Context: an optimization exercise on an open-source flow, tuned for small area. The choices shown serve that exercise and are no tape-out recipe.
At most, simulation tests tie the RTL to the original design; equivalence was not proved.
Some runs may be left out. An edit can pass the tests and still lose a function that they never use.
Only the layout flow was run in runs 2 to 6; the RTL was not checked for function there.
The clock cells of run 11 come from the design's own scripts or RTL, not from TritonCTS.
The flow treats the clock pin as an ideal source. Dropping or thinning the clock tree relies on that and would not hold on a real chip.
Treat power and IR drop as tool artefacts here; the default activity estimate runs too high for this design.

==> design.v <==
`timescale 1ns / 1ps
module sev_seg(
input clk,
input rst,
input [3:0] s_hourten, s_hour, s_minten, s_min,
output reg[3:0] an,  
output reg[6:0] seg  
    );
reg[1:0] current_place;  
reg[6:0] seg_out [3:0];  
reg [18:0] count;  
parameter max_count = 50;  
wire [3:0] four_b_data [3:0];
assign four_b_data[0] = s_min;
assign four_b_data[1] = s_minten;
assign four_b_data[2] = s_hour;
assign four_b_data[3] = s_hourten;
reg [6:0] dec;
always @(*) begin
    case(four_b_data[current_place])
        4'b0000: dec = 7'b1000000;
        4'b0001: dec = 7'b1111001;
        4'b0010: dec = 7'b0100100;
        4'b0011: dec = 7'b0110000;
        4'b0100: dec = 7'b0011001;
        4'b0101: dec = 7'b0010010;
        4'b0110: dec = 7'b0000010;
        4'b0111: dec = 7'b1111000;
        4'b1000: dec = 7'b0000000;
        4'b1001: dec = 7'b0011000;
        default: dec = 7'b0000000;
    endcase
end
always @(posedge clk) begin
    if(rst)
        begin
            count <= 0;
            current_place <= 0;
            seg_out[0] <= 7'b0000000;
            seg_out[1] <= 7'b0000000;
            seg_out[2] <= 7'b0000000;
            seg_out[3] <= 7'b0000000;
            an <= 4'b0000;
            seg <= 7'b0000000;
        end
    else
        begin
            if(count <= max_count)
                count <= count + 1;
            else
                begin
                    current_place <= current_place + 1;
                    count <= 0;
                end
            seg_out[current_place] <= dec;
            case(current_place)
                2'd0: begin an <= 4'b1110; seg <= seg_out[0]; end
                2'd1: begin an <= 4'b1101; seg <= seg_out[1]; end
                2'd2: begin an <= 4'b1011; seg <= seg_out[2]; end
                2'd3: begin an <= 4'b0111; seg <= seg_out[3]; end
            endcase
        end
end
endmodule
`timescale 1ns / 1ps
module clock(
input clk,
input rst,
input btnC, btnU, btnD, btnR, btnL,
input [3:0] sw,
output [6:0] seg,
output [3:0] an,
output reg [3:0] led
    );
reg [31:0] count;
parameter max_count = 100;
parameter set_count = 2500;
reg [5:0] mins, secs;
reg [5:0] hours;
reg [5:0] a_mins, a_hours;
reg [5:0] og_hours, og_secs, og_mins;
reg [3:0] c_hourten, c_hour, c_minten, c_min;
sev_seg display(.clk(clk), .rst(rst), .s_hourten(c_hourten), .s_hour(c_hour), .s_minten(c_minten), .s_min(c_min), .an(an), .seg(seg));
localparam normal_mode = 2'b00;
localparam set_alarm_clock = 2'b01;
localparam alarm_mode = 2'b10;
reg [1:0] current_mode;
reg [31:0] n_count;
reg [5:0] n_secs, n_mins, n_hours, n_a_mins, n_a_hours, n_og_secs, n_og_mins, n_og_hours;
reg [1:0] n_mode;
reg [3:0] n_led;
reg [5:0] v_secs, v_mins, v_hours;
always @(*) begin
    n_count = count;
    n_secs = secs;
    n_mins = mins;
    n_hours = hours;
    n_a_mins = a_mins;
    n_a_hours = a_hours;
    n_og_secs = og_secs;
    n_og_mins = og_mins;
    n_og_hours = og_hours;
    n_mode = current_mode;
    n_led = 4'b0000;
    v_secs = secs;
    v_mins = mins;
    v_hours = hours;
    case(current_mode)
        normal_mode:
            begin
                if(a_hours == hours && a_mins == mins)
                    n_led = 4'b1111;
                if(btnC)  
                    begin
                        n_count = 0;
                        n_secs = 0;
                        n_mode = set_alarm_clock;
                    end
                if(count < max_count)
                    n_count = count + 1;
                else
                    begin
                        n_count = 0;
                        n_secs = secs + 1;
                        n_og_secs = secs;
                        n_og_mins = mins;
                        n_og_hours = hours;
                    end
            end
        set_alarm_clock:
            begin
                n_count = 0;
                n_secs = 0;
                n_a_mins = mins;
                n_a_hours = hours;
                if(count < set_count)
                    n_count = count + 1;
                else
                    begin
                        if(btnU)  
                            n_mins = mins + 1;
                        if(btnD && mins > 0)  
                            n_mins = mins - 1;
                        if(btnL)
                            n_hours = hours + 1;
                        if(btnR && hours > 1)
                            n_hours = hours - 1;
                    end
                if(sw == 4'b0001)
                    n_mode = alarm_mode;
                else
                    n_mode = set_alarm_clock;
            end
        alarm_mode:
            begin
                if(sw == 4'b0000)
                    n_mode = normal_mode;
                if(sw == 4'b0001)
                    begin
                        v_secs = og_secs;
                        v_mins = og_mins;
                        v_hours = og_hours;
                        n_secs = og_secs;
                        n_mins = og_mins;
                        n_hours = og_hours;
                    end
            end
        default: ;
    endcase
    if(v_secs >= 60)
        begin
            n_secs = 0;
            n_mins = v_mins + 1;
        end
    if(v_mins >= 60)
        begin
            n_mins = 0;
            n_hours = v_hours + 1;
        end
    if(v_hours == 13)
        n_hours = 1;
end
always @(posedge clk) begin
    if(rst)
        begin
            count <= 0;
            secs <= 0;
            mins <= 0;
            hours <= 12;
            a_mins <= 0;
            a_hours <= 0;
            og_secs <= 0;
            og_mins <= 0;
            og_hours <= 0;
            current_mode <= normal_mode;
            led <= 4'b0000;
            c_min <= 0;
            c_minten <= 0;
            c_hour <= 0;
            c_hourten <= 0;
        end
    else
        begin
            count <= n_count;
            secs <= n_secs;
            mins <= n_mins;
            hours <= n_hours;
            a_mins <= n_a_mins;
            a_hours <= n_a_hours;
            og_secs <= n_og_secs;
            og_mins <= n_og_mins;
            og_hours <= n_og_hours;
            current_mode <= n_mode;
            led <= n_led;
            c_min <= v_mins % 10;
            c_minten <= v_mins / 10;
            c_hour <= v_hours % 10;
            c_hourten <= v_hours / 10;
        end
end
endmodule
==> run.sh <==
#!/bin/bash
# synth_recipe.tcl (not shown) runs the flow's synth.tcl, then flattens the netlist and writes it again
# the make line also repeats each setting of config.mk as NAME=value (left out here)
make -C /OpenROAD-flow-scripts/flow DESIGN_CONFIG=/design/flow/config.mk WORK_HOME=/design/flow/orfs CLKGATE_MAP_FILE= SYNTH_SCRIPT=/design/flow/synth_recipe.tcl finish
==> config.mk <==
export PLATFORM = sky130hd
export DESIGN_NAME = clock
export DESIGN_NICKNAME = clock
export VERILOG_FILES = /design/flow/design.v
export SDC_FILE = /design/flow/constraint.sdc
export NUM_CORES = 4
export LEC_CHECK = 0
export CAP_MARGIN = 20
export CORE_MARGIN = 2
export CORE_UTILIZATION = 40
export SLEW_MARGIN = 20
==> constraint.sdc <==
create_clock -name core_clock -period 10.0 [get_ports {clk}]
set_input_delay 2.0000 -clock core_clock [delete_from_list [all_inputs] [get_ports {clk}]]
set_output_delay 2.0000 -clock core_clock [all_outputs]
set_load 0.01 [all_outputs]
Fig. 1: run 1, PDN straps and rails
Scale: 2 px per um. Pins as bars on the die edge. Tap cells in grey.
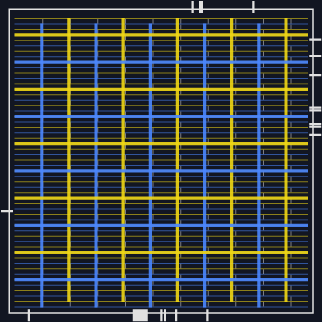
- VDD: yellow
- VSS: blue
- signal pins: 26
- tap cells: 275
core region area: 21200 um^2
die span in x: 151 um
Chip Height: 151 um

Fig. 2: run 1, static IR drop
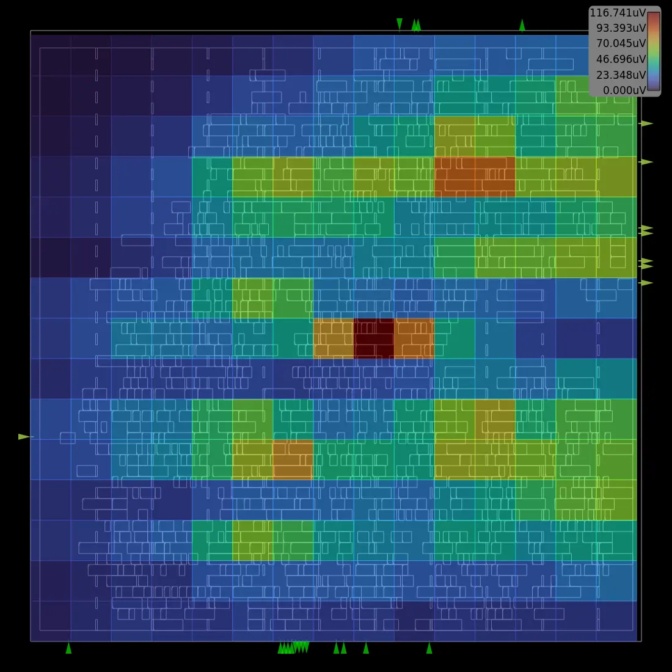

Fig. 3: run 1, clock distribution
Scale: 3 px per um.
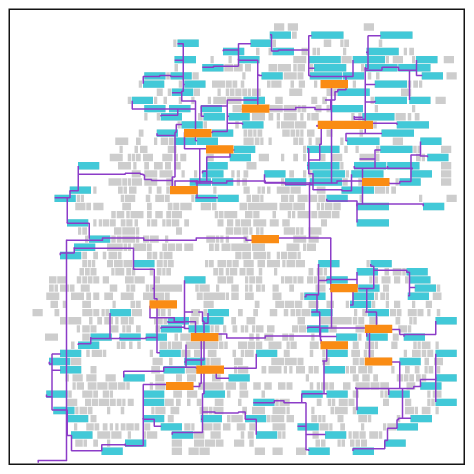
- flip-flops: cyan (count 157)
- clock-net drivers: orange (count 17)
- clock wires: purple (length 2020 um)
- routed clock nets: 18
- flops lie: spread over the die

Fig. 4: run 1, routed metal, one colour a layer
Scale: 3 px per um.
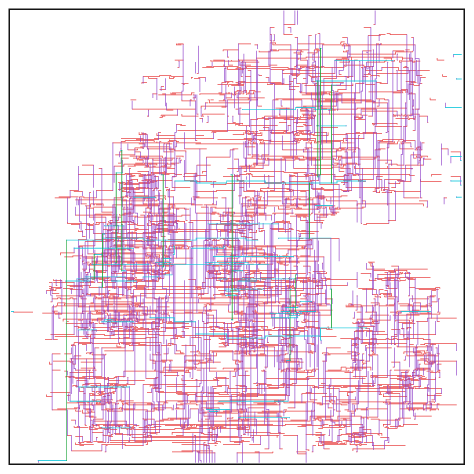
- M3: cyan (wire length 785 um)
- M2: purple (wire length 9110 um)
- M1: red (wire length 9760 um)
- M4: green (wire length 422 um)
Tot GR Track Use: 0.182
DRT Wirelength: 20100 um
Vias: 7086

==> impl_metrics.env, run 1 <==
export IMPL_status="timing/DRC/antenna clean"
export IMPL_grt_max_degree=63
export IMPL_nets=1072
export IMPL_pre_cts_ws_ns=3.50
export IMPL_relSlewSlack=0.342
export IMPL_pin_count=26
export IMPL_r2r_slack_ns=5.75
export IMPL_drive_above_1_share=0.0623
export IMPL_crit_buf_inv=4
export IMPL_seq_area_frac_synth=0.395
export IMPL_synth_top_cells_by_count="175 x nor2_1, 129 x dfxtp_1, 69 x a21oi_1"
export IMPL_max_freq_ghz=0.164
export IMPL_rows=53
export IMPL_fin_area_um2=9720
export IMPL_synth_edf_count=28
export IMPL_max_stage_delay_ns=0.54
export IMPL_min_from="display.count[0]$_SDFF_PP0_"
export IMPL_path_depth=16
export IMPL_firstDrtPassIters=6
export IMPL_final_cell_mix="175 x nor2_1, 129 x dfxtp_1, 69 x a21oi_1"
export IMPL_synth_most_common_cell="nor2_1"
export IMPL_setup_ws_ns=3.88
export IMPL_syn_area_per_cell_um2=8.53
export IMPL_drc=0
export IMPL_crit_chain="clkdlybuf4s50_1, or4b_1, buf_4, nor2_8, mux2i_1, inv_1, ha_1, inv_1, a2111oi_2, a21o_1, a21bo_1, nor3b_2, xnor2_1, ha_1, or3_1, a31oi_1"
export IMPL_die_area_um2=22900
export IMPL_clkLatencyLatePin_ns=0.43
export IMPL_setup_worst_path_start="sw[1]"
export IMPL_layout_commonest_cell="nor2_1"
export IMPL_worstSetupStartpointType="input port"
export IMPL_yosysTopAreaCellShare=0.298
export IMPL_utilization=0.459
export IMPL_dr_first_iter_drc_count=480
export IMPL_io_buffers=25
export IMPL_maxSlewViolCount=0
export IMPL_cts_hold_buf=0
export IMPL_grtUsageMet1=0.244
export IMPL_maxCapViolCount=0
export IMPL_criticalPathCategory="input port to flip-flop"
export IMPL_r2r_start="current_mode[0]$_SDFFE_PP0P_"
export IMPL_r2r_end="c_hour[3]$_SDFF_PP0_"
export IMPL_reg2reg_depth=16
export IMPL_setup_tns_ns=0
export IMPL_synth_cells=1016
run 1: worst register-to-register path, cell delays in order, from the launching register on:
cell and delay, ns:
dfxtp_1 0.33, inv_1 0.10, ha_1 0.19, buf_4 0.42, nand2_2 0.35, nor2_1 0.18, a21o_1 0.14, inv_1 0.06
ha_1 0.17, inv_1 0.05, ha_1 0.22, o32a_1 0.42, a2111oi_4 0.53, xnor2_1 0.18, ha_1 0.22, or4_1 0.52
o211ai_1 0.10
run 1: state kept, by name (all words and copies together) (netlist names), 6 cells and up:
name,flops
a_hours,6
og_mins,6
a_mins,6
mins,6
hours,6
og_secs,6
display.seg_out,28
display.seg,7
display.count,19
og_hours,6
secs,6
count,32
run 1: layer usage:
layer,share of wire,vias to the layer above,routed length [um]
met5,0,-,0
met2,0.45,143,9110
li1,-,3582,-
met3,0.039,32,784
met4,0.021,0,422
met1,0.49,3329,9760
run 1: layout make-up:
type / instances / area [um^2] / area share
multi-input cells: 751 / 4820 / 0.496
flip-flops and latches: 157 / 3420 / 0.352
clock buffers: 22 / 474 / 0.0488
well taps: 275 / 344 / 0.0354
repair buffers: 34 / 313 / 0.0322
inverters: 54 / 203 / 0.0209
clock inverters: 10 / 138 / 0.0142
run 1: how the worst max path moves through the flow:
stage                                endpoint  slack (ns)
final                     c_min[3]$_SDFF_PP0_        3.88
after global routing      c_min[2]$_SDFF_PP0_        3.61
after CTS                 c_min[3]$_SDFF_PP0_        3.93
after detailed placement  c_min[2]$_SDFF_PP0_        3.50
after global placement    c_min[3]$_SDFF_PP0_        3.65
after floorplan           c_min[3]$_SDFF_PP0_        4.24
run 1: kinds of logic (layout without fill, tap and decap cells):
group | after synthesis | count (layout) | synth area share
xor gates and xnor gates | 50 | 50 | 0.0505
other | 1 | 13 | 0.000433
AOI/OAI and AO/OA | 225 | 225 | 0.176
muxes | 44 | 44 | 0.0517
DFF | 157 | 157 | 0.395
adders and majority gates | 46 | 46 | 0.0673
buffers and inverters | 120 | 120 | 0.0547
and+or+nand+nor | 373 | 373 | 0.204
--- run 2 (changed files replaced; the others as in run 1) ---
==> design.v <==
`timescale 1ns / 1ps
module sev_seg(
input clk,
input rst,
input s_hourten,
input [3:0] s_hour,
input [2:0] s_minten,
input [3:0] s_min,
output reg [3:0] an,
output [6:0] seg
    );
reg [1:0] current_place;
reg [5:0] count;
parameter max_count = 50;
wire wrap = (count > max_count);
wire [1:0] next_place = wrap ? current_place + 2'd1 : current_place;
function [3:0] code;
    input [3:0] d;
    code = {d[3] | (d[2] & d[1] & d[0]), d[2:0]};
endfunction
reg [3:0] sel;
always @(*) begin
    case(next_place)
        2'd0: sel = code(s_min);
        2'd1: sel = {1'b0, s_minten};
        2'd2: sel = code(s_hour);
        default: sel = {3'b000, s_hourten};
    endcase
end
reg [3:0] e;           
reg [3:0] so0, so2;    
reg [2:0] so1;
reg [1:0] so3;         
reg [3:0] s;           
reg [3:0] cur;
always @(*) begin
    case(current_place)
        2'd0: cur = so0;
        2'd1: cur = {1'b0, so1};
        2'd2: cur = so2;
        default: cur = {1'b0, so3[1], so3[1], so3[0]};
    endcase
end
always @(posedge clk) begin
    if(rst)
        begin
            count <= 0;
            current_place <= 0;
            e <= 0;
            so0 <= 4'd7;
            so1 <= 3'd7;
            so2 <= 4'd7;
            so3 <= 2'b11;
            s <= 4'd7;
            an <= 4'b0000;
        end
    else
        begin
            count <= wrap ? 6'd0 : count + 6'd1;
            current_place <= next_place;
            e <= sel;
            case(current_place)
                2'd0: so0 <= e;
                2'd1: so1 <= e[2:0];
                2'd2: so2 <= e;
                2'd3: so3 <= {1'b0, e[0]};
            endcase
            s <= cur;
            case(current_place)
                2'd0: an <= 4'b1110;
                2'd1: an <= 4'b1101;
                2'd2: an <= 4'b1011;
                2'd3: an <= 4'b0111;
            endcase
        end
end
reg [6:0] dec;
always @(*) begin
    case(s)
        4'd0: dec = 7'b1000000;
        4'd1: dec = 7'b1111001;
        4'd2: dec = 7'b0100100;
        4'd3: dec = 7'b0110000;
        4'd4: dec = 7'b0011001;
        4'd5: dec = 7'b0010010;
        4'd6: dec = 7'b0000010;
        4'd15: dec = 7'b1111000;
        4'd8: dec = 7'b0000000;
        4'd9: dec = 7'b0011000;
        4'd7: dec = 7'b0000000;
        default: dec = 7'bxxxxxxx;
    endcase
end
assign seg = dec;
endmodule
`timescale 1ns / 1ps
module clock(
input clk,
input rst,
input btnC, btnU, btnD, btnR, btnL,
input [3:0] sw,
output [6:0] seg,
output [3:0] an,
output [3:0] led
    );
reg [11:0] count;
reg [5:0] secs, og_secs;
reg [2:0] mt, a_mt, og_mt;      
reg [3:0] mu, a_mu, og_mu;      
reg [3:0] hr, a_hr, og_hr;      
reg [1:0] mode;                 
reg led_r;
assign led = {4{led_r}};
wire is_s = mode[0];
wire is_a = mode[1];
wire is_n = ~mode[0] & ~mode[1];
wire sw0 = (sw == 4'b0000);
wire sw1 = (sw == 4'b0001);
wire restore = is_a & sw1;
wire [5:0] v_s  = restore ? og_secs : secs;
wire [2:0] v_mt = restore ? og_mt : mt;
wire [3:0] v_mu = restore ? og_mu : mu;
wire [3:0] v_hr = restore ? og_hr : hr;
wire s60 = &v_s[5:2];
wire m60 = v_mt[2] & v_mt[1];
wire h13 = v_hr[3] & v_hr[2] & v_hr[0];
wire tick = (count >= 12'd100);
wire btn = (count >= 12'd2500);
wire m_pos = |{mt, mu};
wire h_gt1 = |hr[3:1];
wire step = is_s & btn;
wire m_dn = step & btnD & m_pos;
wire m_up = s60 | (step & btnU & ~m_dn);
wire h_dn = step & btnR & h_gt1;
wire h_up = m60 | (step & btnL & ~h_dn);
wire mu9 = v_mu[3] & v_mu[0];
wire mu0 = ~|v_mu;
wire [2:0] mt_inc = mu9 ? v_mt + 3'd1 : v_mt;
wire [3:0] mu_inc = mu9 ? 4'd0 : v_mu + 4'd1;
wire [2:0] mt_dec = mu0 ? v_mt - 3'd1 : v_mt;
wire [3:0] mu_dec = mu0 ? 4'd9 : v_mu - 4'd1;
reg [5:0] n_secs;
reg [2:0] n_mt;
reg [3:0] n_mu, n_hr;
always @(*) begin
    if (s60 | is_s | (is_n & btnC & ~tick))
        n_secs = 6'd0;
    else if (is_n & tick)
        n_secs = secs + 6'd1;
    else
        n_secs = v_s;
    if (m60)
        begin n_mt = 3'd0; n_mu = 4'd0; end
    else if (m_up)
        begin n_mt = mt_inc; n_mu = mu_inc; end
    else if (m_dn & ~s60)
        begin n_mt = mt_dec; n_mu = mu_dec; end
    else
        begin n_mt = v_mt; n_mu = v_mu; end
    if (h13)
        n_hr = 4'd1;
    else if (h_up)
        n_hr = v_hr + 4'd1;
    else if (h_dn & ~m60)
        n_hr = v_hr - 4'd1;
    else
        n_hr = v_hr;
end
always @(posedge clk) begin
    if (rst)
        begin
            count <= 0;
            secs <= 0;
            mt <= 0; mu <= 0;
            hr <= 4'd12;
            a_mt <= 0; a_mu <= 0; a_hr <= 0;
            og_secs <= 0; og_mt <= 0; og_mu <= 0; og_hr <= 0;
            mode <= 2'b00;
            led_r <= 1'b0;
        end
    else
        begin
            if (~is_a)
                count <= ((is_n & tick) | (is_s & btn)) ? 12'd0 : count + 12'd1;
            secs <= n_secs;
            mt <= n_mt; mu <= n_mu;
            hr <= n_hr;
            if (is_s)
                begin a_mt <= mt; a_mu <= mu; a_hr <= hr; end
            if (is_n & tick)
                begin og_secs <= secs; og_mt <= mt; og_mu <= mu; og_hr <= hr; end
            case (mode)
                2'b00: mode <= btnC ? 2'b01 : 2'b00;
                2'b01: mode <= sw1 ? 2'b10 : 2'b01;
                default: mode <= sw0 ? 2'b00 : 2'b10;
            endcase
            led_r <= is_n & (a_mt == mt) & (a_mu == mu) & (a_hr == hr);
        end
end
wire hten = v_hr[3] & (v_hr[2] | v_hr[1]);
wire [3:0] hun = hten ? {2'b00, v_hr[2], v_hr[0]} : v_hr;
sev_seg display(.clk(clk), .rst(rst), .s_hourten(hten), .s_hour(hun), .s_minten(v_mt), .s_min(v_mu), .an(an), .seg(seg));
endmodule
Fig. 5: run 2, PDN straps and rails
Scale: 3 px per um. Pins as bars on the die edge. Tap cells in grey.
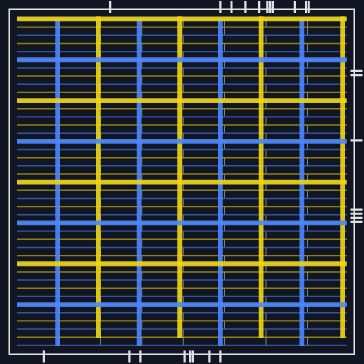
- VDD: yellow
- VSS: blue
- met5 straps: 8
- rows: 40
- met4 straps: 8
core region area: 12000 um^2
die span in x: 115 um
Chip Height: 115 um

Fig. 6: run 2, routed metal, one colour a layer
Scale: 4 px per um.
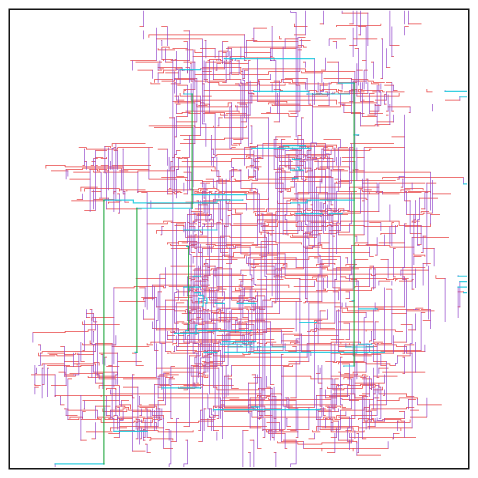
- M3: cyan (wire length 397 um)
- M1: red (wire length 5370 um)
- M2: purple (wire length 5050 um)
- M4: green (wire length 222 um)
Vias: 3962
Tot GR Track Use: 0.176

==> run 2 against run 1 <==
  * Register-to-register slack improved by 0.66 ns
  * Non-clock buffer count fell by 7
  * Cell count fell by 46%
  * Die area fell by 43%
  * Maximum frequency rose by 16%
  * Sequential share of layout area fell by 0.18 points
  * Largest cell class unchanged
==> impl_metrics.env, run 2 <==
export IMPL_relSlewSlack=0.371
export IMPL_largest_reg_flops=12
export IMPL_synth_edf_count=0
export IMPL_dr_first_iter_drc_count=353
export IMPL_drive_above_1_share=0.0739
export IMPL_io_buffers=25
export IMPL_final_cell_mix="96 x dfxtp_1, 86 x nor2_1, 55 x mux2i_1"
export IMPL_synth_cells=544
export IMPL_area_growth_pct=12.2
export IMPL_synth_most_common_cell="dfxtp_1"
export IMPL_regMostFlops="count"
export IMPL_utilization=0.458
export IMPL_nets=581
export IMPL_setup_ws_ns=4.75
export IMPL_grt_max_degree=54
export IMPL_maxSlewViolCount=0
export IMPL_clkLatencyLatePin_ns=0.34
export IMPL_seq_area_frac_synth=0.393
export IMPL_pre_cts_ws_ns=4.43
export IMPL_cts_hold_buf=0
export IMPL_drc=0
export IMPL_worstSetupStartpointType="input port"
export IMPL_max_freq_ghz=0.190
export IMPL_fin_area_um2=5480
export IMPL_firstDrtPassIters=5
export IMPL_status="timing/DRC/antenna clean"
export IMPL_yosysTopAreaCellShare=0.393
Fig. 7: run 2, static IR drop
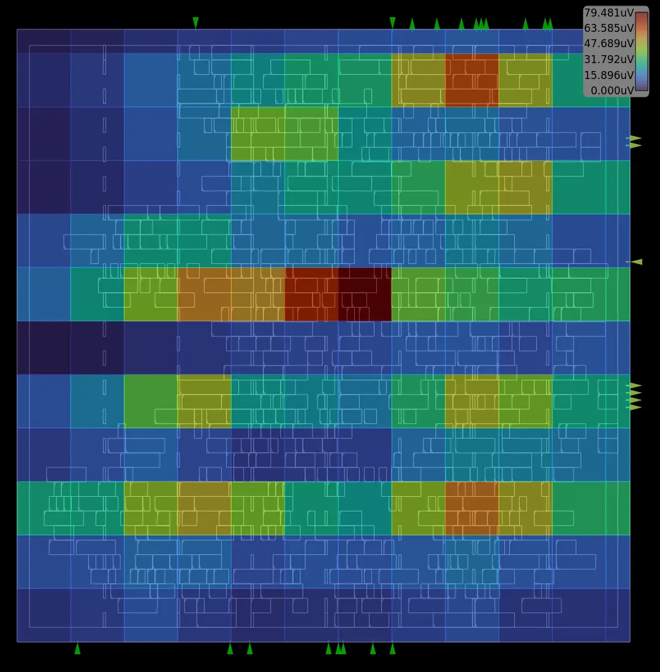

## run 2: worst paths after layout
kind | cells past startpoint | start | to | slack, ns
max | 10 | sw[1] | mt[2]$_SDFF_PP0_ | 4.75
min | 2 | display.so3[1]$_SDFFE_PP1N_ | display.so3[1]$_SDFFE_PP1N_ | 0.46
max reg2reg | 9 | mode[1]$_SDFF_PP0_ | mt[2]$_SDFF_PP0_ | 6.41
min reg2reg | 2 | display.so3[1]$_SDFFE_PP1N_ | display.so3[1]$_SDFFE_PP1N_ | 0.46
## run 2: cell families (layout without fill, tap and decap cells)
logic type / Yosys count / count (layout) / synth area share
and+or+nand+nor: 207 / 207 / 0.210
muxes: 59 / 59 / 0.122
adders and majority gates: 19 / 19 / 0.0487
AOI/OAI and AO/OA: 91 / 91 / 0.134
DFF: 96 / 96 / 0.393
buffers and inverters: 47 / 58 / 0.0466
xor gates and xnor gates: 25 / 25 / 0.0448
## run 2: critical path, stage by stage
cell	delay (ns)
clkdlybuf4s50_1	0.47
nor3_4	0.38
nand2_1	0.64
mux2i_1	0.55
ha_1	0.31
and4_1	0.21
a31oi_1	0.09
nor3_2	0.36
a22oi_1	0.16
mux2_1	0.32
## run 2: layout make-up
type / count / area [um^2] / share of cell area
Multi-Input combinational cell: 401 / 2750 / 0.501
Timing Repair Buffer: 27 / 260 / 0.0475
Sequential cell: 96 / 1920 / 0.351
Inverter: 16 / 60.1 / 0.0110
Tap cell: 147 / 184 / 0.0335
Clock buffer: 13 / 270 / 0.0493
Clock inverter: 2 / 37.5 / 0.00685
## run 2: per-layer routing
layer | GRT usage | vias up | routed length (um) | part of all wire
met4 | 0.0870 | 0 | 222 | 0.020
met2 | 0.277 | 98 | 5050 | 0.46
met1 | 0.233 | 1900 | 5370 | 0.49
li1 | - | 1949 | - | -
met5 | 0 | - | 0 | 0
met3 | 0.0302 | 15 | 397 | 0.036
## Run 3: what changed since run 2
--- a/design.v
+++ b/design.v
@@ -11,19 +11,14 @@
     );
 reg [1:0] current_place;
 reg [5:0] count;
-parameter max_count = 50;
-wire wrap = (count > max_count);
-wire [1:0] next_place = wrap ? current_place + 2'd1 : current_place;
-function [3:0] code;
-    input [3:0] d;
-    code = {d[3] | (d[2] & d[1] & d[0]), d[2:0]};
-endfunction
+wire wrap = count[5] & count[4] & count[1] & count[0];    
+wire [1:0] next_place = current_place + {1'b0, wrap};
 reg [3:0] sel;
 always @(*) begin
     case(next_place)
-        2'd0: sel = code(s_min);
+        2'd0: sel = {s_min[3] | (s_min[2] & s_min[1] & s_min[0]), s_min[2:0]};
         2'd1: sel = {1'b0, s_minten};
-        2'd2: sel = code(s_hour);
+        2'd2: sel = {s_hour[3] | (s_hour[2] & s_hour[1] & s_hour[0]), s_hour[2:0]};
         default: sel = {3'b000, s_hourten};
     endcase
 end
@@ -66,32 +61,19 @@
                 2'd3: so3 <= {1'b0, e[0]};
             endcase
             s <= cur;
-            case(current_place)
-                2'd0: an <= 4'b1110;
-                2'd1: an <= 4'b1101;
-                2'd2: an <= 4'b1011;
-                2'd3: an <= 4'b0111;
-            endcase
+            an[0] <= ~(current_place == 2'd0);
+            an[1] <= ~(current_place == 2'd1);
+            an[2] <= ~(current_place == 2'd2);
+            an[3] <= ~(current_place == 2'd3);
         end
 end
-reg [6:0] dec;
-always @(*) begin
-    case(s)
-        4'd0: dec = 7'b1000000;
-        4'd1: dec = 7'b1111001;
-        4'd2: dec = 7'b0100100;
-        4'd3: dec = 7'b0110000;
-        4'd4: dec = 7'b0011001;
-        4'd5: dec = 7'b0010010;
-        4'd6: dec = 7'b0000010;
-        4'd15: dec = 7'b1111000;
-        4'd8: dec = 7'b0000000;
-        4'd9: dec = 7'b0011000;
-        4'd7: dec = 7'b0000000;
-        default: dec = 7'bxxxxxxx;
-    endcase
-end
-assign seg = dec;
+assign seg[0] = (s[2] & ~s[1] & ~s[0]) | (~s[3] & ~s[2] & ~s[1] & s[0]);
+assign seg[1] = (s[2] & ~s[1] & s[0]) | (s[2] & s[1] & ~s[0]);
+assign seg[2] = (~s[2] & s[1] & ~s[0]);
+assign seg[3] = (s[3] & s[1]) | (s[2] & ~s[1] & ~s[0]) | (~s[2] & ~s[1] & s[0]);
+assign seg[4] = (s[3] & s[1]) | (~s[2] & s[0]) | (s[2] & ~s[1]);
+assign seg[5] = (~s[2] & s[1]) | (s[3] & s[1]) | (~s[3] & ~s[2] & s[0]);
+assign seg[6] = (~s[3] & ~s[2] & ~s[1]) | (s[3] & s[1]);
 endmodule
 `timescale 1ns / 1ps
 module clock(
@@ -125,7 +107,7 @@
 wire m60 = v_mt[2] & v_mt[1];
 wire h13 = v_hr[3] & v_hr[2] & v_hr[0];
 wire tick = (count >= 12'd100);
-wire btn = (count >= 12'd2500);
+wire btn = count[11] & count[8] & count[7] & count[6] & count[2];
 wire m_pos = |{mt, mu};
 wire h_gt1 = |hr[3:1];
 wire step = is_s & btn;
@@ -145,10 +127,10 @@
 always @(*) begin
     if (s60 | is_s | (is_n & btnC & ~tick))
         n_secs = 6'd0;
-    else if (is_n & tick)
-        n_secs = secs + 6'd1;
+    else if (restore)
+        n_secs = og_secs;
     else
-        n_secs = v_s;
+        n_secs = secs + {5'd0, is_n & tick};
     if (m60)
         begin n_mt = 3'd0; n_mu = 4'd0; end
     else if (m_up)
@@ -180,8 +162,7 @@
         end
     else
         begin
-            if (~is_a)
-                count <= ((is_n & tick) | (is_s & btn)) ? 12'd0 : count + 12'd1;
+            count <= ((is_n & tick) | (is_s & btn)) ? 12'd0 : count + {11'd0, ~is_a};
             secs <= n_secs;
             mt <= n_mt; mu <= n_mu;
             hr <= n_hr;
--- a/config.mk
+++ b/config.mk
@@ -5,7 +5,11 @@
 export SDC_FILE = /design/flow/constraint.sdc
 export NUM_CORES = 4
 export LEC_CHECK = 0
+export ABC_AREA = 1
 export CAP_MARGIN = 20
 export CORE_MARGIN = 2
 export CORE_UTILIZATION = 40
+export CTS_BUF_LIST = sky130_fd_sc_hd__clkbuf_16
+export CTS_CLUSTER_DIAMETER = 500
+export CTS_CLUSTER_SIZE = 100
 export SLEW_MARGIN = 20
==> run 3 against run 2 <==
  * Highest routed layer unchanged
  * Design area fell by 4.6%
  * Largest cell class unchanged
  * Still clean
  * Worst setup slack improved by 1.0 ns
  * Clock skew fell by 0.00065 ns
  * Register-to-register slack improved by 0.65 ns
  * Clock-buffer cell count fell by 4
  * Critical path type unchanged
==> impl_metrics.env, run 3 <==
export IMPL_firstDrtPassIters=5
export IMPL_synth_most_common_cell="nand2_1"
export IMPL_largest_reg_flops=12
export IMPL_reg2reg_depth=11
export IMPL_worstSetupStartpointType="input port"
export IMPL_setup_worst_path_start="sw[0]"
export IMPL_drc=0
export IMPL_relSlewSlack=0.439
export IMPL_pin_count=26
export IMPL_max_freq_ghz=0.237
export IMPL_maxCapViolCount=0
export IMPL_setup_ws_ns=5.78
export IMPL_synth_edf_count=0
export IMPL_final_cell_mix="125 x nand2_1, 93 x dfxtp_1, 76 x inv_1"
export IMPL_totalWireLength_um=9870
export IMPL_vias=4030
export IMPL_min_from="display.so0[2]$_SDFFE_PP1N_"
export IMPL_yosys_area_top_type="dfxtp_1"
export IMPL_max_stage_delay_ns=0.48
export IMPL_dr_first_iter_drc_count=322
export IMPL_r2r_end="secs[4]$_SDFF_PP0_"
export IMPL_worstSetupEndpoint="mt[1]$_SDFF_PP0_"
export IMPL_grt_max_degree=47
export IMPL_crit_chain="clkdlybuf4s50_1, inv_1, nor2_4, nand3_4, o21ai_2, inv_1, ha_1, o21ai_0, a21oi_1, nand2_1, inv_1"
export IMPL_pre_cts_ws_ns=5.52
export IMPL_maxSlewViolCount=0
export IMPL_crit_path_frequent_cell="inv_1"
export IMPL_r2r_start="count[2]$_SDFF_PP0_"
export IMPL_cts_hold_buf=0
export IMPL_yosysTopAreaCellShare=0.402
export IMPL_syn_area_per_cell_um2=7.28
export IMPL_die_area_um2=12500
export IMPL_whs_endpoint="display.so0[2]$_SDFFE_PP1N_"
export IMPL_status="timing/DRC/antenna clean"
export IMPL_fin_area_um2=5230
export IMPL_r2r_slack_ns=7.06
export IMPL_clkLatencyLatePin_ns=0.34
export IMPL_min_path_cells=2
export IMPL_drive_above_1_share=0.0991
export IMPL_io_buffers=25
export IMPL_criticalPathCategory="input port to flip-flop"
export IMPL_synth_top_cells_by_count="125 x nand2_1, 93 x dfxtp_1, 74 x inv_1"
export IMPL_nets=676
export IMPL_regMostFlops="count"
export IMPL_setup_tns_ns=0
export IMPL_start_util=0.407
export IMPL_seq_area_frac_synth=0.402
export IMPL_crit_path_top_delay_cell="clkdlybuf4s50_1"
[run 3: cell count changes in the layout (fill, tap and decap cells not counted), moves of 8 or more]
cell / change
nand2_1: +89
inv_1: +60
mux2i_1: -55
a21oi_1: +36
nor2_1: -24
nand3_1: +22
o21ai_0: +22
nand4_1: +14
nand2_2: +12
xnor2_1: -10
and3_1: -8
[run 3: logic make-up (layout without fill, tap and decap cells)]
| kind of cell | after synthesis | after routing | share of synthesized area |
|---|---|---|---|
| adder cells (fa/ha/maj) | 13 | 13 | 0.0351 |
| XOR/XNOR | 10 | 10 | 0.0189 |
| buffers and inverters | 103 | 123 | 0.0937 |
| flip-flops | 93 | 93 | 0.402 |
| AND/OR/NAND/NOR | 294 | 294 | 0.299 |
| AO/OA/AOI/OAI | 123 | 123 | 0.151 |
[run 3: critical path: cells and delay by family]
family / cells / cell delay [ns]
and+or+nand+nor: 3 / 0.69
buffers and inverters: 4 / 0.74
AOI/OAI and AO/OA: 3 / 0.68
adders and majority gates: 1 / 0.33
[run 3: final cells by class]
cell class	instances	area, um^2
Fill cell	1112	6140
Multi-Input combinational cell	440	2340
Sequential cell	93	1860
Inverter	81	308
Timing Repair Buffer	27	265
Clock buffer	9	225
Tap cell	143	179
Clock inverter	6	57.6
[run 3: stage by stage]
step	util	hold slack (ns)
after floorplan	-	0.419
after global routing	0.460	0.485
after global placement	0.435	0.436
after detailed placement	0.435	0.446
final	0.460	0.457
after CTS	0.460	0.462
[run 3: routing by layer]
layer	wire length (um)	track usage	up-vias
met1	4940	0.228	1811
met2	4390	0.263	79
li1	-	-	2125
met5	0	0	-
met3	369	0.0376	15
met4	165	0.0568	0
Fig. 8: run 3, routed metal, one colour a layer
Scale: 4 px per um.
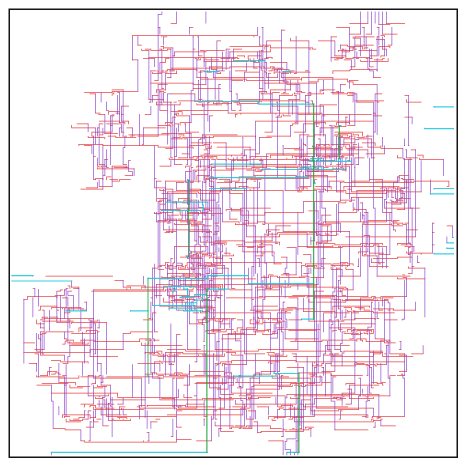
- M3: cyan (wire length 369 um)
- M2: purple (wire length 4390 um)
- M4: green (wire length 166 um)
- M1: red (wire length 4940 um)
Avg WL per Cell: 12.4 um
Tot GR Track Use: 0.167

Fig. 9: run 3, placement by cell class
Scale: 3 px per um.
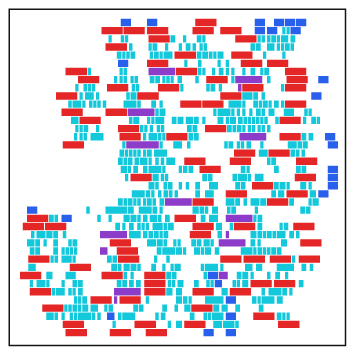
- remaining buffers and delay cells: blue (cells 27; share of their area 5.2%)
- remaining logic cells: cyan (cells 521; share of their area 52%)
- registers: red (cells 93; share of their area 37%)
- clock drivers and dummy loads: purple (cells 15; share of their area 5.6%)

Fig. 10: run 3, PDN straps and rails
Scale: 3 px per um. Pins as bars on the die edge. Tap cells in grey.
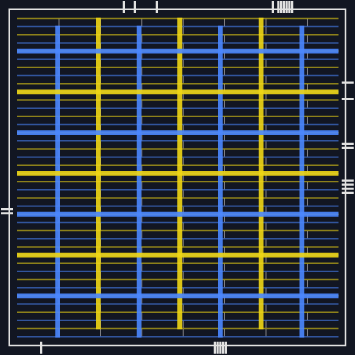
- VDD: yellow
- VSS: blue
- rows: 39
- met1 rails: 40
- met5 straps: 7
- tap cells: 143
- signal pins: 26
Chip Height: 112 um
core region area: 11400 um^2
die span in x: 112 um

## Run 4: what changed since run 3
--- a/config.mk
+++ b/config.mk
@@ -9,7 +9,7 @@
 export CAP_MARGIN = 20
 export CORE_MARGIN = 2
 export CORE_UTILIZATION = 40
-export CTS_BUF_LIST = sky130_fd_sc_hd__clkbuf_16
-export CTS_CLUSTER_DIAMETER = 500
-export CTS_CLUSTER_SIZE = 100
+export CTS_BUF_LIST = sky130_fd_sc_hd__clkbuf_8
+export CTS_CLUSTER_DIAMETER = 100
+export CTS_CLUSTER_SIZE = 30
 export SLEW_MARGIN = 20
Fig. 11: run 4, clock distribution
Scale: 4 px per um.
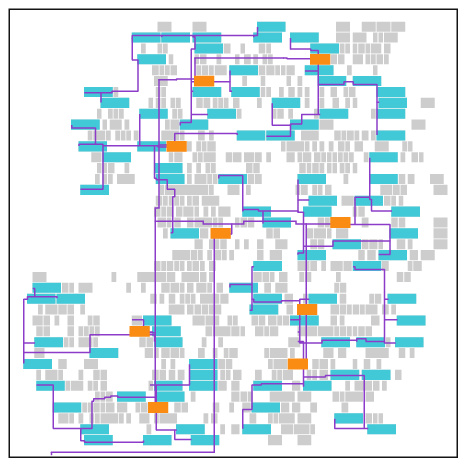
- clock-net drivers: orange (count 9)
- clock wires: purple (length 1150 um)
- flip-flops: cyan (count 93)
- flops lie: spread over the die
- routed clock nets: 10

Fig. 12: run 4, placement by cell class
Scale: 3 px per um.
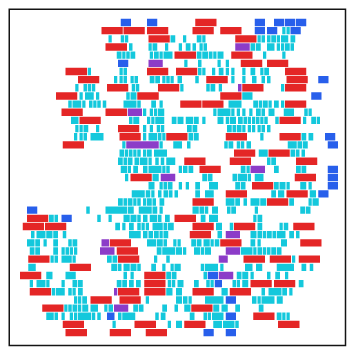
- remaining buffers and delay cells: blue (cells 27; share of their area 5.3%)
- clock drivers and dummy loads: purple (cells 15; share of their area 3.9%)
- registers: red (cells 93; share of their area 38%)
- remaining logic cells: cyan (cells 521; share of their area 53%)

Fig. 13: run 4, static IR drop
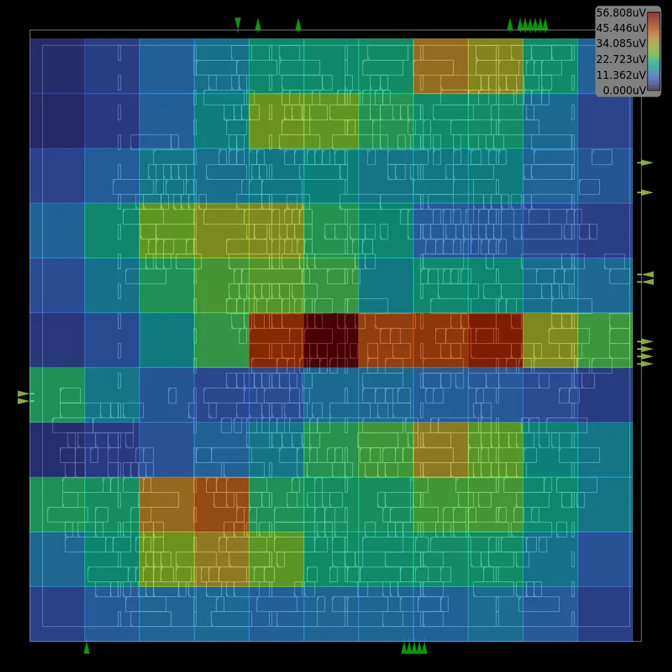

==> run 4 against run 3 <==
  * Critical path depth did not move
  * Global-route usage rose by 0.13 points
  * Still clean on timing, DRC and antenna
  * Non-clock buffer count did not move
  * Largest cell class unchanged
  * Critical endpoint unchanged
  * Worst setup slack improved by 0.054 ns
  * Synthesized cell count did not move
==> impl_metrics.env, run 4 <==
export IMPL_status="timing/DRC/antenna clean"
export IMPL_wl_per_cell_um=12.4
export IMPL_crit_path_top_delay_cell="clkdlybuf4s50_1"
export IMPL_seq_area_frac_synth=0.402
export IMPL_start_util=0.407
export IMPL_die_area_um2=12500
export IMPL_firstDrtPassIters=5
export IMPL_hold_ws_ns=0.460
export IMPL_final_cell_mix="125 x nand2_1, 93 x dfxtp_1, 76 x inv_1"
export IMPL_criticalPathCategory="input port to flip-flop"
export IMPL_area_growth_pct=11.0
export IMPL_worstSetupStartpointType="input port"
export IMPL_reg2reg_depth=11
export IMPL_maxSlewViolCount=0
export IMPL_crit_buf_inv=4
export IMPL_n_fill_cell=1123
export IMPL_largest_reg_flops=12
export IMPL_coreArea_um2=11400
export IMPL_drive_above_1_share=0.101
export IMPL_crit_chain="clkdlybuf4s50_1, inv_1, nor2_4, nand3_4, o21ai_2, inv_1, ha_1, o21ai_0, a21oi_1, nand2_1, inv_1"
export IMPL_register_area_um2=1860
export IMPL_pin_count=26
export IMPL_rows=39
export IMPL_min_path_cells=2
export IMPL_max_freq_ghz=0.240
export IMPL_path_depth=11
export IMPL_drc=0
export IMPL_path_delay_family="buffers and inverters"
export IMPL_cts_hold_buf=0
export IMPL_met3_length_um=441
-- run 4: layout make-up --
cell class                 instances  area share
inverter                          81      0.0599
tap                              143      0.0348
clock inverter                     5      0.0105
clock buffer                      10      0.0268
multi-input combinational        440       0.454
sequential                        93       0.362
timing repair buffer              27      0.0516
-- run 4: logic make-up (layout without fill, tap and decap cells) --
logic type,count (synthesis),after routing,share of synthesized area
compound gates,123,123,0.151
xor+xnor,10,10,0.0189
fa+ha+maj,13,13,0.0351
buf+inv,103,123,0.0937
flops,93,93,0.402
simple gates,294,294,0.299
-- run 4: worst register-to-register path: stages, from the launching register on --
cell     delay (ns)
dfxtp_1        0.44
nor3_1         0.06
o21ai_0        0.44
nand2_1        0.56
inv_1          0.57
ha_1           0.26
ha_1           0.16
inv_1          0.04
nor2_1         0.17
nand2_1        0.07
nand2_1        0.06
a21oi_1        0.05
-- run 4: worst max path at each step --
stage | slack, ns | to
final | 5.84 | mt[1]$_SDFF_PP0_
after global routing | 5.64 | mt[1]$_SDFF_PP0_
after CTS | 5.90 | mt[1]$_SDFF_PP0_
after detailed placement | 5.52 | mt[1]$_SDFF_PP0_
after global placement | 5.63 | mt[1]$_SDFF_PP0_
after floorplan | 6.50 | mt[1]$_SDFF_PP0_
-- run 4: stage by stage --
| step | worst slack, ns | instance area, um^2 | utilization | std cells |
|---|---|---|---|---|
| detailed placement | 5.52 | 4950 | 0.435 | 784 |
| global placement | 5.63 | 4950 | 0.435 | 784 |
| global route | 5.64 | 5140 | 0.452 | 799 |
| finish | 5.84 | 5140 | 0.452 | 799 |
| floorplan | 6.50 | 4630 | - | 636 |
| CTS | 5.90 | 5140 | 0.452 | 799 |
-- run 4: metal layers --
layer | track usage | vias to the layer above
li1 | - | 2119
met1 | 0.226 | 1823
met2 | 0.262 | 81
met3 | 0.0370 | 16
met4 | 0.0716 | 0
met5 | 0 | -
Fig. 14: run 4, routed metal, one colour a layer
Scale: 4 px per um.
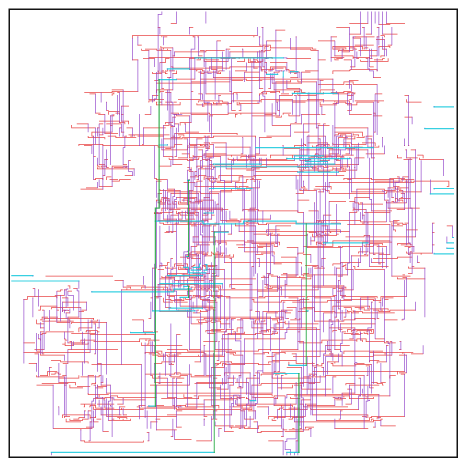

==> run 5: a larger rewrite; changed files in full <==
==> design.v <==
`timescale 1ns / 1ps
module sev_seg(
input clk,
input rst,
input s_hourten,
input [3:0] s_hour,
input [2:0] s_minten,
input [3:0] s_min,
output reg [3:0] an,
output [6:0] seg
    );
reg [1:0] current_place;
reg [5:0] count;
wire wrap = count[5] & count[4] & count[1] & count[0];    
wire [1:0] next_place = current_place + {1'b0, wrap};
reg [3:0] sel;
always @(*) begin
    case(next_place)
        2'd0: sel = {s_min[3] | (s_min[2] & s_min[1] & s_min[0]), s_min[2:0]};
        2'd1: sel = {1'b0, s_minten};
        2'd2: sel = {s_hour[3] | (s_hour[2] & s_hour[1] & s_hour[0]), s_hour[2:0]};
        default: sel = {3'b000, s_hourten};
    endcase
end
reg [3:0] e;           
reg [3:0] so0, so2;    
reg [2:0] so1;
reg [1:0] so3;         
reg [3:0] s;           
reg [3:0] cur;
always @(*) begin
    case(current_place)
        2'd0: cur = so0;
        2'd1: cur = {1'b0, so1};
        2'd2: cur = so2;
        default: cur = {1'b0, so3[1], so3[1], so3[0]};
    endcase
end
always @(posedge clk) begin
    if(rst)
        begin
            count <= 0;
            current_place <= 0;
            e <= 0;
            so0 <= 4'd7;
            so1 <= 3'd7;
            so2 <= 4'd7;
            so3 <= 2'b11;
            s <= 4'd7;
            an <= 4'b0000;
        end
    else
        begin
            count <= wrap ? 6'd0 : count + 6'd1;
            current_place <= next_place;
            e <= sel;
            case(current_place)
                2'd0: so0 <= e;
                2'd1: so1 <= e[2:0];
                2'd2: so2 <= e;
                2'd3: so3 <= {1'b0, e[0]};
            endcase
            s <= cur;
            an[0] <= ~(current_place == 2'd0);
            an[1] <= ~(current_place == 2'd1);
            an[2] <= ~(current_place == 2'd2);
            an[3] <= ~(current_place == 2'd3);
        end
end
assign seg[0] = (s[2] & ~s[1] & ~s[0]) | (~s[3] & ~s[2] & ~s[1] & s[0]);
assign seg[1] = (s[2] & ~s[1] & s[0]) | (s[2] & s[1] & ~s[0]);
assign seg[2] = (~s[2] & s[1] & ~s[0]);
assign seg[3] = (s[3] & s[1]) | (s[2] & ~s[1] & ~s[0]) | (~s[2] & ~s[1] & s[0]);
assign seg[4] = (s[3] & s[1]) | (~s[2] & s[0]) | (s[2] & ~s[1]);
assign seg[5] = (~s[2] & s[1]) | (s[3] & s[1]) | (~s[3] & ~s[2] & s[0]);
assign seg[6] = (~s[3] & ~s[2] & ~s[1]) | (s[3] & s[1]);
endmodule
`timescale 1ns / 1ps
module clock(
input clk,
input rst,
input btnC, btnU, btnD, btnR, btnL,
input [3:0] sw,
output [6:0] seg,
output [3:0] an,
output [3:0] led
    );
reg [11:0] count;
reg [5:0] og_secs;
reg [1:0] sf;
reg [2:0] mt, a_mt, og_mt;      
reg [3:0] mu, a_mu, og_mu;      
reg [3:0] hr, a_hr, og_hr;      
reg [1:0] mode;                 
reg led_r;
assign led = {4{led_r}};
wire is_s = mode[0];
wire is_a = mode[1];
wire is_n = ~mode[0] & ~mode[1];
wire sw0 = (sw == 4'b0000);
wire sw1 = (sw == 4'b0001);
wire restore = is_a & sw1;
wire [2:0] v_mt = restore ? og_mt : mt;
wire [3:0] v_mu = restore ? og_mu : mu;
wire [3:0] v_hr = restore ? og_hr : hr;
wire s60 = ~restore & sf[1] & og_secs[5] & og_secs[4] & og_secs[3] & ~og_secs[2] & og_secs[1] & og_secs[0];
wire m60 = v_mt[2] & v_mt[1];
wire h13 = v_hr[3] & v_hr[2] & v_hr[0];
wire tick = is_n & (count >= 12'd100);
wire btn = is_s & count[11] & count[8] & count[7] & count[6] & count[2];
wire m_pos = |{mt, mu};
wire h_gt1 = |hr[3:1];
wire m_dn = btn & btnD & m_pos & ~s60;
wire m_up = s60 | (btn & btnU & ~(btnD & m_pos));
wire h_dn = btn & btnR & h_gt1 & ~m60;
wire h_up = m60 | (btn & btnL & ~(btnR & h_gt1));
wire mu9 = v_mu[3] & v_mu[0];
wire mu0 = ~|v_mu;
reg [2:0] n_mt;
reg [3:0] n_mu, n_hr;
reg [1:0] n_sf;
always @(*) begin
    if (m60)
        begin n_mt = 3'd0; n_mu = 4'd0; end
    else if (m_up)
        begin n_mt = v_mt + {2'd0, mu9}; n_mu = mu9 ? 4'd0 : v_mu + 4'd1; end
    else if (m_dn)
        begin n_mt = v_mt - {2'd0, mu0}; n_mu = mu0 ? 4'd9 : v_mu - 4'd1; end
    else
        begin n_mt = v_mt; n_mu = v_mu; end
    if (h13)
        n_hr = 4'd1;
    else if (h_up)
        n_hr = v_hr + 4'd1;
    else if (h_dn)
        n_hr = v_hr - 4'd1;
    else
        n_hr = v_hr;
    if (s60 | is_s | (is_n & btnC & ~tick))
        n_sf = 2'b00;
    else if (tick)
        n_sf = 2'b10;
    else if (restore)
        n_sf = 2'b01;
    else
        n_sf = sf;
end
always @(posedge clk) begin
    if (rst)
        begin
            count <= 0;
            og_secs <= 0;
            sf <= 2'b00;
            mt <= 0; mu <= 0;
            hr <= 4'd12;
            a_hr[3:1] <= 3'b111;    
            og_mt <= 0; og_mu <= 0; og_hr <= 0;
            mode <= 2'b00;
            led_r <= 1'b0;
        end
    else
        begin
            count <= (tick | btn) ? 12'd0 : count + {11'd0, ~is_a};
            og_secs <= (tick & ~sf[1] & ~sf[0]) ? 6'd0 : og_secs + {5'd0, tick & sf[1]};
            sf <= n_sf;
            mt <= n_mt; mu <= n_mu;
            hr <= n_hr;
            if (is_s)
                a_hr[3:1] <= hr[3:1];
            if (tick)
                begin og_mt <= mt; og_mu <= mu; og_hr <= hr; end
            case (mode)
                2'b00: mode <= btnC ? 2'b01 : 2'b00;
                2'b01: mode <= sw1 ? 2'b10 : 2'b01;
                default: mode <= sw0 ? 2'b00 : 2'b10;
            endcase
            led_r <= is_n & (a_mt == mt) & (a_mu == mu) & (a_hr == hr);
        end
end
always @(posedge clk) begin
    if (is_s)
        begin a_mt <= mt; a_mu <= mu; a_hr[0] <= hr[0]; end
end
wire hten = v_hr[3] & (v_hr[2] | v_hr[1]);
wire [3:0] hun = hten ? {2'b00, v_hr[2], v_hr[0]} : v_hr;
sev_seg display(.clk(clk), .rst(rst), .s_hourten(hten), .s_hour(hun), .s_minten(v_mt), .s_min(v_mu), .an(an), .seg(seg));
endmodule
Fig. 15: run 5, routed metal, one colour a layer
Scale: 4 px per um.
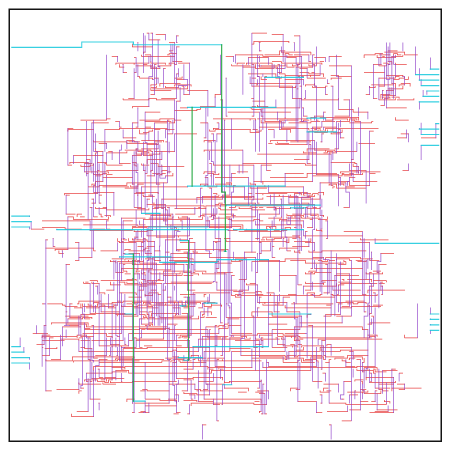
- M2: purple (wire length 3880 um)
- M1: red (wire length 4410 um)
- M4: green (wire length 139 um)
- M3: cyan (wire length 417 um)
Avg WL per Cell: 12.1 um
Tot GR Track Use: 0.168
Vias: 3563

Fig. 16: run 5, static IR drop
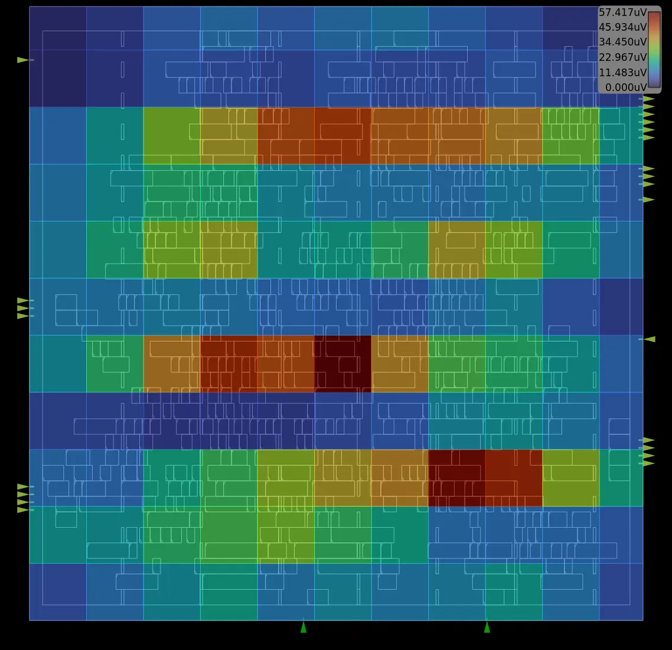

==> run 5 against run 4 <==
  * Wire length decreased by 10%
  * Register-to-register slack improved by 0.63 ns
  * Sequential share of layout area increased by 2.5 points
  * First-iteration DRC count decreased by 26%
  * Cell count decreased by 8.3%
  * Maximum frequency about the same
  * Non-clock buffer count decreased by 1
  * Sequential cell count decreased by 4
  * Clock-buffer cell count unchanged
  * Largest cell class unchanged
==> impl_metrics.env, run 5 <==
export IMPL_criticalPathCategory="input port to flip-flop"
export IMPL_worstSetupStartpointType="input port"
export IMPL_dr_first_iter_drc_count=188
export IMPL_max_freq_ghz=0.240
export IMPL_fin_cells=733
export IMPL_rows=37
export IMPL_layout_commonest_cell="nand2_1"
export IMPL_regMostFlops="count"
export IMPL_nets=618
export IMPL_placed_cells=717
export IMPL_yosys_area_top_type="dfxtp_1"
export IMPL_firstDrtPassIters=4
export IMPL_synth_cells=569
export IMPL_seq_area_frac_synth=0.433
export IMPL_path_delay_family="simple AND/OR/NAND/NOR gates"
export IMPL_r2r_start="mode[1]$_SDFF_PP0_"
export IMPL_die_y_um=108
export IMPL_max_stage_delay_ns=0.48
export IMPL_fp_dieW_um=108
export IMPL_min_from="display.so3[1]$_SDFFE_PP1N_"
export IMPL_area_growth_pct=12.0
export IMPL_syn_area_per_cell_um2=7.55
export IMPL_clkLatencyLatePin_ns=0.37
export IMPL_setup_tns_ns=0
export IMPL_n_fill_cell=1062
export IMPL_start_util=0.414
export IMPL_coreArea_um2=10400
export IMPL_totalWireLength_um=8850
export IMPL_relSlewSlack=0.440
export IMPL_crit_chain="clkdlybuf4s50_1, inv_1, nor2_4, nand3_4, nand2_1, nand2_1, ha_1, nand3_1, inv_1, ha_1, ha_1, nand2_1, o211ai_1, a21oi_1"
export IMPL_register_area_um2=1860
export IMPL_maxCapViolCount=0
export IMPL_pin_count=26
export IMPL_io_buffers=25
export IMPL_final_cell_mix="127 x nand2_1, 81 x dfxtp_1, 68 x inv_1"
export IMPL_cts_hold_buf=0
export IMPL_status="timing/DRC/antenna clean"
export IMPL_crit_path_top_delay_cell="clkdlybuf4s50_1"
export IMPL_multiInputGateArea_um2=2090
export IMPL_setup_worst_path_start="sw[0]"
export IMPL_yosysTopAreaCellShare=0.378
export IMPL_synth_most_common_cell="nand2_1"
export IMPL_largest_reg_flops=12
export IMPL_grt_max_degree=37
Fig. 17: run 5, placement by cell class
Scale: 3 px per um.
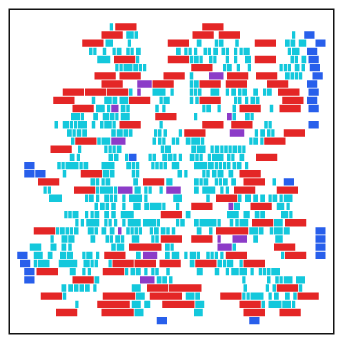
- registers: red (cells 89; share of their area 40%)
- clock drivers and dummy loads: purple (cells 16; share of their area 3.6%)
- remaining buffers and delay cells: blue (cells 26; share of their area 5.6%)
- remaining logic cells: cyan (cells 466; share of their area 51%)
Seq/total area: 0.387
Design Area, Final: 4810 um^2

==> run 5: changes by cell type after synthesis, sizes merged, moves of 10 or more <==
cell,change
inv,-10
dfxtp,-12
nand4,-10
o21ai,-32
xor2,+16
a21oi,-20
==> run 5: per-stage QoR <==
stage	cell area (um^2)	utilization	hold WS (ns)	setup WS [ns]
after detailed placement	4650	0.448	0.441	5.48
after floorplan	4300	-	0.419	6.21
after CTS	4810	0.464	0.459	5.85
final	4810	0.464	0.457	5.84
after global routing	4810	0.464	0.471	5.66
after global placement	4650	0.448	0.437	5.57
==> run 5: area by class of cell <==
class / count / share of cell area
Clock buffer: 10 / 0.0286
Clock inverter: 6 / 0.00598
Inverter: 71 / 0.0556
Multi-Input combinational cell: 395 / 0.434
Sequential cell: 89 / 0.387
Tap cell: 136 / 0.0354
Timing Repair Buffer: 26 / 0.0536
==> run 5: cells by family (layout without fill, tap and decap cells) <==
logic type | count (synthesis) | count (layout) | synth area share
flip-flops | 89 | 89 | 0.433
AND/OR/NAND/NOR | 284 | 284 | 0.295
buffers and inverters | 85 | 113 | 0.0804
XOR/XNOR | 22 | 22 | 0.0449
AO/OA/AOI/OAI | 74 | 74 | 0.103
adder cells (fa/ha/maj) | 15 | 15 | 0.0437
==> run 5: worst register-to-register path, stage by stage (launching register included) <==
cell      delay (ns)
dfxtp_1         0.54
nand3_4         0.30
nand2_1         0.15
nand2_1         0.13
ha_1            0.27
nand3_1         0.14
inv_1           0.06
ha_1            0.17
ha_1            0.27
nand2_1         0.05
o211ai_1        0.09
a21oi_1         0.08
==> run 5: routing by layer <==
metal / GRT usage / vias up / share of wire
li1: - / 1879 / -
met1: 0.226 / 1604 / 0.50
met2: 0.260 / 71 / 0.44
met3: 0.0387 / 9 / 0.047
met4: 0.0687 / 0 / 0.016
met5: 0 / - / 0
==> run 5: final timing paths <==
kind	to	slack, ns	depth (start not counted)
worst max-delay path	mt[1]$_SDFF_PP0_	5.84	14
worst min-delay path	display.so3[1]$_SDFFE_PP1N_	0.46	2
worst max register to register	mt[1]$_SDFF_PP0_	7.62	11
worst min register to register	display.so3[1]$_SDFFE_PP1N_	0.46	2
Fig. 18: run 5, clock distribution
Scale: 4 px per um.
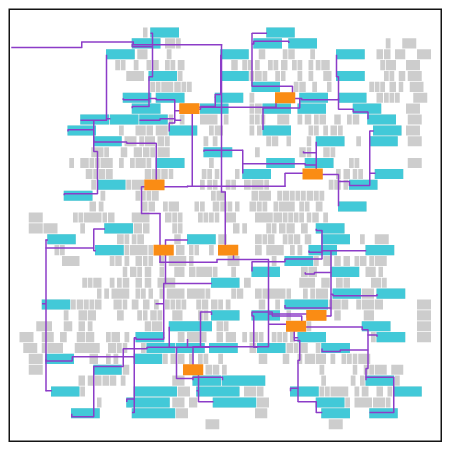

## Run 6: what changed since run 5
==> flow/run.sh (new file) <==
#!/bin/bash
# Standard layout with smaller port buffers and a clock tree without dummy loads.
# Every tool's output goes to flow_make.log here; ORFS keeps its own logs under orfs/logs.
set -euo pipefail
export BUFFER_PORTS_ARGS="-buffer_cell sky130_fd_sc_hd__buf_1"
export CTS_ARGS="-sink_clustering_enable -repair_clock_nets -dont_use_dummy_load -buf_list sky130_fd_sc_hd__clkbuf_8 -sink_clustering_size 30 -sink_clustering_max_diameter 100"
bash standard.sh > flow_make.log 2>&1
==> standard.sh (new file) <==
#!/bin/bash
# synth_recipe.tcl (not shown) runs the flow's synth.tcl, then flattens the netlist and writes it again
# the make line also repeats each setting of config.mk as NAME=value (left out here)
make -C /OpenROAD-flow-scripts/flow DESIGN_CONFIG=/design/flow/config.mk WORK_HOME=/design/flow/orfs CLKGATE_MAP_FILE= SYNTH_SCRIPT=/design/flow/synth_recipe.tcl "${@:-finish}"
removed: run.sh
Fig. 19: run 6, clock distribution
Scale: 4 px per um.
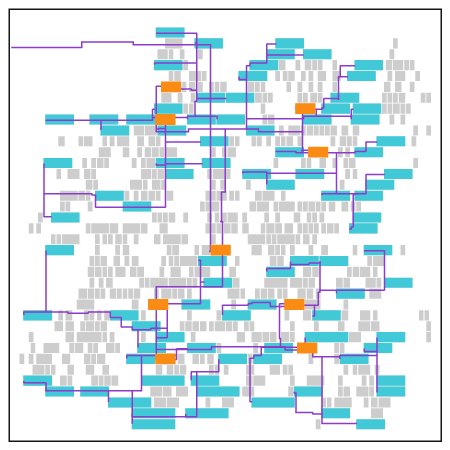
- clock-net drivers: orange (count 9)
- clock wires: purple (length 1090 um)
- flip-flops: cyan (count 89)
- flops lie: spread over the die
- routed clock nets: 10
clock latency (worst-skew pair): 0.35 ns
clock skew: 0.0177 ns

Fig. 20: run 6, PDN straps and rails
Scale: 3 px per um. Pins as bars on the die edge. Tap cells in grey.
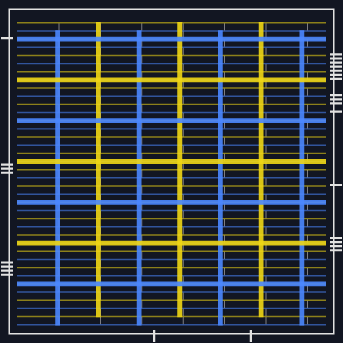
- VDD: yellow
- VSS: blue
- met1 rails: 38
- tap cells: 136
- met5 straps: 7

Fig. 21: run 6, static IR drop
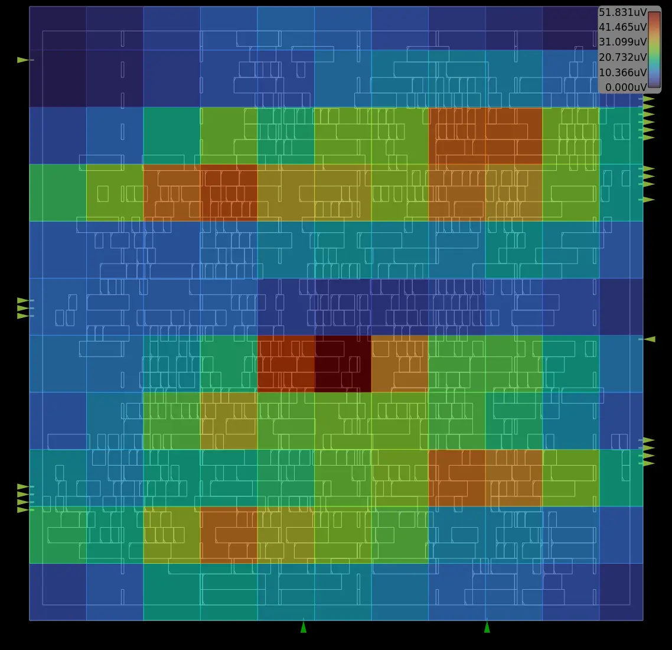

==> run 6 against run 5 <==
  * Synthesized cell count did not move
  * Largest cell class unchanged
  * Still clean
  * Sequential cell count did not move
  * Critical endpoint unchanged
  * Worst setup slack improved by 0.39 ns
==> impl_metrics.env, run 6 <==
export IMPL_r2r_start="mode[1]$_SDFF_PP0_"
export IMPL_synth_compound_area_frac=0.103
export IMPL_dr_first_iter_drc_count=154
export IMPL_place_area_um2=4490
export IMPL_crit_chain="buf_1, inv_1, nor2_4, nand3_4, nand2_1, nand2_1, ha_1, nand3_1, inv_1, ha_1, ha_1, nand2_1, o211ai_1, a21oi_1"
export IMPL_setup_tns_ns=0
export IMPL_io_buffers=25
export IMPL_status="timing/DRC/antenna clean"
export IMPL_fin_area_um2=4610
export IMPL_regMostFlops="count"
export IMPL_placed_cells=717
export IMPL_synthSimpleGateAreaFrac=0.295
export IMPL_n_fill_cell=1085
export IMPL_r2r_slack_ns=7.62
export IMPL_vias=3541
export IMPL_min_path_cells=2
export IMPL_synth_most_common_cell="nand2_1"
export IMPL_synth_mux_area_frac=0
export IMPL_path_delay_family="simple AND/OR/NAND/NOR gates"
export IMPL_max_freq_ghz=0.265
export IMPL_fp_dieW_um=108
export IMPL_grt_max_degree=25
export IMPL_synth_edf_count=8
export IMPL_cts_hold_buf=0
export IMPL_synth_top_family_by_area="simple AND/OR/NAND/NOR gates"
export IMPL_min_from="display.so2[1]$_SDFFE_PP1N_"
export IMPL_wl_per_cell_um=12.2
export IMPL_max_stage_delay_ns=0.27
export IMPL_area_growth_pct=7.40
export IMPL_whs_endpoint="display.so2[1]$_SDFFE_PP1N_"
export IMPL_yosysTopAreaCellShare=0.378
export IMPL_die_area_um2=11600
export IMPL_grtUsageMet3=0.0309
export IMPL_met2_usage=0.240
export IMPL_totalWireLength_um=8830
export IMPL_pre_cts_ws_ns=5.87
export IMPL_maxSlewViolCount=0
export IMPL_rows=37
==> run 6: cell counts after synthesis <==
Identical to the previous run, type by type.
==> run 6: worst register-to-register path, delay by kind of cell, from the launching register on <==
kind,cells,cell delay (ns)
buf+inv,1,0.06
simple gates,5,0.77
compound gates,2,0.21
flops,1,0.56
fa+ha+maj,3,0.71
==> run 6: cells by family (layout without fill, tap and decap cells) <==
logic type	count (synthesis)	after routing
buffers and inverters	85	106
AO/OA/AOI/OAI	74	74
AND/OR/NAND/NOR	284	284
flip-flops	89	89
XOR/XNOR	22	22
adder cells (fa/ha/maj)	15	15
==> run 6: per-layer routing <==
metal / up-vias / share of wire
li1: 1876 / -
met1: 1586 / 0.51
met2: 72 / 0.43
met3: 7 / 0.050
met4: 0 / 0.0097
met5: - / 0
==> run 6: worst max path at each step <==
stage	depth (start not counted)	from	end	slack [ns]
2_1_floorplan	14	sw[0]	mt[1]$_SDFF_PP0_	6.21
4_1_cts	5	rst	display.count[4]$_SDFF_PP0_	6.25
3_5_place_dp	5	rst	display.count[4]$_SDFF_PP0_	5.87
5_1_grt	14	sw[0]	mt[1]$_SDFF_PP0_	6.02
6_report	14	sw[0]	mt[1]$_SDFF_PP0_	6.22
3_3_place_gp	5	rst	count[9]$_SDFF_PP0_	5.92
==> run 6: through the flow <==
| stage | util | hold slack [ns] |
|---|---|---|
| finish | 0.445 | 0.463 |
| global route | 0.445 | 0.475 |
| CTS | 0.445 | 0.464 |
| detailed placement | 0.433 | 0.444 |
| global placement | 0.433 | 0.437 |
| floorplan | - | 0.419 |
==> run 6: layout make-up <==
class                      count  area, um^2  area share
multi-input combinational    395        2090       0.453
tap                          136         170      0.0369
sequential                    89        1860       0.404
timing repair buffer          26         101      0.0220
inverter                      71         268      0.0580
clock buffer                   9         124      0.0269
==> run 7: a larger rewrite; changed files in full <==
==> design.v <==
`timescale 1ns / 1ps
module sev_seg(
input clk,
input rst,
input s_hourten,
input [3:0] s_hour,
input [2:0] s_minten,
input [3:0] s_min,
output [3:0] an,
output [6:0] seg
    );
reg [1:0] current_place;
reg [5:0] count;
wire wrap = &count[3:0];
wire [1:0] next_place = current_place + {1'b0, wrap};
reg [3:0] sel;
always @(*) begin
    case(next_place)
        2'd0: sel = {s_min[3] | (s_min[2] & s_min[1] & s_min[0]), s_min[2:0]};
        2'd1: sel = {1'b0, s_minten};
        2'd2: sel = {s_hour[3] | (s_hour[2] & s_hour[1] & s_hour[0]), s_hour[2:0]};
        default: sel = {3'b000, s_hourten};
    endcase
end
reg [3:0] e;           
reg [3:0] so0, so2;    
reg [2:0] so1;
reg [1:0] so3;         
reg [3:0] s;           
reg [1:0] place_d;     
reg an_on;             
reg [3:0] cur;
always @(*) begin
    case(current_place)
        2'd0: cur = so0;
        2'd1: cur = {1'b0, so1};
        2'd2: cur = so2;
        default: cur = {1'b0, so3[1], so3[1], so3[0]};
    endcase
end
always @(posedge clk) begin
    if(rst)
        begin
            count <= 0;
            current_place <= 0;
            e <= 0;
            so0 <= 4'd7;
            so1 <= 3'd7;
            so2 <= 4'd7;
            so3 <= 2'b11;
            s <= 4'd7;
        end
    else
        begin
            count <= wrap ? 6'd0 : {count[4:0], ~(count[5] ^ count[0])};
            current_place <= next_place;
            e <= sel;
            case(current_place)
                2'd0: so0 <= e;
                2'd1: so1 <= e[2:0];
                2'd2: so2 <= e;
                2'd3: so3 <= {1'b0, e[0]};
            endcase
            s <= cur;
        end
end
always @(posedge clk) begin
    an_on <= ~rst;
    place_d <= current_place;
end
assign an[0] = an_on & (place_d != 2'd0);
assign an[1] = an_on & (place_d != 2'd1);
assign an[2] = an_on & (place_d != 2'd2);
assign an[3] = an_on & (place_d != 2'd3);
assign seg[0] = (s[2] & ~s[1] & ~s[0]) | (~s[3] & ~s[2] & ~s[1] & s[0]);
assign seg[1] = (s[2] & ~s[1] & s[0]) | (s[2] & s[1] & ~s[0]);
assign seg[2] = (~s[2] & s[1] & ~s[0]);
assign seg[3] = (s[3] & s[1]) | (s[2] & ~s[1] & ~s[0]) | (~s[2] & ~s[1] & s[0]);
assign seg[4] = (s[3] & s[1]) | (~s[2] & s[0]) | (s[2] & ~s[1]);
assign seg[5] = (~s[2] & s[1]) | (s[3] & s[1]) | (~s[3] & ~s[2] & s[0]);
assign seg[6] = (~s[3] & ~s[2] & ~s[1]) | (s[3] & s[1]);
endmodule
`timescale 1ns / 1ps
module clock(
input clk,
input rst,
input btnC, btnU, btnD, btnR, btnL,
input [3:0] sw,
output [6:0] seg,
output [3:0] an,
output [3:0] led
    );
reg [6:0] count;                
reg [5:0] og_secs;
reg [1:0] sf;
reg [2:0] mt, a_mt, og_mt;      
reg [3:0] mu, a_mu, og_mu;      
reg [3:0] hr, a_hr, og_hr;      
reg [1:0] mode;                 
reg led_r;
assign led = {4{led_r}};
wire is_s = mode[0];
wire is_a = mode[1];
wire is_n = ~mode[0] & ~mode[1];
wire sw0 = (sw == 4'b0000);
wire sw1 = (sw == 4'b0001);
wire restore = is_a & sw1;
wire [2:0] v_mt = restore ? og_mt : mt;
wire [3:0] v_mu = restore ? og_mu : mu;
wire [3:0] v_hr = restore ? og_hr : hr;
wire s60 = ~restore & sf[1] & og_secs[5] & og_secs[4] & og_secs[3] & ~og_secs[2] & og_secs[1] & og_secs[0];
wire m60 = v_mt[2] & v_mt[1];
wire h13 = v_hr[3] & v_hr[2] & v_hr[0];
wire [4:0] hi = {a_mt[0], a_mu};
wire tick = is_n & count[6] & count[5] & (count[4] | count[3] | count[2]);
wire btn = is_s & hi[4] & hi[1] & hi[0] & count[6] & count[2];
wire [7:0] lo_inc = {1'b0, count} + {7'd0, ~is_a};
wire [4:0] hi_inc = hi + {4'd0, lo_inc[7]};
wire load_a = is_s & sw1;
wire sat = load_a & (lo_inc[7] | (|hi));
wire [4:0] n_hi = (is_s & ~load_a) ? (btn ? 5'd0 : hi_inc) : 5'd0;
wire m_pos = |{mt, mu};
wire h_gt1 = |hr[3:1];
wire m_dn = btn & btnD & m_pos & ~s60;
wire m_up = s60 | (btn & btnU & ~(btnD & m_pos));
wire h_dn = btn & btnR & h_gt1 & ~m60;
wire h_up = m60 | (btn & btnL & ~(btnR & h_gt1));
wire [3:0] tg_mu;
assign tg_mu[0] = m_up | m_dn;
assign tg_mu[1] = (m_up & v_mu[0] & ~v_mu[3]) | (m_dn & ~v_mu[0] & (v_mu[1] | v_mu[2] | v_mu[3]));
assign tg_mu[2] = (m_up & v_mu[1] & v_mu[0]) | (m_dn & ~v_mu[1] & ~v_mu[0] & (v_mu[2] | v_mu[3]));
assign tg_mu[3] = (m_up & v_mu[0] & (v_mu[3] | (v_mu[2] & v_mu[1]))) | (m_dn & ~v_mu[2] & ~v_mu[1] & ~v_mu[0]);
wire c_up = m_up & v_mu[3] & v_mu[0];
wire c_dn = m_dn & ~v_mu[3] & ~v_mu[2] & ~v_mu[1] & ~v_mu[0];
wire [3:0] tg_hr;
assign tg_hr[0] = h_up | h_dn;
assign tg_hr[1] = (h_up & v_hr[0]) | (h_dn & ~v_hr[0]);
assign tg_hr[2] = (h_up & v_hr[1] & v_hr[0]) | (h_dn & ~v_hr[1] & ~v_hr[0]);
assign tg_hr[3] = (h_up & v_hr[2] & v_hr[1] & v_hr[0]) | (h_dn & ~v_hr[2] & ~v_hr[1] & ~v_hr[0]);
wire [2:0] tg_mt;
assign tg_mt[0] = c_up | c_dn;
assign tg_mt[1] = (c_up & v_mt[0]) | (c_dn & ~v_mt[0]);
assign tg_mt[2] = (c_up & v_mt[1] & v_mt[0]) | (c_dn & ~v_mt[1] & ~v_mt[0]);
reg [2:0] n_mt;
reg [3:0] n_mu, n_hr;
reg [1:0] n_sf;
always @(*) begin
    n_mu = m60 ? 4'd0 : v_mu ^ tg_mu;
    n_mt = m60 ? 3'd0 : v_mt ^ tg_mt;
    n_hr = h13 ? 4'd1 : v_hr ^ tg_hr;
    if (s60 | is_s | (is_n & btnC & ~tick))
        n_sf = 2'b00;
    else if (tick)
        n_sf = 2'b10;
    else if (restore)
        n_sf = 2'b01;
    else
        n_sf = sf;
end
always @(posedge clk) begin
    if (rst)
        begin
            count <= 0;
            og_secs <= 0;
            sf <= 2'b00;
            mt <= 0; mu <= 0;
            hr <= 4'd12;
            a_hr[3:1] <= 3'b111;    
            og_mt <= 0; og_mu <= 0; og_hr <= 0;
            mode <= 2'b00;
            led_r <= 1'b0;
        end
    else
        begin
            count <= (tick | btn) ? 7'd0 : (lo_inc[6:0] | {sat, sat, 2'b00, sat, 2'b00});
            og_secs <= (tick & ~sf[1] & ~sf[0]) ? 6'd0 : og_secs + {5'd0, tick & sf[1]};
            sf <= n_sf;
            mt <= n_mt; mu <= n_mu;
            hr <= n_hr;
            if (load_a)
                a_hr[3:1] <= hr[3:1];
            if (tick)
                begin og_mt <= mt; og_mu <= mu; og_hr <= hr; end
            case (mode)
                2'b00: mode <= btnC ? 2'b01 : 2'b00;
                2'b01: mode <= sw1 ? 2'b10 : 2'b01;
                default: mode <= sw0 ? 2'b00 : 2'b10;
            endcase
            led_r <= is_n & (a_mt == mt) & (a_mu == mu) & (a_hr == hr);
        end
end
always @(posedge clk) begin
    if (load_a)
        begin a_mt[2:1] <= mt[2:1]; a_hr[0] <= hr[0]; end
    if (load_a)
        {a_mt[0], a_mu} <= {mt[0], mu};
    else if (is_s | (is_n & btnC))
        {a_mt[0], a_mu} <= n_hi;
end
wire hten = v_hr[3] & (v_hr[2] | v_hr[1]);
wire [3:0] hun = hten ? {2'b00, v_hr[2], v_hr[0]} : v_hr;
sev_seg display(.clk(clk), .rst(rst), .s_hourten(hten), .s_hour(hun), .s_minten(v_mt), .s_min(v_mu), .an(an), .seg(seg));
endmodule
==> flow/run.sh <==
#!/bin/bash
# Standard layout with smaller port buffers and a clock tree without dummy loads.
# Every tool's output goes to flow_make.log here; ORFS keeps its own logs under orfs/logs.
set -euo pipefail
export BUFFER_PORTS_ARGS="-buffer_cell sky130_fd_sc_hd__buf_1"
export CTS_ARGS="-sink_clustering_enable -repair_clock_nets -dont_use_dummy_load -root_buf sky130_fd_sc_hd__clkbuf_16 -buf_list sky130_fd_sc_hd__clkbuf_4 -sink_clustering_size 30 -sink_clustering_max_diameter 100"
bash standard.sh > flow_make.log 2>&1
==> run 7 against run 6 <==
  * Synthesized cell count down 4.9%
  * Area after synthesis decreased by 6.4%
  * First-iteration DRC count is 14% higher
  * Clock-buffer cell count did not move
  * Critical path depth fell by 1
  * Register-to-register slack improved by 0.04 ns
  * Hold slack got worse by 0.055 ns
  * Non-clock buffer count is 1 higher
  * Maximum frequency grew 15%
  * Clock skew is essentially flat
==> impl_metrics.env, run 7 <==
export IMPL_r2r_start="mode[1]$_SDFF_PP0_"
export IMPL_status="timing/DRC/antenna clean"
export IMPL_reg2reg_depth=12
export IMPL_clkLatencyLatePin_ns=0.34
export IMPL_layout_commonest_cell="nand2_1"
export IMPL_firstDrtPassIters=5
export IMPL_fp_dieW_um=104
export IMPL_pin_count=26
export IMPL_pre_cts_ws_ns=6.37
export IMPL_io_buffers=25
export IMPL_totalWireLength_um=8620
export IMPL_setup_tns_ns=0
export IMPL_maxCapViolCount=0
export IMPL_synth_edf_count=8
export IMPL_criticalPathCategory="input port to flip-flop"
export IMPL_drive_above_1_share=0.0604
export IMPL_crit_chain="buf_1, nor2_4, nand3_4, nand2_1, nand2_1, nand2_1, nand2_1, nand3_1, nand2_1, nand2_1, nand2_1, nand3_1, nand2_1"
export IMPL_min_from="display.count[4]$_SDFF_PP0_"
export IMPL_placed_cells=687
export IMPL_syn_area_per_cell_um2=7.44
export IMPL_r2r_slack_ns=7.66
export IMPL_fin_cells=696
export IMPL_seq_area_frac_synth=0.433
export IMPL_crit_path_top_delay_cell="nand3_4"
[run 7: changes by cell type in the layout (fill, tap and decap cells not counted), moves of 6 or more]
cell       change
xnor2_1       +14
xor2_1        -11
clkbuf_16      +9
clkbuf_8       -9
ha_1           -8
o21ai_0        +8
dfxtp_1        -6
o211ai_1       -6
[run 7: critical path, delay by kind of cell]
kind | cells | cell delay (ns)
buffers and inverters | 1 | 0.11
and+or+nand+nor | 12 | 1.40
[run 7: cell type report]
class,count,area [um^2],share of cell area
clock buffer,9,225,0.0507
inverter,69,262,0.0589
multi-input combinational,375,1930,0.436
sequential,83,1740,0.392
tap,133,166,0.0375
timing repair buffer,27,109,0.0245
[run 7: how the worst max path moves through the flow]
stage | start | cells past startpoint | endpoint
floorplan | sw[3] | 11 | hr[3]$_SDFF_PP1_
global placement | rst | 7 | mu[3]$_SDFF_PP0_
detailed placement | rst | 7 | mu[3]$_SDFF_PP0_
CTS | sw[3] | 10 | mt[2]$_SDFF_PP0_
global route | sw[3] | 12 | mt[2]$_SDFF_PP0_
finish | sw[3] | 13 | hr[3]$_SDFF_PP1_
[run 7: through the flow]
stage / utilization / hold WS [ns]
floorplan: - / 0.388
global placement: 0.431 / 0.396
detailed placement: 0.431 / 0.400
CTS: 0.454 / 0.410
global route: 0.454 / 0.424
finish: 0.454 / 0.408
[run 7: logic make-up (layout without fill, tap and decap cells)]
kind of cell / Yosys count / after routing / synth area share
AND/OR/NAND/NOR: 263 / 263 / 0.285
flip-flops: 83 / 83 / 0.433
buffers and inverters: 83 / 105 / 0.0862
AO/OA/AOI/OAI: 80 / 80 / 0.120
XOR/XNOR: 25 / 25 / 0.0544
adder cells (fa/ha/maj): 7 / 7 / 0.0218
[run 7: routing by layer]
metal / GRT usage / vias to the layer above / part of all wire
met3: 0.0357 / 12 / 0.052
li1: - / 1788 / -
met2: 0.260 / 63 / 0.44
met5: 0 / - / 0
met4: 0.0666 / 0 / 0.015
met1: 0.220 / 1562 / 0.49
Fig. 22: run 7, routed metal, one colour a layer
Scale: 4 px per um.
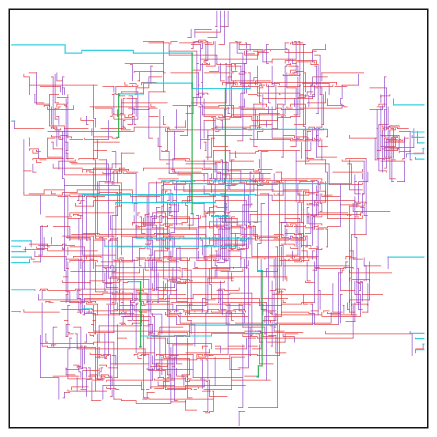
- M2: purple (wire length 3830 um)
- M4: green (wire length 128 um)
- M1: red (wire length 4210 um)
- M3: cyan (wire length 451 um)
Avg WL per Cell: 12.4 um
Tot GR Track Use: 0.165
Vias: 3425

Fig. 23: run 7, placement by cell class
Scale: 4 px per um.
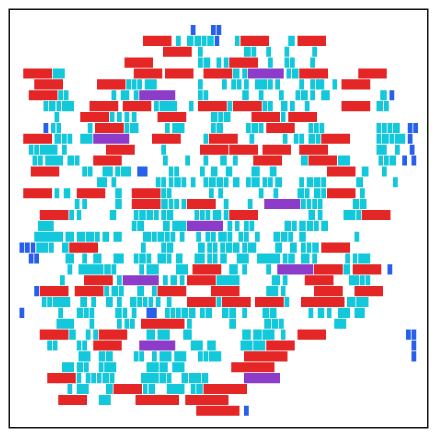
- remaining logic cells: cyan (cells 444; share of their area 51%)
- clock-net drivers: purple (cells 9; share of their area 5.3%)
- remaining buffers and delay cells: blue (cells 27; share of their area 2.5%)
- registers: red (cells 83; share of their area 41%)
Core Util, Final: 0.454
Design Area, Final: 4440 um^2
Row Count: 36
core region area: 9770 um^2
Seq/total area: 0.392

Fig. 24: run 7, static IR drop
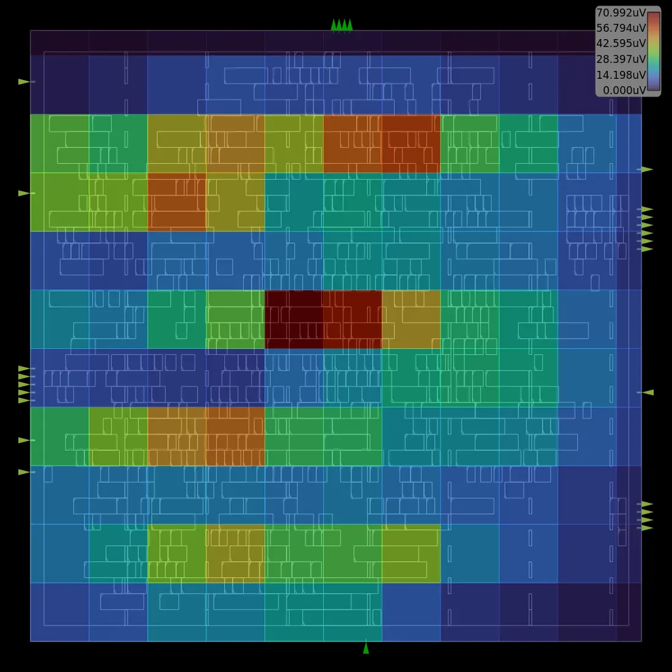

## Run 8: what changed since run 7
==> flow/run.sh (replaced) <==
#!/bin/bash
# Standard layout with smaller port buffers and a clock tree without dummy loads.
# Every tool's output goes to flow_make.log here; ORFS keeps its own logs under orfs/logs.
set -euo pipefail
export BUFFER_PORTS_ARGS="-buffer_cell sky130_fd_sc_hd__buf_1"
export CTS_ARGS="-sink_clustering_enable -repair_clock_nets -dont_use_dummy_load -root_buf sky130_fd_sc_hd__clkbuf_8 -tree_buf sky130_fd_sc_hd__clkbuf_4 -buf_list sky130_fd_sc_hd__clkbuf_4 -sink_clustering_size 30 -sink_clustering_max_diameter 100"
bash standard.sh > flow_make.log 2>&1
==> run 8 against run 7 <==
  * Design area is 2.3% lower
  * Maximum frequency is 0.44% higher
  * Core utilization is 1.0 points lower
  * Largest cell class unchanged
  * Critical path type is now flip-flop to output pin
  * Wire length is 1.2% lower
  * Clock skew is 0.012 ns higher
==> impl_metrics.env, run 8 <==
export IMPL_status="timing/DRC/antenna clean"
export IMPL_coreArea_um2=9770
export IMPL_nets=583
export IMPL_largest_reg_flops=7
export IMPL_firstDrtPassIters=4
export IMPL_pin_count=26
export IMPL_r2r_start="mode[1]$_SDFF_PP0_"
export IMPL_synth_top_cells_by_count="124 x nand2_1, 75 x dfxtp_1, 64 x inv_1, 64 x nor2_1, 46 x nand3_1"
export IMPL_max_freq_ghz=0.305
export IMPL_regMostFlops="count"
export IMPL_path_delay_family="flip-flops"
export IMPL_hold_ws_ns=0.411
export IMPL_die_area_um2=10900
export IMPL_synth_compound_area_frac=0.120
export IMPL_crit_chain="nor2_1, nand2_1, o21ai_0, buf_1"
export IMPL_finClkSkew_ns=0.0305
export IMPL_path_depth=4
export IMPL_synth_edf_count=8
export IMPL_clkLatencyLatePin_ns=0.36
export IMPL_rows=36
export IMPL_pre_cts_ws_ns=6.37
export IMPL_setup_tns_ns=0
export IMPL_synth_cells=541
export IMPL_synthSimpleGateAreaFrac=0.285
export IMPL_synth_top_family_by_area="simple AND/OR/NAND/NOR gates"
export IMPL_vias=3434
export IMPL_r2r_end="og_secs[4]$_SDFF_PP0_"
export IMPL_criticalPathCategory="flip-flop to output pin"
export IMPL_r2r_slack_ns=7.69
export IMPL_layout_commonest_cell="nand2_1"
export IMPL_die_y_um=104
export IMPL_synth_xor_area_frac=0.0544
export IMPL_wl_per_cell_um=12.2
export IMPL_setup_worst_path_start="display.s[2]$_SDFF_PP1_"
export IMPL_max_stage_delay_ns=0.34
[run 8: worst min-delay path by stage]
stage	start	to	slack [ns]	cells after the start
2_1_floorplan	display.current_place[1]$_SDFF_PP0_	display.place_d[1]$_DFF_P_	0.39	0
3_3_place_gp	display.count[4]$_SDFF_PP0_	display.count[5]$_SDFF_PP0_	0.40	2
3_5_place_dp	display.count[4]$_SDFF_PP0_	display.count[5]$_SDFF_PP0_	0.40	2
4_1_cts	display.count[4]$_SDFF_PP0_	display.count[5]$_SDFF_PP0_	0.41	2
5_1_grt	display.count[4]$_SDFF_PP0_	display.count[5]$_SDFF_PP0_	0.43	2
6_report	display.count[4]$_SDFF_PP0_	display.count[5]$_SDFF_PP0_	0.41	2
[run 8: through the flow]
stage,utilization
2_1_floorplan,-
3_3_place_gp,0.431
3_5_place_dp,0.431
4_1_cts,0.444
5_1_grt,0.444
6_report,0.444
[run 8: logic make-up (layout without fill, tap and decap cells)]
family | count (synthesis) | count (layout)
buffers and inverters | 83 | 105
adder cells (fa/ha/maj) | 7 | 7
XOR/XNOR | 25 | 25
flip-flops | 83 | 83
AND/OR/NAND/NOR | 263 | 263
AO/OA/AOI/OAI | 80 | 80
[run 8: area by class of cell]
class / count / area, um^2
Sequential cell: 83 / 1740
Multi-Input combinational cell: 375 / 1930
Fill cell: 1032 / 5440
Inverter: 69 / 262
Clock buffer: 9 / 124
Timing Repair Buffer: 27 / 109
Tap cell: 133 / 166
[run 8: worst reg2reg max path, stage by stage, from the launching register on]
cell and delay, ns:
dfxtp_1 0.40, nor2_1 0.25, inv_1 0.09, nor2_1 0.09, nand2_1 0.39, nor2_1 0.24, ha_1 0.20, ha_1 0.17
nand2_1 0.05, inv_1 0.07, nand2_1 0.06, xor2_1 0.13, nor2_1 0.06
[run 8: layer usage]
metal | up-vias | track usage | wire (um)
met5 | - | 0 | 0
met4 | 0 | 0.0753 | 153
met3 | 11 | 0.0263 | 440
met2 | 62 | 0.256 | 3790
met1 | 1569 | 0.220 | 4140
li1 | 1792 | - | -
Fig. 25: run 8, routed metal, one colour a layer
Scale: 4 px per um.
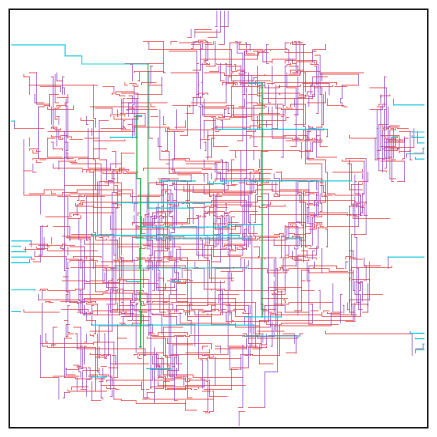
- M1: red (wire length 4140 um)
- M4: green (wire length 153 um)
- M3: cyan (wire length 440 um)
- M2: purple (wire length 3790 um)

Fig. 26: run 8, placement by cell class
Scale: 4 px per um.
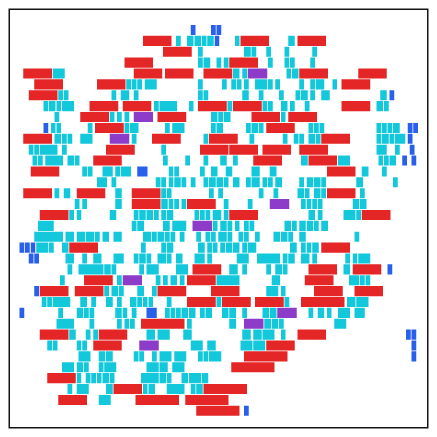
- remaining buffers and delay cells: blue (cells 27; share of their area 2.6%)
- clock-net drivers: purple (cells 9; share of their area 3.0%)
- registers: red (cells 83; share of their area 42%)
- remaining logic cells: cyan (cells 444; share of their area 53%)

Fig. 27: run 8, clock distribution
Scale: 4 px per um.
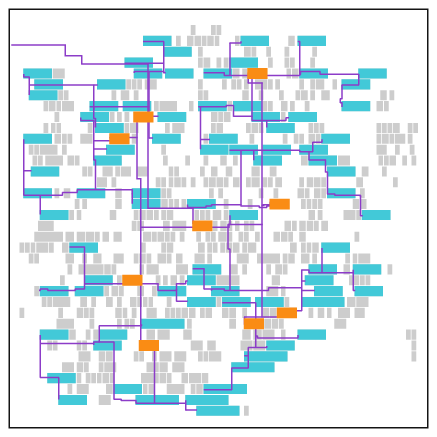
- clock-net drivers: orange (count 9)
- flip-flops: cyan (count 83)
- clock wires: purple (length 1010 um)
- routed clock nets: 10

## Run 9: what changed since run 8
==> flow/run.sh (replaced) <==
#!/bin/bash
# Standard layout with smaller port buffers and a clock tree without dummy loads.
# Every tool's output goes to flow_make.log here; ORFS keeps its own logs under orfs/logs.
set -euo pipefail
export BUFFER_PORTS_ARGS="-buffer_cell sky130_fd_sc_hd__buf_1"
export CTS_ARGS="-sink_clustering_enable -repair_clock_nets -dont_use_dummy_load -buf_list sky130_fd_sc_hd__clkbuf_8 -sink_clustering_size 30 -sink_clustering_max_diameter 100"
bash standard.sh > flow_make.log 2>&1
Fig. 28: run 9, static IR drop
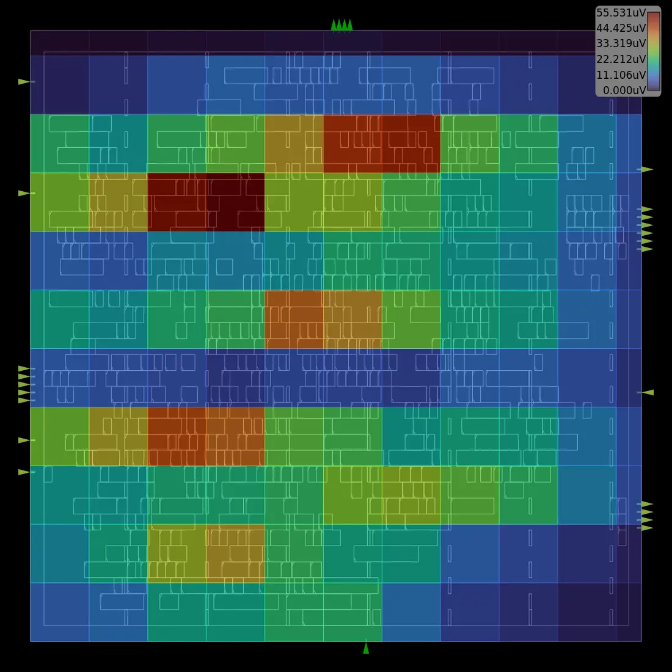

Fig. 29: run 9, PDN straps and rails
Scale: 4 px per um. Pins as bars on the die edge. Tap cells in grey.
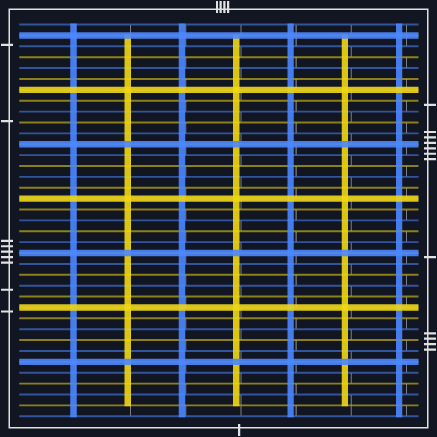
- VDD: yellow
- VSS: blue
- tap cells: 133
- met1 rails: 37
- met4 straps: 7
- signal pins: 26
die span in x: 104 um

==> run 9 against run 8 <==
  * Still clean on timing, DRC and antenna
  * Worst setup slack is the same
  * Global-route usage is the same
  * Maximum frequency is the same
  * Sequential cell count is the same
  * Clock skew is the same
  * Critical path depth is the same
  * Sequential share of layout area is the same
==> impl_metrics.env, run 9 <==
export IMPL_regMostFlops="count"
export IMPL_cts_tree="built"
export IMPL_drive_above_1_share=0.0604
export IMPL_layout_commonest_cell="nand2_1"
export IMPL_grt_pass1_vias=3170
export IMPL_met2_usage=0.256
export IMPL_ys_top_cells_by_area="dfxtp_1 37%, nand2_1 12%, edfxtp_1 6.0%, inv_1 6.0%, nor2_1 6.0%"
export IMPL_rsz0062_at_grt="no"
export IMPL_synth_top_cells_by_count="124 x nand2_1, 75 x dfxtp_1, 64 x inv_1, 64 x nor2_1, 46 x nand3_1"
export IMPL_synth_cells=541
export IMPL_seq_area_frac_synth=0.433
export IMPL_utilization=0.444
export IMPL_pre_cts_ws_ns=6.37
export IMPL_place_area_um2=4210
export IMPL_area_growth_pct=7.81
export IMPL_clkLatencyLatePin_ns=0.36
export IMPL_rows=36
export IMPL_gp_congestion=0.828
export IMPL_final_cell_mix="124 x nand2_1, 75 x dfxtp_1, 64 x inv_1, 64 x nor2_1, 46 x nand3_1"
export IMPL_maxSlewViolCount=0
export IMPL_start_util=0.412
export IMPL_coreArea_um2=9770
export IMPL_setup_ws_ns=6.72
export IMPL_cts_hold_buf=0
export IMPL_worstSetupStartpointType="flip-flop"
export IMPL_relSlewSlack=0.491
export IMPL_vias=3434
export IMPL_fin_area_um2=4340
export IMPL_die_area_um2=10900
export IMPL_grtUsageMet3=0.0263
export IMPL_dr_first_iter_drc_count=179
export IMPL_synth_most_common_cell="nand2_1"
export IMPL_async_reset_ff_frac=0
export IMPL_grtUsageMet1=0.220
export IMPL_status="timing/DRC/antenna clean"
export IMPL_synth_edf_count=8
export IMPL_ys_flop_type="dfxtp_1"
export IMPL_wl_per_cell_um=12.2
export IMPL_hold_ws_ns=0.411
export IMPL_pin_count=26
export IMPL_io_buffers=25
export IMPL_finClkSkew_ns=0.0305
export IMPL_setup_tns_ns=0
export IMPL_grt_max_degree=34
export IMPL_yosysTopAreaCellShare=0.373
export IMPL_grt_overflow_total=0
export IMPL_largest_reg_flops=7
export IMPL_totalWireLength_um=8520
export IMPL_cts_resized=0
export IMPL_maxCapViolCount=0
export IMPL_track_usage=0.163
export IMPL_criticalPathCategory="flip-flop to output pin"
export IMPL_drc=0
export IMPL_top_usage_layer="met2"
export IMPL_yosys_area_top_type="dfxtp_1"
-- run 9: path summary, 6_finish.rpt --
| check | startpoint | end | slack [ns] | cells after the start |
|---|---|---|---|---|
| max | display.s[2]$_SDFF_PP1_ | seg[0] | 6.72 | 4 |
| min | display.count[4]$_SDFF_PP0_ | display.count[5]$_SDFF_PP0_ | 0.41 | 2 |
| max reg2reg | mode[1]$_SDFF_PP0_ | og_secs[4]$_SDFF_PP0_ | 7.69 | 12 |
| min reg2reg | display.count[4]$_SDFF_PP0_ | display.count[5]$_SDFF_PP0_ | 0.41 | 2 |
-- run 9: stage by stage --
step,instances
after floorplan,541
after global placement,687
after detailed placement,687
after CTS,696
after global routing,696
final,696
-- run 9: kinds of logic (layout without fill, tap and decap cells) --
group | Yosys count | in the layout | share of synthesized area
XOR/XNOR | 25 | 25 | 0.0544
AO/OA/AOI/OAI | 80 | 80 | 0.120
buffers and inverters | 83 | 105 | 0.0862
flip-flops | 83 | 83 | 0.433
AND/OR/NAND/NOR | 263 | 263 | 0.285
adder cells (fa/ha/maj) | 7 | 7 | 0.0218
-- run 9: final cells by class --
| class | count | area, um^2 |
|---|---|---|
| well taps | 133 | 166 |
| inverters | 69 | 262 |
| fillers | 1032 | 5440 |
| flip-flops and latches | 83 | 1740 |
| clock buffers | 9 | 124 |
| multi-input cells | 375 | 1930 |
| repair buffers | 27 | 109 |
-- run 9: metal layers --
| layer | vias to the layer above | routed length [um] |
|---|---|---|
| met5 | - | 0 |
| met4 | 0 | 153 |
| met3 | 11 | 440 |
| met2 | 62 | 3790 |
| met1 | 1569 | 4140 |
| li1 | 1792 | - |
-- run 9: critical path, cell delays in order, from the launching register on --
cell	delay, ns
dfxtp_1	0.34
nor2_1	0.15
nand2_1	0.09
o21ai_0	0.17
buf_1	0.17
## Run 10: what changed since run 9
==> flow/run.sh (replaced) <==
#!/bin/bash
# The standard layout (standard.sh) with three changes:
#  - synthesis maps the logic with an area-only ABC script (flow/synth_area.tcl, flow/area.abc);
#  - every port still gets a buffer, but the smallest one, sky130_fd_sc_hd__buf_1;
#  - the clock tree is built without dummy loads.
# The make output of all steps goes to flow_make.log here; ORFS keeps each step's log under orfs/logs.
set -euo pipefail
work=$(pwd)
export FLOW_WORK="$work"
export AREA_ABC_SCRIPT="$work/flow/area.abc"
export BUFFER_PORTS_ARGS="-buffer_cell sky130_fd_sc_hd__buf_1"
export CTS_ARGS="-sink_clustering_enable -repair_clock_nets -dont_use_dummy_load -buf_list sky130_fd_sc_hd__clkbuf_8 -sink_clustering_size 30 -sink_clustering_max_diameter 100"
sed "s#SYNTH_SCRIPT=[^ ]*#SYNTH_SCRIPT=$work/flow/synth_area.tcl#" standard.sh > flow_standard_area.sh
grep -q "SYNTH_SCRIPT=$work/flow/synth_area.tcl" flow_standard_area.sh
bash flow_standard_area.sh > flow_make.log 2>&1
==> flow/area.abc (new file) <==
strash
balance -l; resub -K 6 -l; rewrite -l; resub -K 6 -N 2 -l; refactor -l; resub -K 8 -l; balance -l; resub -K 8 -N 2 -l; rewrite -l; resub -K 10 -l; rewrite -z -l; resub -K 10 -N 2 -l; balance -l; resub -K 12 -l; refactor -z -l; resub -K 12 -N 2 -l; rewrite -z -l; balance -l
dch -f
amap
strash
dch -f
amap
topo
==> flow/synth_area.tcl (new file) <==
# The standard synthesis (synth_recipe.tcl, sourced unchanged) with one change: ABC maps
# the logic with flow/area.abc, an area-only script, instead of ORFS's own ABC script.
# Registers are mapped before ABC runs, so they come out as in the standard synthesis.
proc abc {args} {
  set i [lsearch -exact $args -script]
  if { $i >= 0 } {
    set args [lreplace $args [expr {$i + 1}] [expr {$i + 1}] $::env(AREA_ABC_SCRIPT)]
  }
  puts "abc with the area script: $args"
  yosys abc {*}$args
}
source $::env(FLOW_WORK)/synth_recipe.tcl
Fig. 30: run 10, clock distribution
Scale: 4 px per um.
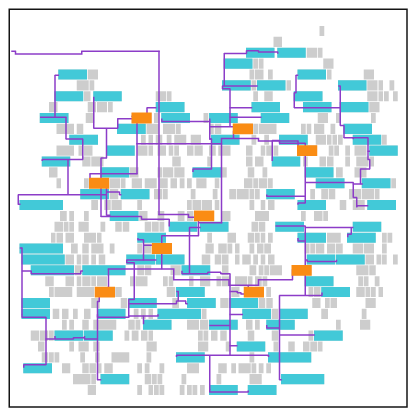
- clock wires: purple (length 1050 um)
- clock-net drivers: orange (count 9)
- flip-flops: cyan (count 83)
- flops lie: spread over the die

Fig. 31: run 10, PDN straps and rails
Scale: 4 px per um. Pins as bars on the die edge. Tap cells in grey.
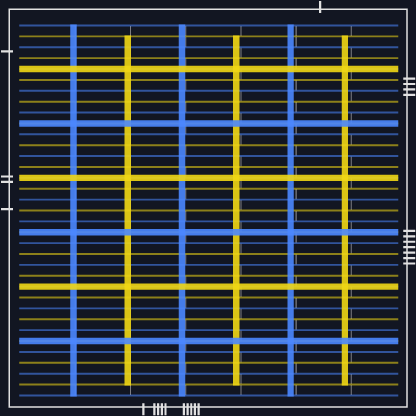
- VSS: blue
- VDD: yellow
- met5 straps: 6
- signal pins: 26
- rows: 34
die span in x: 99.1 um
Chip Height: 99.1 um
core region area: 8760 um^2

Fig. 32: run 10, routed metal, one colour a layer
Scale: 4 px per um.
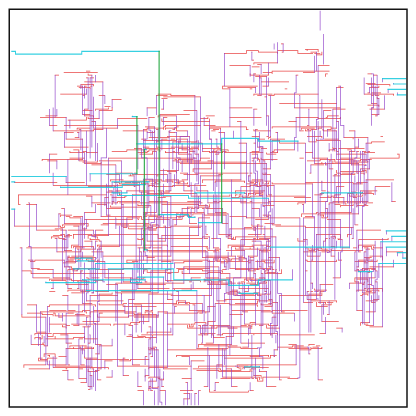
- M3: cyan (wire length 446 um)
- M2: purple (wire length 3860 um)
- M4: green (wire length 100 um)
- M1: red (wire length 3840 um)
Tot GR Track Use: 0.179
DRT Wirelength: 8240 um
Vias: 3172
Avg WL per Cell: 14.4 um

==> run 10 against run 9 <==
  * Maximum frequency fell by 40%
  * Non-clock buffer count shrank 1
  * Wire length is 3.3% lower
  * Clock-buffer cell count unchanged
  * Worst setup slack got worse by 2.2 ns
  * Register-to-register slack worse by 1.6 ns
  * Cell count shrank 18%
  * Die area down 9.7%
  * Critical endpoint is now mt[0]$_SDFF_PP0_
  * Highest routed layer unchanged
==> impl_metrics.env, run 10 <==
export IMPL_status="timing/DRC/antenna clean"
export IMPL_met1_length_um=3840
export IMPL_wl_met2_um=3860
export IMPL_area_growth_pct=9.45
export IMPL_pin_count=26
export IMPL_top_layer_used="met4"
export IMPL_synth_edf_count=8
export IMPL_drive_above_1_share=0.0237
export IMPL_min_path_cells=0
export IMPL_criticalPathCategory="input port to flip-flop"
export IMPL_final_cell_mix="75 x dfxtp_1, 68 x clkinv_1, 59 x nor2_1"
export IMPL_regMostFlops="count"
export IMPL_clkLatencyLatePin_ns=0.36
export IMPL_worstSetupStartpointType="input port"
export IMPL_cts_tree="built"
export IMPL_gp_congestion=0.874
export IMPL_io_buffers=25
export IMPL_syn_area_per_cell_um2=8.33
export IMPL_drc=0
export IMPL_maxCapViolCount=0
export IMPL_firstDrtPassIters=5
export IMPL_rows=34
export IMPL_cts_resized=0
export IMPL_grt_pass1_vias=2989
export IMPL_synth_cells=434
export IMPL_synth_top_cells_by_count="75 x dfxtp_1, 68 x clkinv_1, 59 x nor2_1"
export IMPL_finClkSkew_ns=0.0321
## run 10: cell count changes after synthesis, moves of 13 or more
cell | previous run | this run
o22ai_1 | 2 | 25
xnor2_1 | 17 | 0
inv_1 | 64 | 0
clkinv_1 | 0 | 68
o221ai_1 | 0 | 13
nand2_1 | 124 | 23
nand3_1 | 46 | 10
## run 10: logic make-up after synthesis
kind of cell / share of synthesized area
DFF: 0.482
AOI/OAI and AO/OA: 0.253
buffers and inverters: 0.0789
and+or+nand+nor: 0.162
adders and majority gates: 0.0242
## run 10: critical path, cell delays in order
cell and delay [ns]:
buf_1 0.07, nor2_1 0.14, nand3b_1 0.16, nor2_1 0.76, clkinv_1 0.58, o22ai_1 0.36, clkinv_1 0.19, or4_1 0.54
o32ai_1 0.34, clkinv_1 0.15, nor2_1 0.16, nor2_1 0.05, a211oi_1 0.21
## run 10: final timing paths
kind                                end                           startpoint  slack (ns)
max                    mt[0]$_SDFF_PP0_                                sw[3]        4.53
min          display.place_d[0]$_DFF_P_  display.current_place[0]$_SDFF_PP0_        0.41
max reg2reg            mt[0]$_SDFF_PP0_                   mode[1]$_SDFF_PP0_        6.09
min reg2reg  display.place_d[0]$_DFF_P_  display.current_place[0]$_SDFF_PP0_        0.41
## run 10: cell type report
class | instances | area, um^2
Clock buffer | 9 | 124
Fill cell | 914 | 4810
Inverter | 68 | 255
Multi-Input combinational cell | 279 | 1600
Sequential cell | 83 | 1740
Tap cell | 108 | 135
Timing Repair Buffer | 26 | 101
## run 10: through the flow
step	instance area [um^2]	cells	utilization	setup slack [ns]
6_report	3960	573	0.452	4.53
5_1_grt	3960	573	0.452	4.08
4_1_cts	3950	573	0.451	4.60
3_5_place_dp	3830	564	0.437	4.26
3_3_place_gp	3830	564	0.437	4.53
2_1_floorplan	3620	434	-	5.07
## run 10: metal layers
layer  vias to the layer above  track usage
met3                         9       0.0482
li1                       1639            -
met4                         0       0.0506
met2                        67        0.295
met1                      1457        0.231
met5                         -            0
## Run 11: what changed since run 10
==> flow/run.sh (replaced) <==
#!/bin/bash
# The standard layout (standard.sh) with three changes:
#  - synthesis maps the logic with an area-only ABC script (flow/synth_area.tcl, flow/area.abc);
#  - every port still gets a buffer, but the smallest one, sky130_fd_sc_hd__buf_1;
#  - the clock tree is flow/clock_tree.tcl: the clock port drives a few clkbuf_8, each
#    driving the flip-flops nearest to it (ORFS runs it in place of its own CTS command).
# The make output of all steps goes to flow_make.log here; ORFS keeps each step's log under orfs/logs.
set -euo pipefail
work=$(pwd)
export FLOW_WORK="$work"
export AREA_ABC_SCRIPT="$work/flow/area.abc"
export BUFFER_PORTS_ARGS="-buffer_cell sky130_fd_sc_hd__buf_1"
export PRE_CTS_TCL="$work/flow/clock_tree.tcl"
export CLOCK_LEAVES=4
export CLOCK_LEAF_CELL=sky130_fd_sc_hd__clkbuf_16
export CTS_ARGS="-sink_clustering_enable"
sed "s#SYNTH_SCRIPT=[^ ]*#SYNTH_SCRIPT=$work/flow/synth_area.tcl#" standard.sh > flow_standard_area.sh
grep -q "SYNTH_SCRIPT=$work/flow/synth_area.tcl" flow_standard_area.sh
bash flow_standard_area.sh > flow_make.log 2>&1
==> flow/clock_tree.tcl (new file) <==
# Replaces ORFS's clock tree with a small one: the clock port drives a few
# sky130_fd_sc_hd__clkbuf_8 buffers, each driving the flip-flops nearest to it.
# Sourced by ORFS's cts.tcl as PRE_CTS_TCL; the rest of cts.tcl runs as usual.
proc clock_tree_synthesis { args } {
  set nleaf 3
  if { [info exists ::env(CLOCK_LEAVES)] } { set nleaf $::env(CLOCK_LEAVES) }
  set block [ord::get_db_block]
  set db [ord::get_db]
  set cell sky130_fd_sc_hd__clkbuf_8
  if { [info exists ::env(CLOCK_LEAF_CELL)] } { set cell $::env(CLOCK_LEAF_CELL) }
  set master [$db findMaster $cell]
  set clk [$block findNet clk]
  set sinks {}
  foreach it [$clk getITerms] {
    if { [$it isInputSignal] } {
      set inst [$it getInst]
      set loc [$inst getLocation]
      lappend sinks [list [lindex $loc 0] [lindex $loc 1] $it]
    }
  }
  # k-means on the sink locations, started from sinks spread along x
  set sinks [lsort -integer -index 0 $sinks]
  set n [llength $sinks]
  set cent {}
  for { set k 0 } { $k < $nleaf } { incr k } {
    set s [lindex $sinks [expr { int(($k + 0.5) * $n / $nleaf) }]]
    lappend cent [list [lindex $s 0] [lindex $s 1]]
  }
  for { set iter 0 } { $iter < 30 } { incr iter } {
    set groups {}
    for { set k 0 } { $k < $nleaf } { incr k } { lappend groups {} }
    foreach s $sinks {
      set best 0
      set bd 1e18
      for { set k 0 } { $k < $nleaf } { incr k } {
        set c [lindex $cent $k]
        set d [expr { abs([lindex $s 0] - [lindex $c 0]) + abs([lindex $s 1] - [lindex $c 1]) }]
        if { $d < $bd } { set bd $d; set best $k }
      }
      lset groups $best [concat [lindex $groups $best] [list $s]]
    }
    set cent {}
    foreach g $groups {
      set sx 0; set sy 0
      foreach s $g { set sx [expr { $sx + [lindex $s 0] }]; set sy [expr { $sy + [lindex $s 1] }] }
      set m [expr { max(1, [llength $g]) }]
      lappend cent [list [expr { int($sx / $m) }] [expr { int($sy / $m) }]]
    }
  }
  for { set k 0 } { $k < $nleaf } { incr k } {
    set g [lindex $groups $k]
    if { [llength $g] == 0 } { continue }
    set buf [odb::dbInst_create $block $master "clkbuf_leaf_$k"]
    set net [odb::dbNet_create $block "clknet_leaf_$k"]
    $net setSigType CLOCK
    [$buf findITerm A] connect $clk
    [$buf findITerm X] connect $net
    foreach s $g {
      set it [lindex $s 2]
      $it disconnect
      $it connect $net
    }
    set c [lindex $cent $k]
    $buf setLocation [lindex $c 0] [lindex $c 1]
    $buf setPlacementStatus PLACED
    puts "clock leaf $k: [llength $g] sinks at $c"
  }
  set_propagated_clock [all_clocks]
}
==> run 11 against run 10 <==
  * Global-route usage is 1.4 points lower
  * Area after synthesis unchanged
  * Cell count fell by 0.87%
  * Die area unchanged
  * Clock skew is 0.015 ns lower
  * First-iteration DRC count up 7.0%
  * Critical path type unchanged
  * Critical endpoint unchanged
==> impl_metrics.env, run 11 <==
export IMPL_start_util=0.413
export IMPL_cts_hold_buf=0
export IMPL_dr_first_iter_drc_count=107
export IMPL_coreArea_um2=8760
export IMPL_maxSlewViolCount=0
export IMPL_min_from="display.count[3]$_SDFF_PP0_"
export IMPL_drive_above_1_share=0.0130
export IMPL_gp_congestion=0.874
export IMPL_seq_area_frac_synth=0.482
export IMPL_worstSetupStartpointType="input port"
export IMPL_relSlewSlack=0.370
export IMPL_status="timing/DRC/antenna clean"
export IMPL_crit_path_frequent_cell="nor2_1"
export IMPL_max_freq_ghz=0.178
export IMPL_fp_dieW_um=99.1
export IMPL_synth_most_common_cell="dfxtp_1"
export IMPL_firstDrtPassIters=5
export IMPL_cts_resized=0
export IMPL_die_y_um=99.1
export IMPL_nets=480
export IMPL_path_delay_family="simple AND/OR/NAND/NOR gates"
export IMPL_setup_tns_ns=0
export IMPL_pin_count=26
export IMPL_n_fill_cell=916
export IMPL_drc=0
export IMPL_ys_flop_type="dfxtp_1"
export IMPL_criticalPathCategory="input port to flip-flop"
export IMPL_layout_commonest_cell="dfxtp_1"
export IMPL_async_reset_ff_frac=0
export IMPL_crit_path_top_delay_cell="nor2_1"
export IMPL_io_buffers=25
export IMPL_synth_top_cells_by_count="75 x dfxtp_1, 68 x clkinv_1, 59 x nor2_1"
export IMPL_utilization=0.449
export IMPL_yosys_area_top_type="dfxtp_1"
export IMPL_max_stage_delay_ns=0.75
export IMPL_grt_pass1_vias=2911
export IMPL_multiInputGateArea_um2=1600
export IMPL_grt_max_degree=30
export IMPL_crit_buf_inv=4
export IMPL_register_area_um2=1740
export IMPL_finClkSkew_ns=0.0172
export IMPL_pre_cts_ws_ns=4.26
export IMPL_synth_cells=434
==> run 11: worst paths after layout <==
check,slack (ns),cells past startpoint,to
setup / recovery,4.39,13,mt[0]$_SDFF_PP0_
hold / removal,0.42,2,display.count[4]$_SDFF_PP0_
setup reg to reg,6.14,11,mt[0]$_SDFF_PP0_
hold reg to reg,0.42,2,display.count[4]$_SDFF_PP0_
==> run 11: kinds of logic after synthesis <==
group                    share of synthesized area
AO/OA/AOI/OAI                                0.253
adder cells (fa/ha/maj)                     0.0242
buffers and inverters                       0.0789
flip-flops                                   0.482
AND/OR/NAND/NOR                              0.162
==> run 11: area by class of cell <==
class,instances,share of cell area
tap,108,0.0344
sequential,83,0.443
inverter,68,0.0649
multi-input combinational,279,0.407
timing repair buffer,26,0.0258
buffer,4,0.0254
==> run 11: worst reg2reg max path: stages, from the launching register on <==
cell	delay, ns
dfxtp_1	0.34
clkinv_1	0.13
nor2_1	0.75
clkinv_1	0.57
o22ai_1	0.37
clkinv_1	0.19
or4_1	0.54
o32ai_1	0.33
clkinv_1	0.15
nor2_1	0.16
nor2_1	0.05
a211oi_1	0.21
==> run 11: metal layers <==
layer | global-route usage | part of all wire | wire, um | up-vias
met2 | 0.286 | 0.46 | 3720 | 50
met1 | 0.230 | 0.48 | 3880 | 1444
met3 | 0.0156 | 0.038 | 307 | 10
met4 | 0.0200 | 0.014 | 113 | 0
met5 | 0 | 0 | 0 | -
li1 | - | - | - | 1629
==> run 11: through the flow <==
step	cell area [um^2]	std cells
after CTS	3930	568
after floorplan	3620	434
final	3930	568
after global placement	3830	564
after detailed placement	3830	564
after global routing	3930	568
Fig. 33: run 11, static IR drop
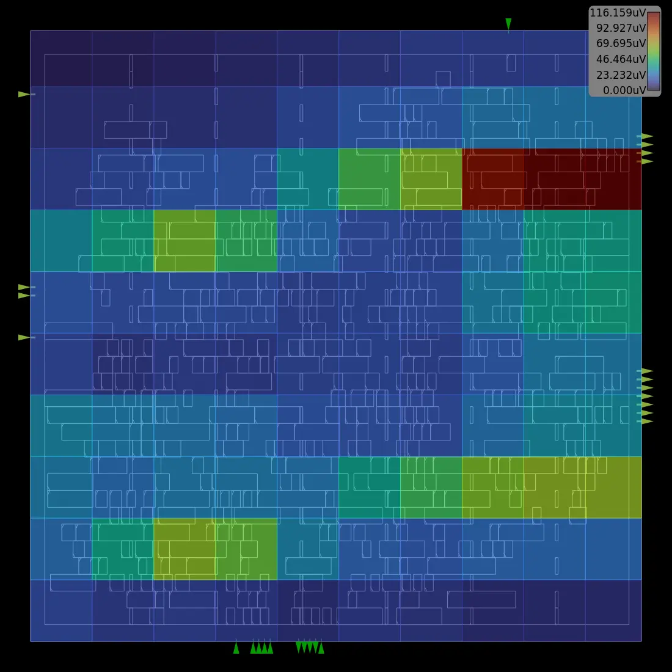

Fig. 34: run 11, placement by cell class
Scale: 4 px per um.
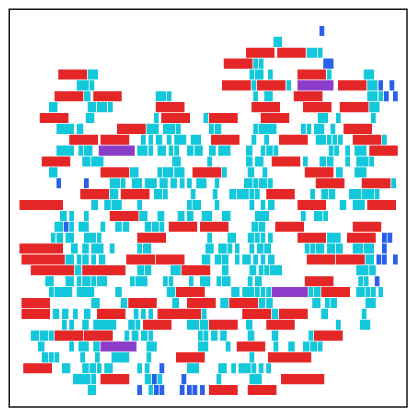
- remaining logic cells: cyan (cells 347; share of their area 49%)
- remaining buffers and delay cells: blue (cells 26; share of their area 2.7%)
- registers: red (cells 83; share of their area 46%)
- clock-net drivers: purple (cells 4; share of their area 2.6%)
Row Count: 34
Design Area, Final: 3930 um^2

Fig. 35: run 11, routed metal, one colour a layer
Scale: 4 px per um.
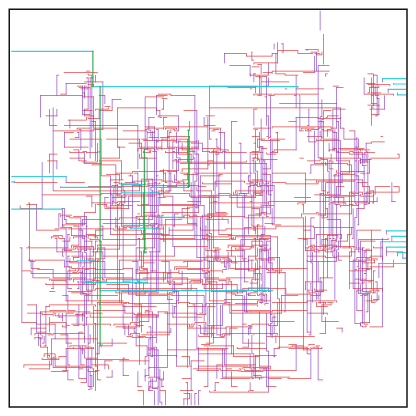
- M3: cyan (wire length 308 um)
- M1: red (wire length 3880 um)
- M4: green (wire length 114 um)
- M2: purple (wire length 3720 um)
Vias: 3133
Tot GR Track Use: 0.165
Avg WL per Cell: 14.1 um
DRT Wirelength: 8030 um


## Gallery

Clock distribution.
Scale: 4 px per um.
shot_01.png
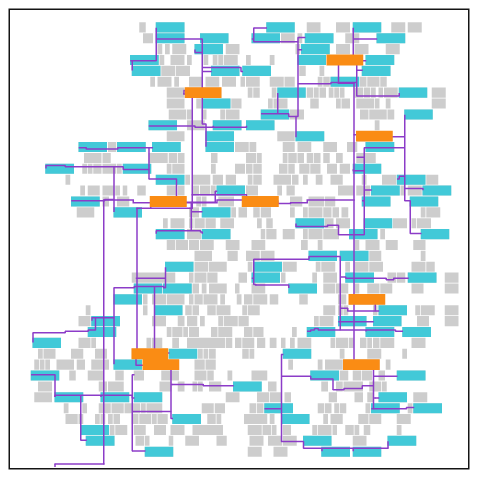
shot_02.png
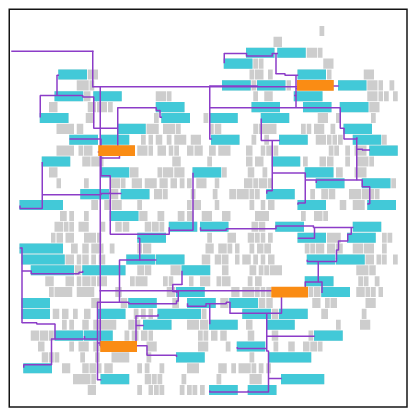
shot_03.png
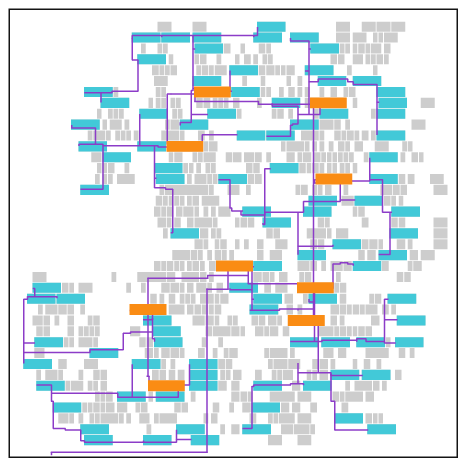
shot_04.png
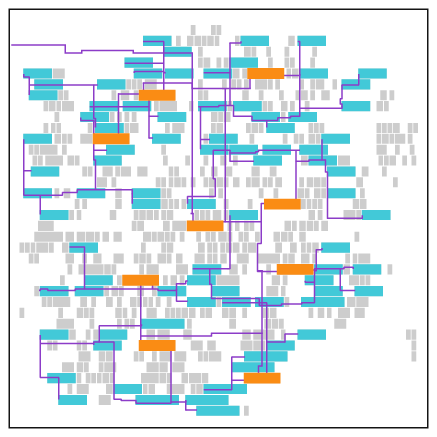
Run 7 is shot_04.png.
Run 3 is shot_03.png.
Run 11 is shot_02.png.
Run 2 is shot_01.png.


## Gallery

Placement by cell class.
Plate I
Scale: 2 px per um.
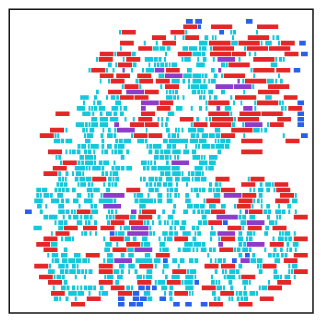
Plate II
Scale: 3 px per um.
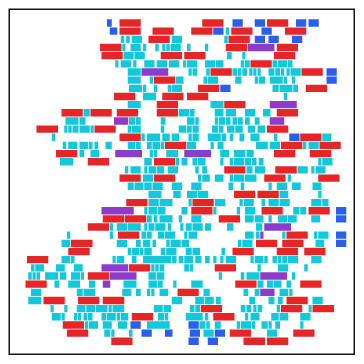
Plate III
Scale: 4 px per um.
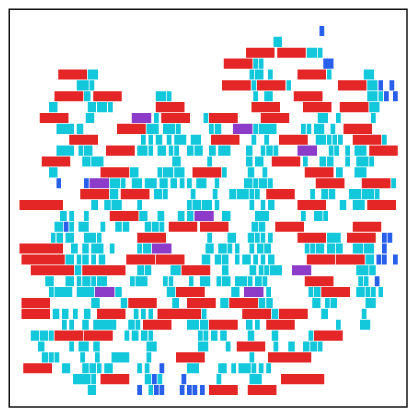
Plate IV
Scale: 3 px per um.
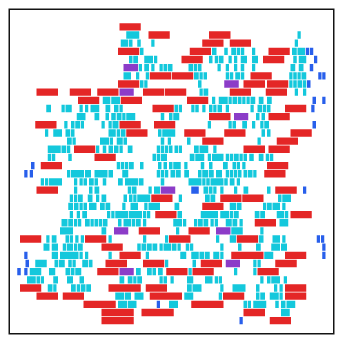
run 1: Plate I
run 2: Plate II
run 10: Plate III
run 6: Plate IV
Of these, largest die: Plate I
Of these, most cells: Plate I

==> port drivers added, routing unchanged <==
Ports are ideal in the flow. The routed layouts listed here were re-timed in OpenROAD.
Step 1 (the two cells are an assumption about what drives the block):
set clk [get_ports {clk}]
set_driving_cell -lib_cell sky130_fd_sc_hd__clkbuf_16 $clk
set_driving_cell -lib_cell sky130_fd_sc_hd__buf_2 [delete_from_list [all_inputs] $clk]
Step 2, shift: input delay + t, output delay - t, t = (earliest + latest rising clock arrival at the registers) / 2. This alone moves slack from input paths to output paths.
a / b / c = no drivers / after step 1 / after step 2; a / b = the first two.
run	t (ns)	slack for setup (ns)	hold slack, ns	worst slew at a driven data input, ns
run 1	0.469	3.884 / 3.909 / 3.441	0.462 / 0.462 / 0.462	0.03
run 2	0.380	4.748 / 4.765 / 4.385	0.461 / 0.461 / 0.461	0.04
run 3	0.370	5.783 / 5.796 / 5.426	0.457 / 0.457 / 0.457	0.05
run 4	0.403	5.836 / 5.848 / 5.445	0.460 / 0.460 / 0.460	0.05
run 5	0.394	5.835 / 5.846 / 5.452	0.457 / 0.457 / 0.457	0.03
run 6	0.378	6.221 / 6.233 / 5.855	0.463 / 0.463 / 0.463	0.03
run 7	0.369	6.702 / 6.713 / 6.348	0.408 / 0.408 / 0.408	0.03
run 8	0.380	6.717 / 6.686 / 6.354	0.411 / 0.411 / 0.411	0.03
run 9	0.380	6.717 / 6.686 / 6.354	0.411 / 0.411 / 0.411	0.03
run 10	0.380	4.531 / 4.543 / 4.163	0.406 / 0.406 / 0.406	0.03
run 11	0.228	4.386 / 4.447 / 4.218	0.423 / 0.423 / 0.423	0.03
After both steps every run listed still meets setup and hold. For run 1, which loses most, drivers alone change the setup slack by +0.025 ns; drivers and shift together by -0.443 ns.
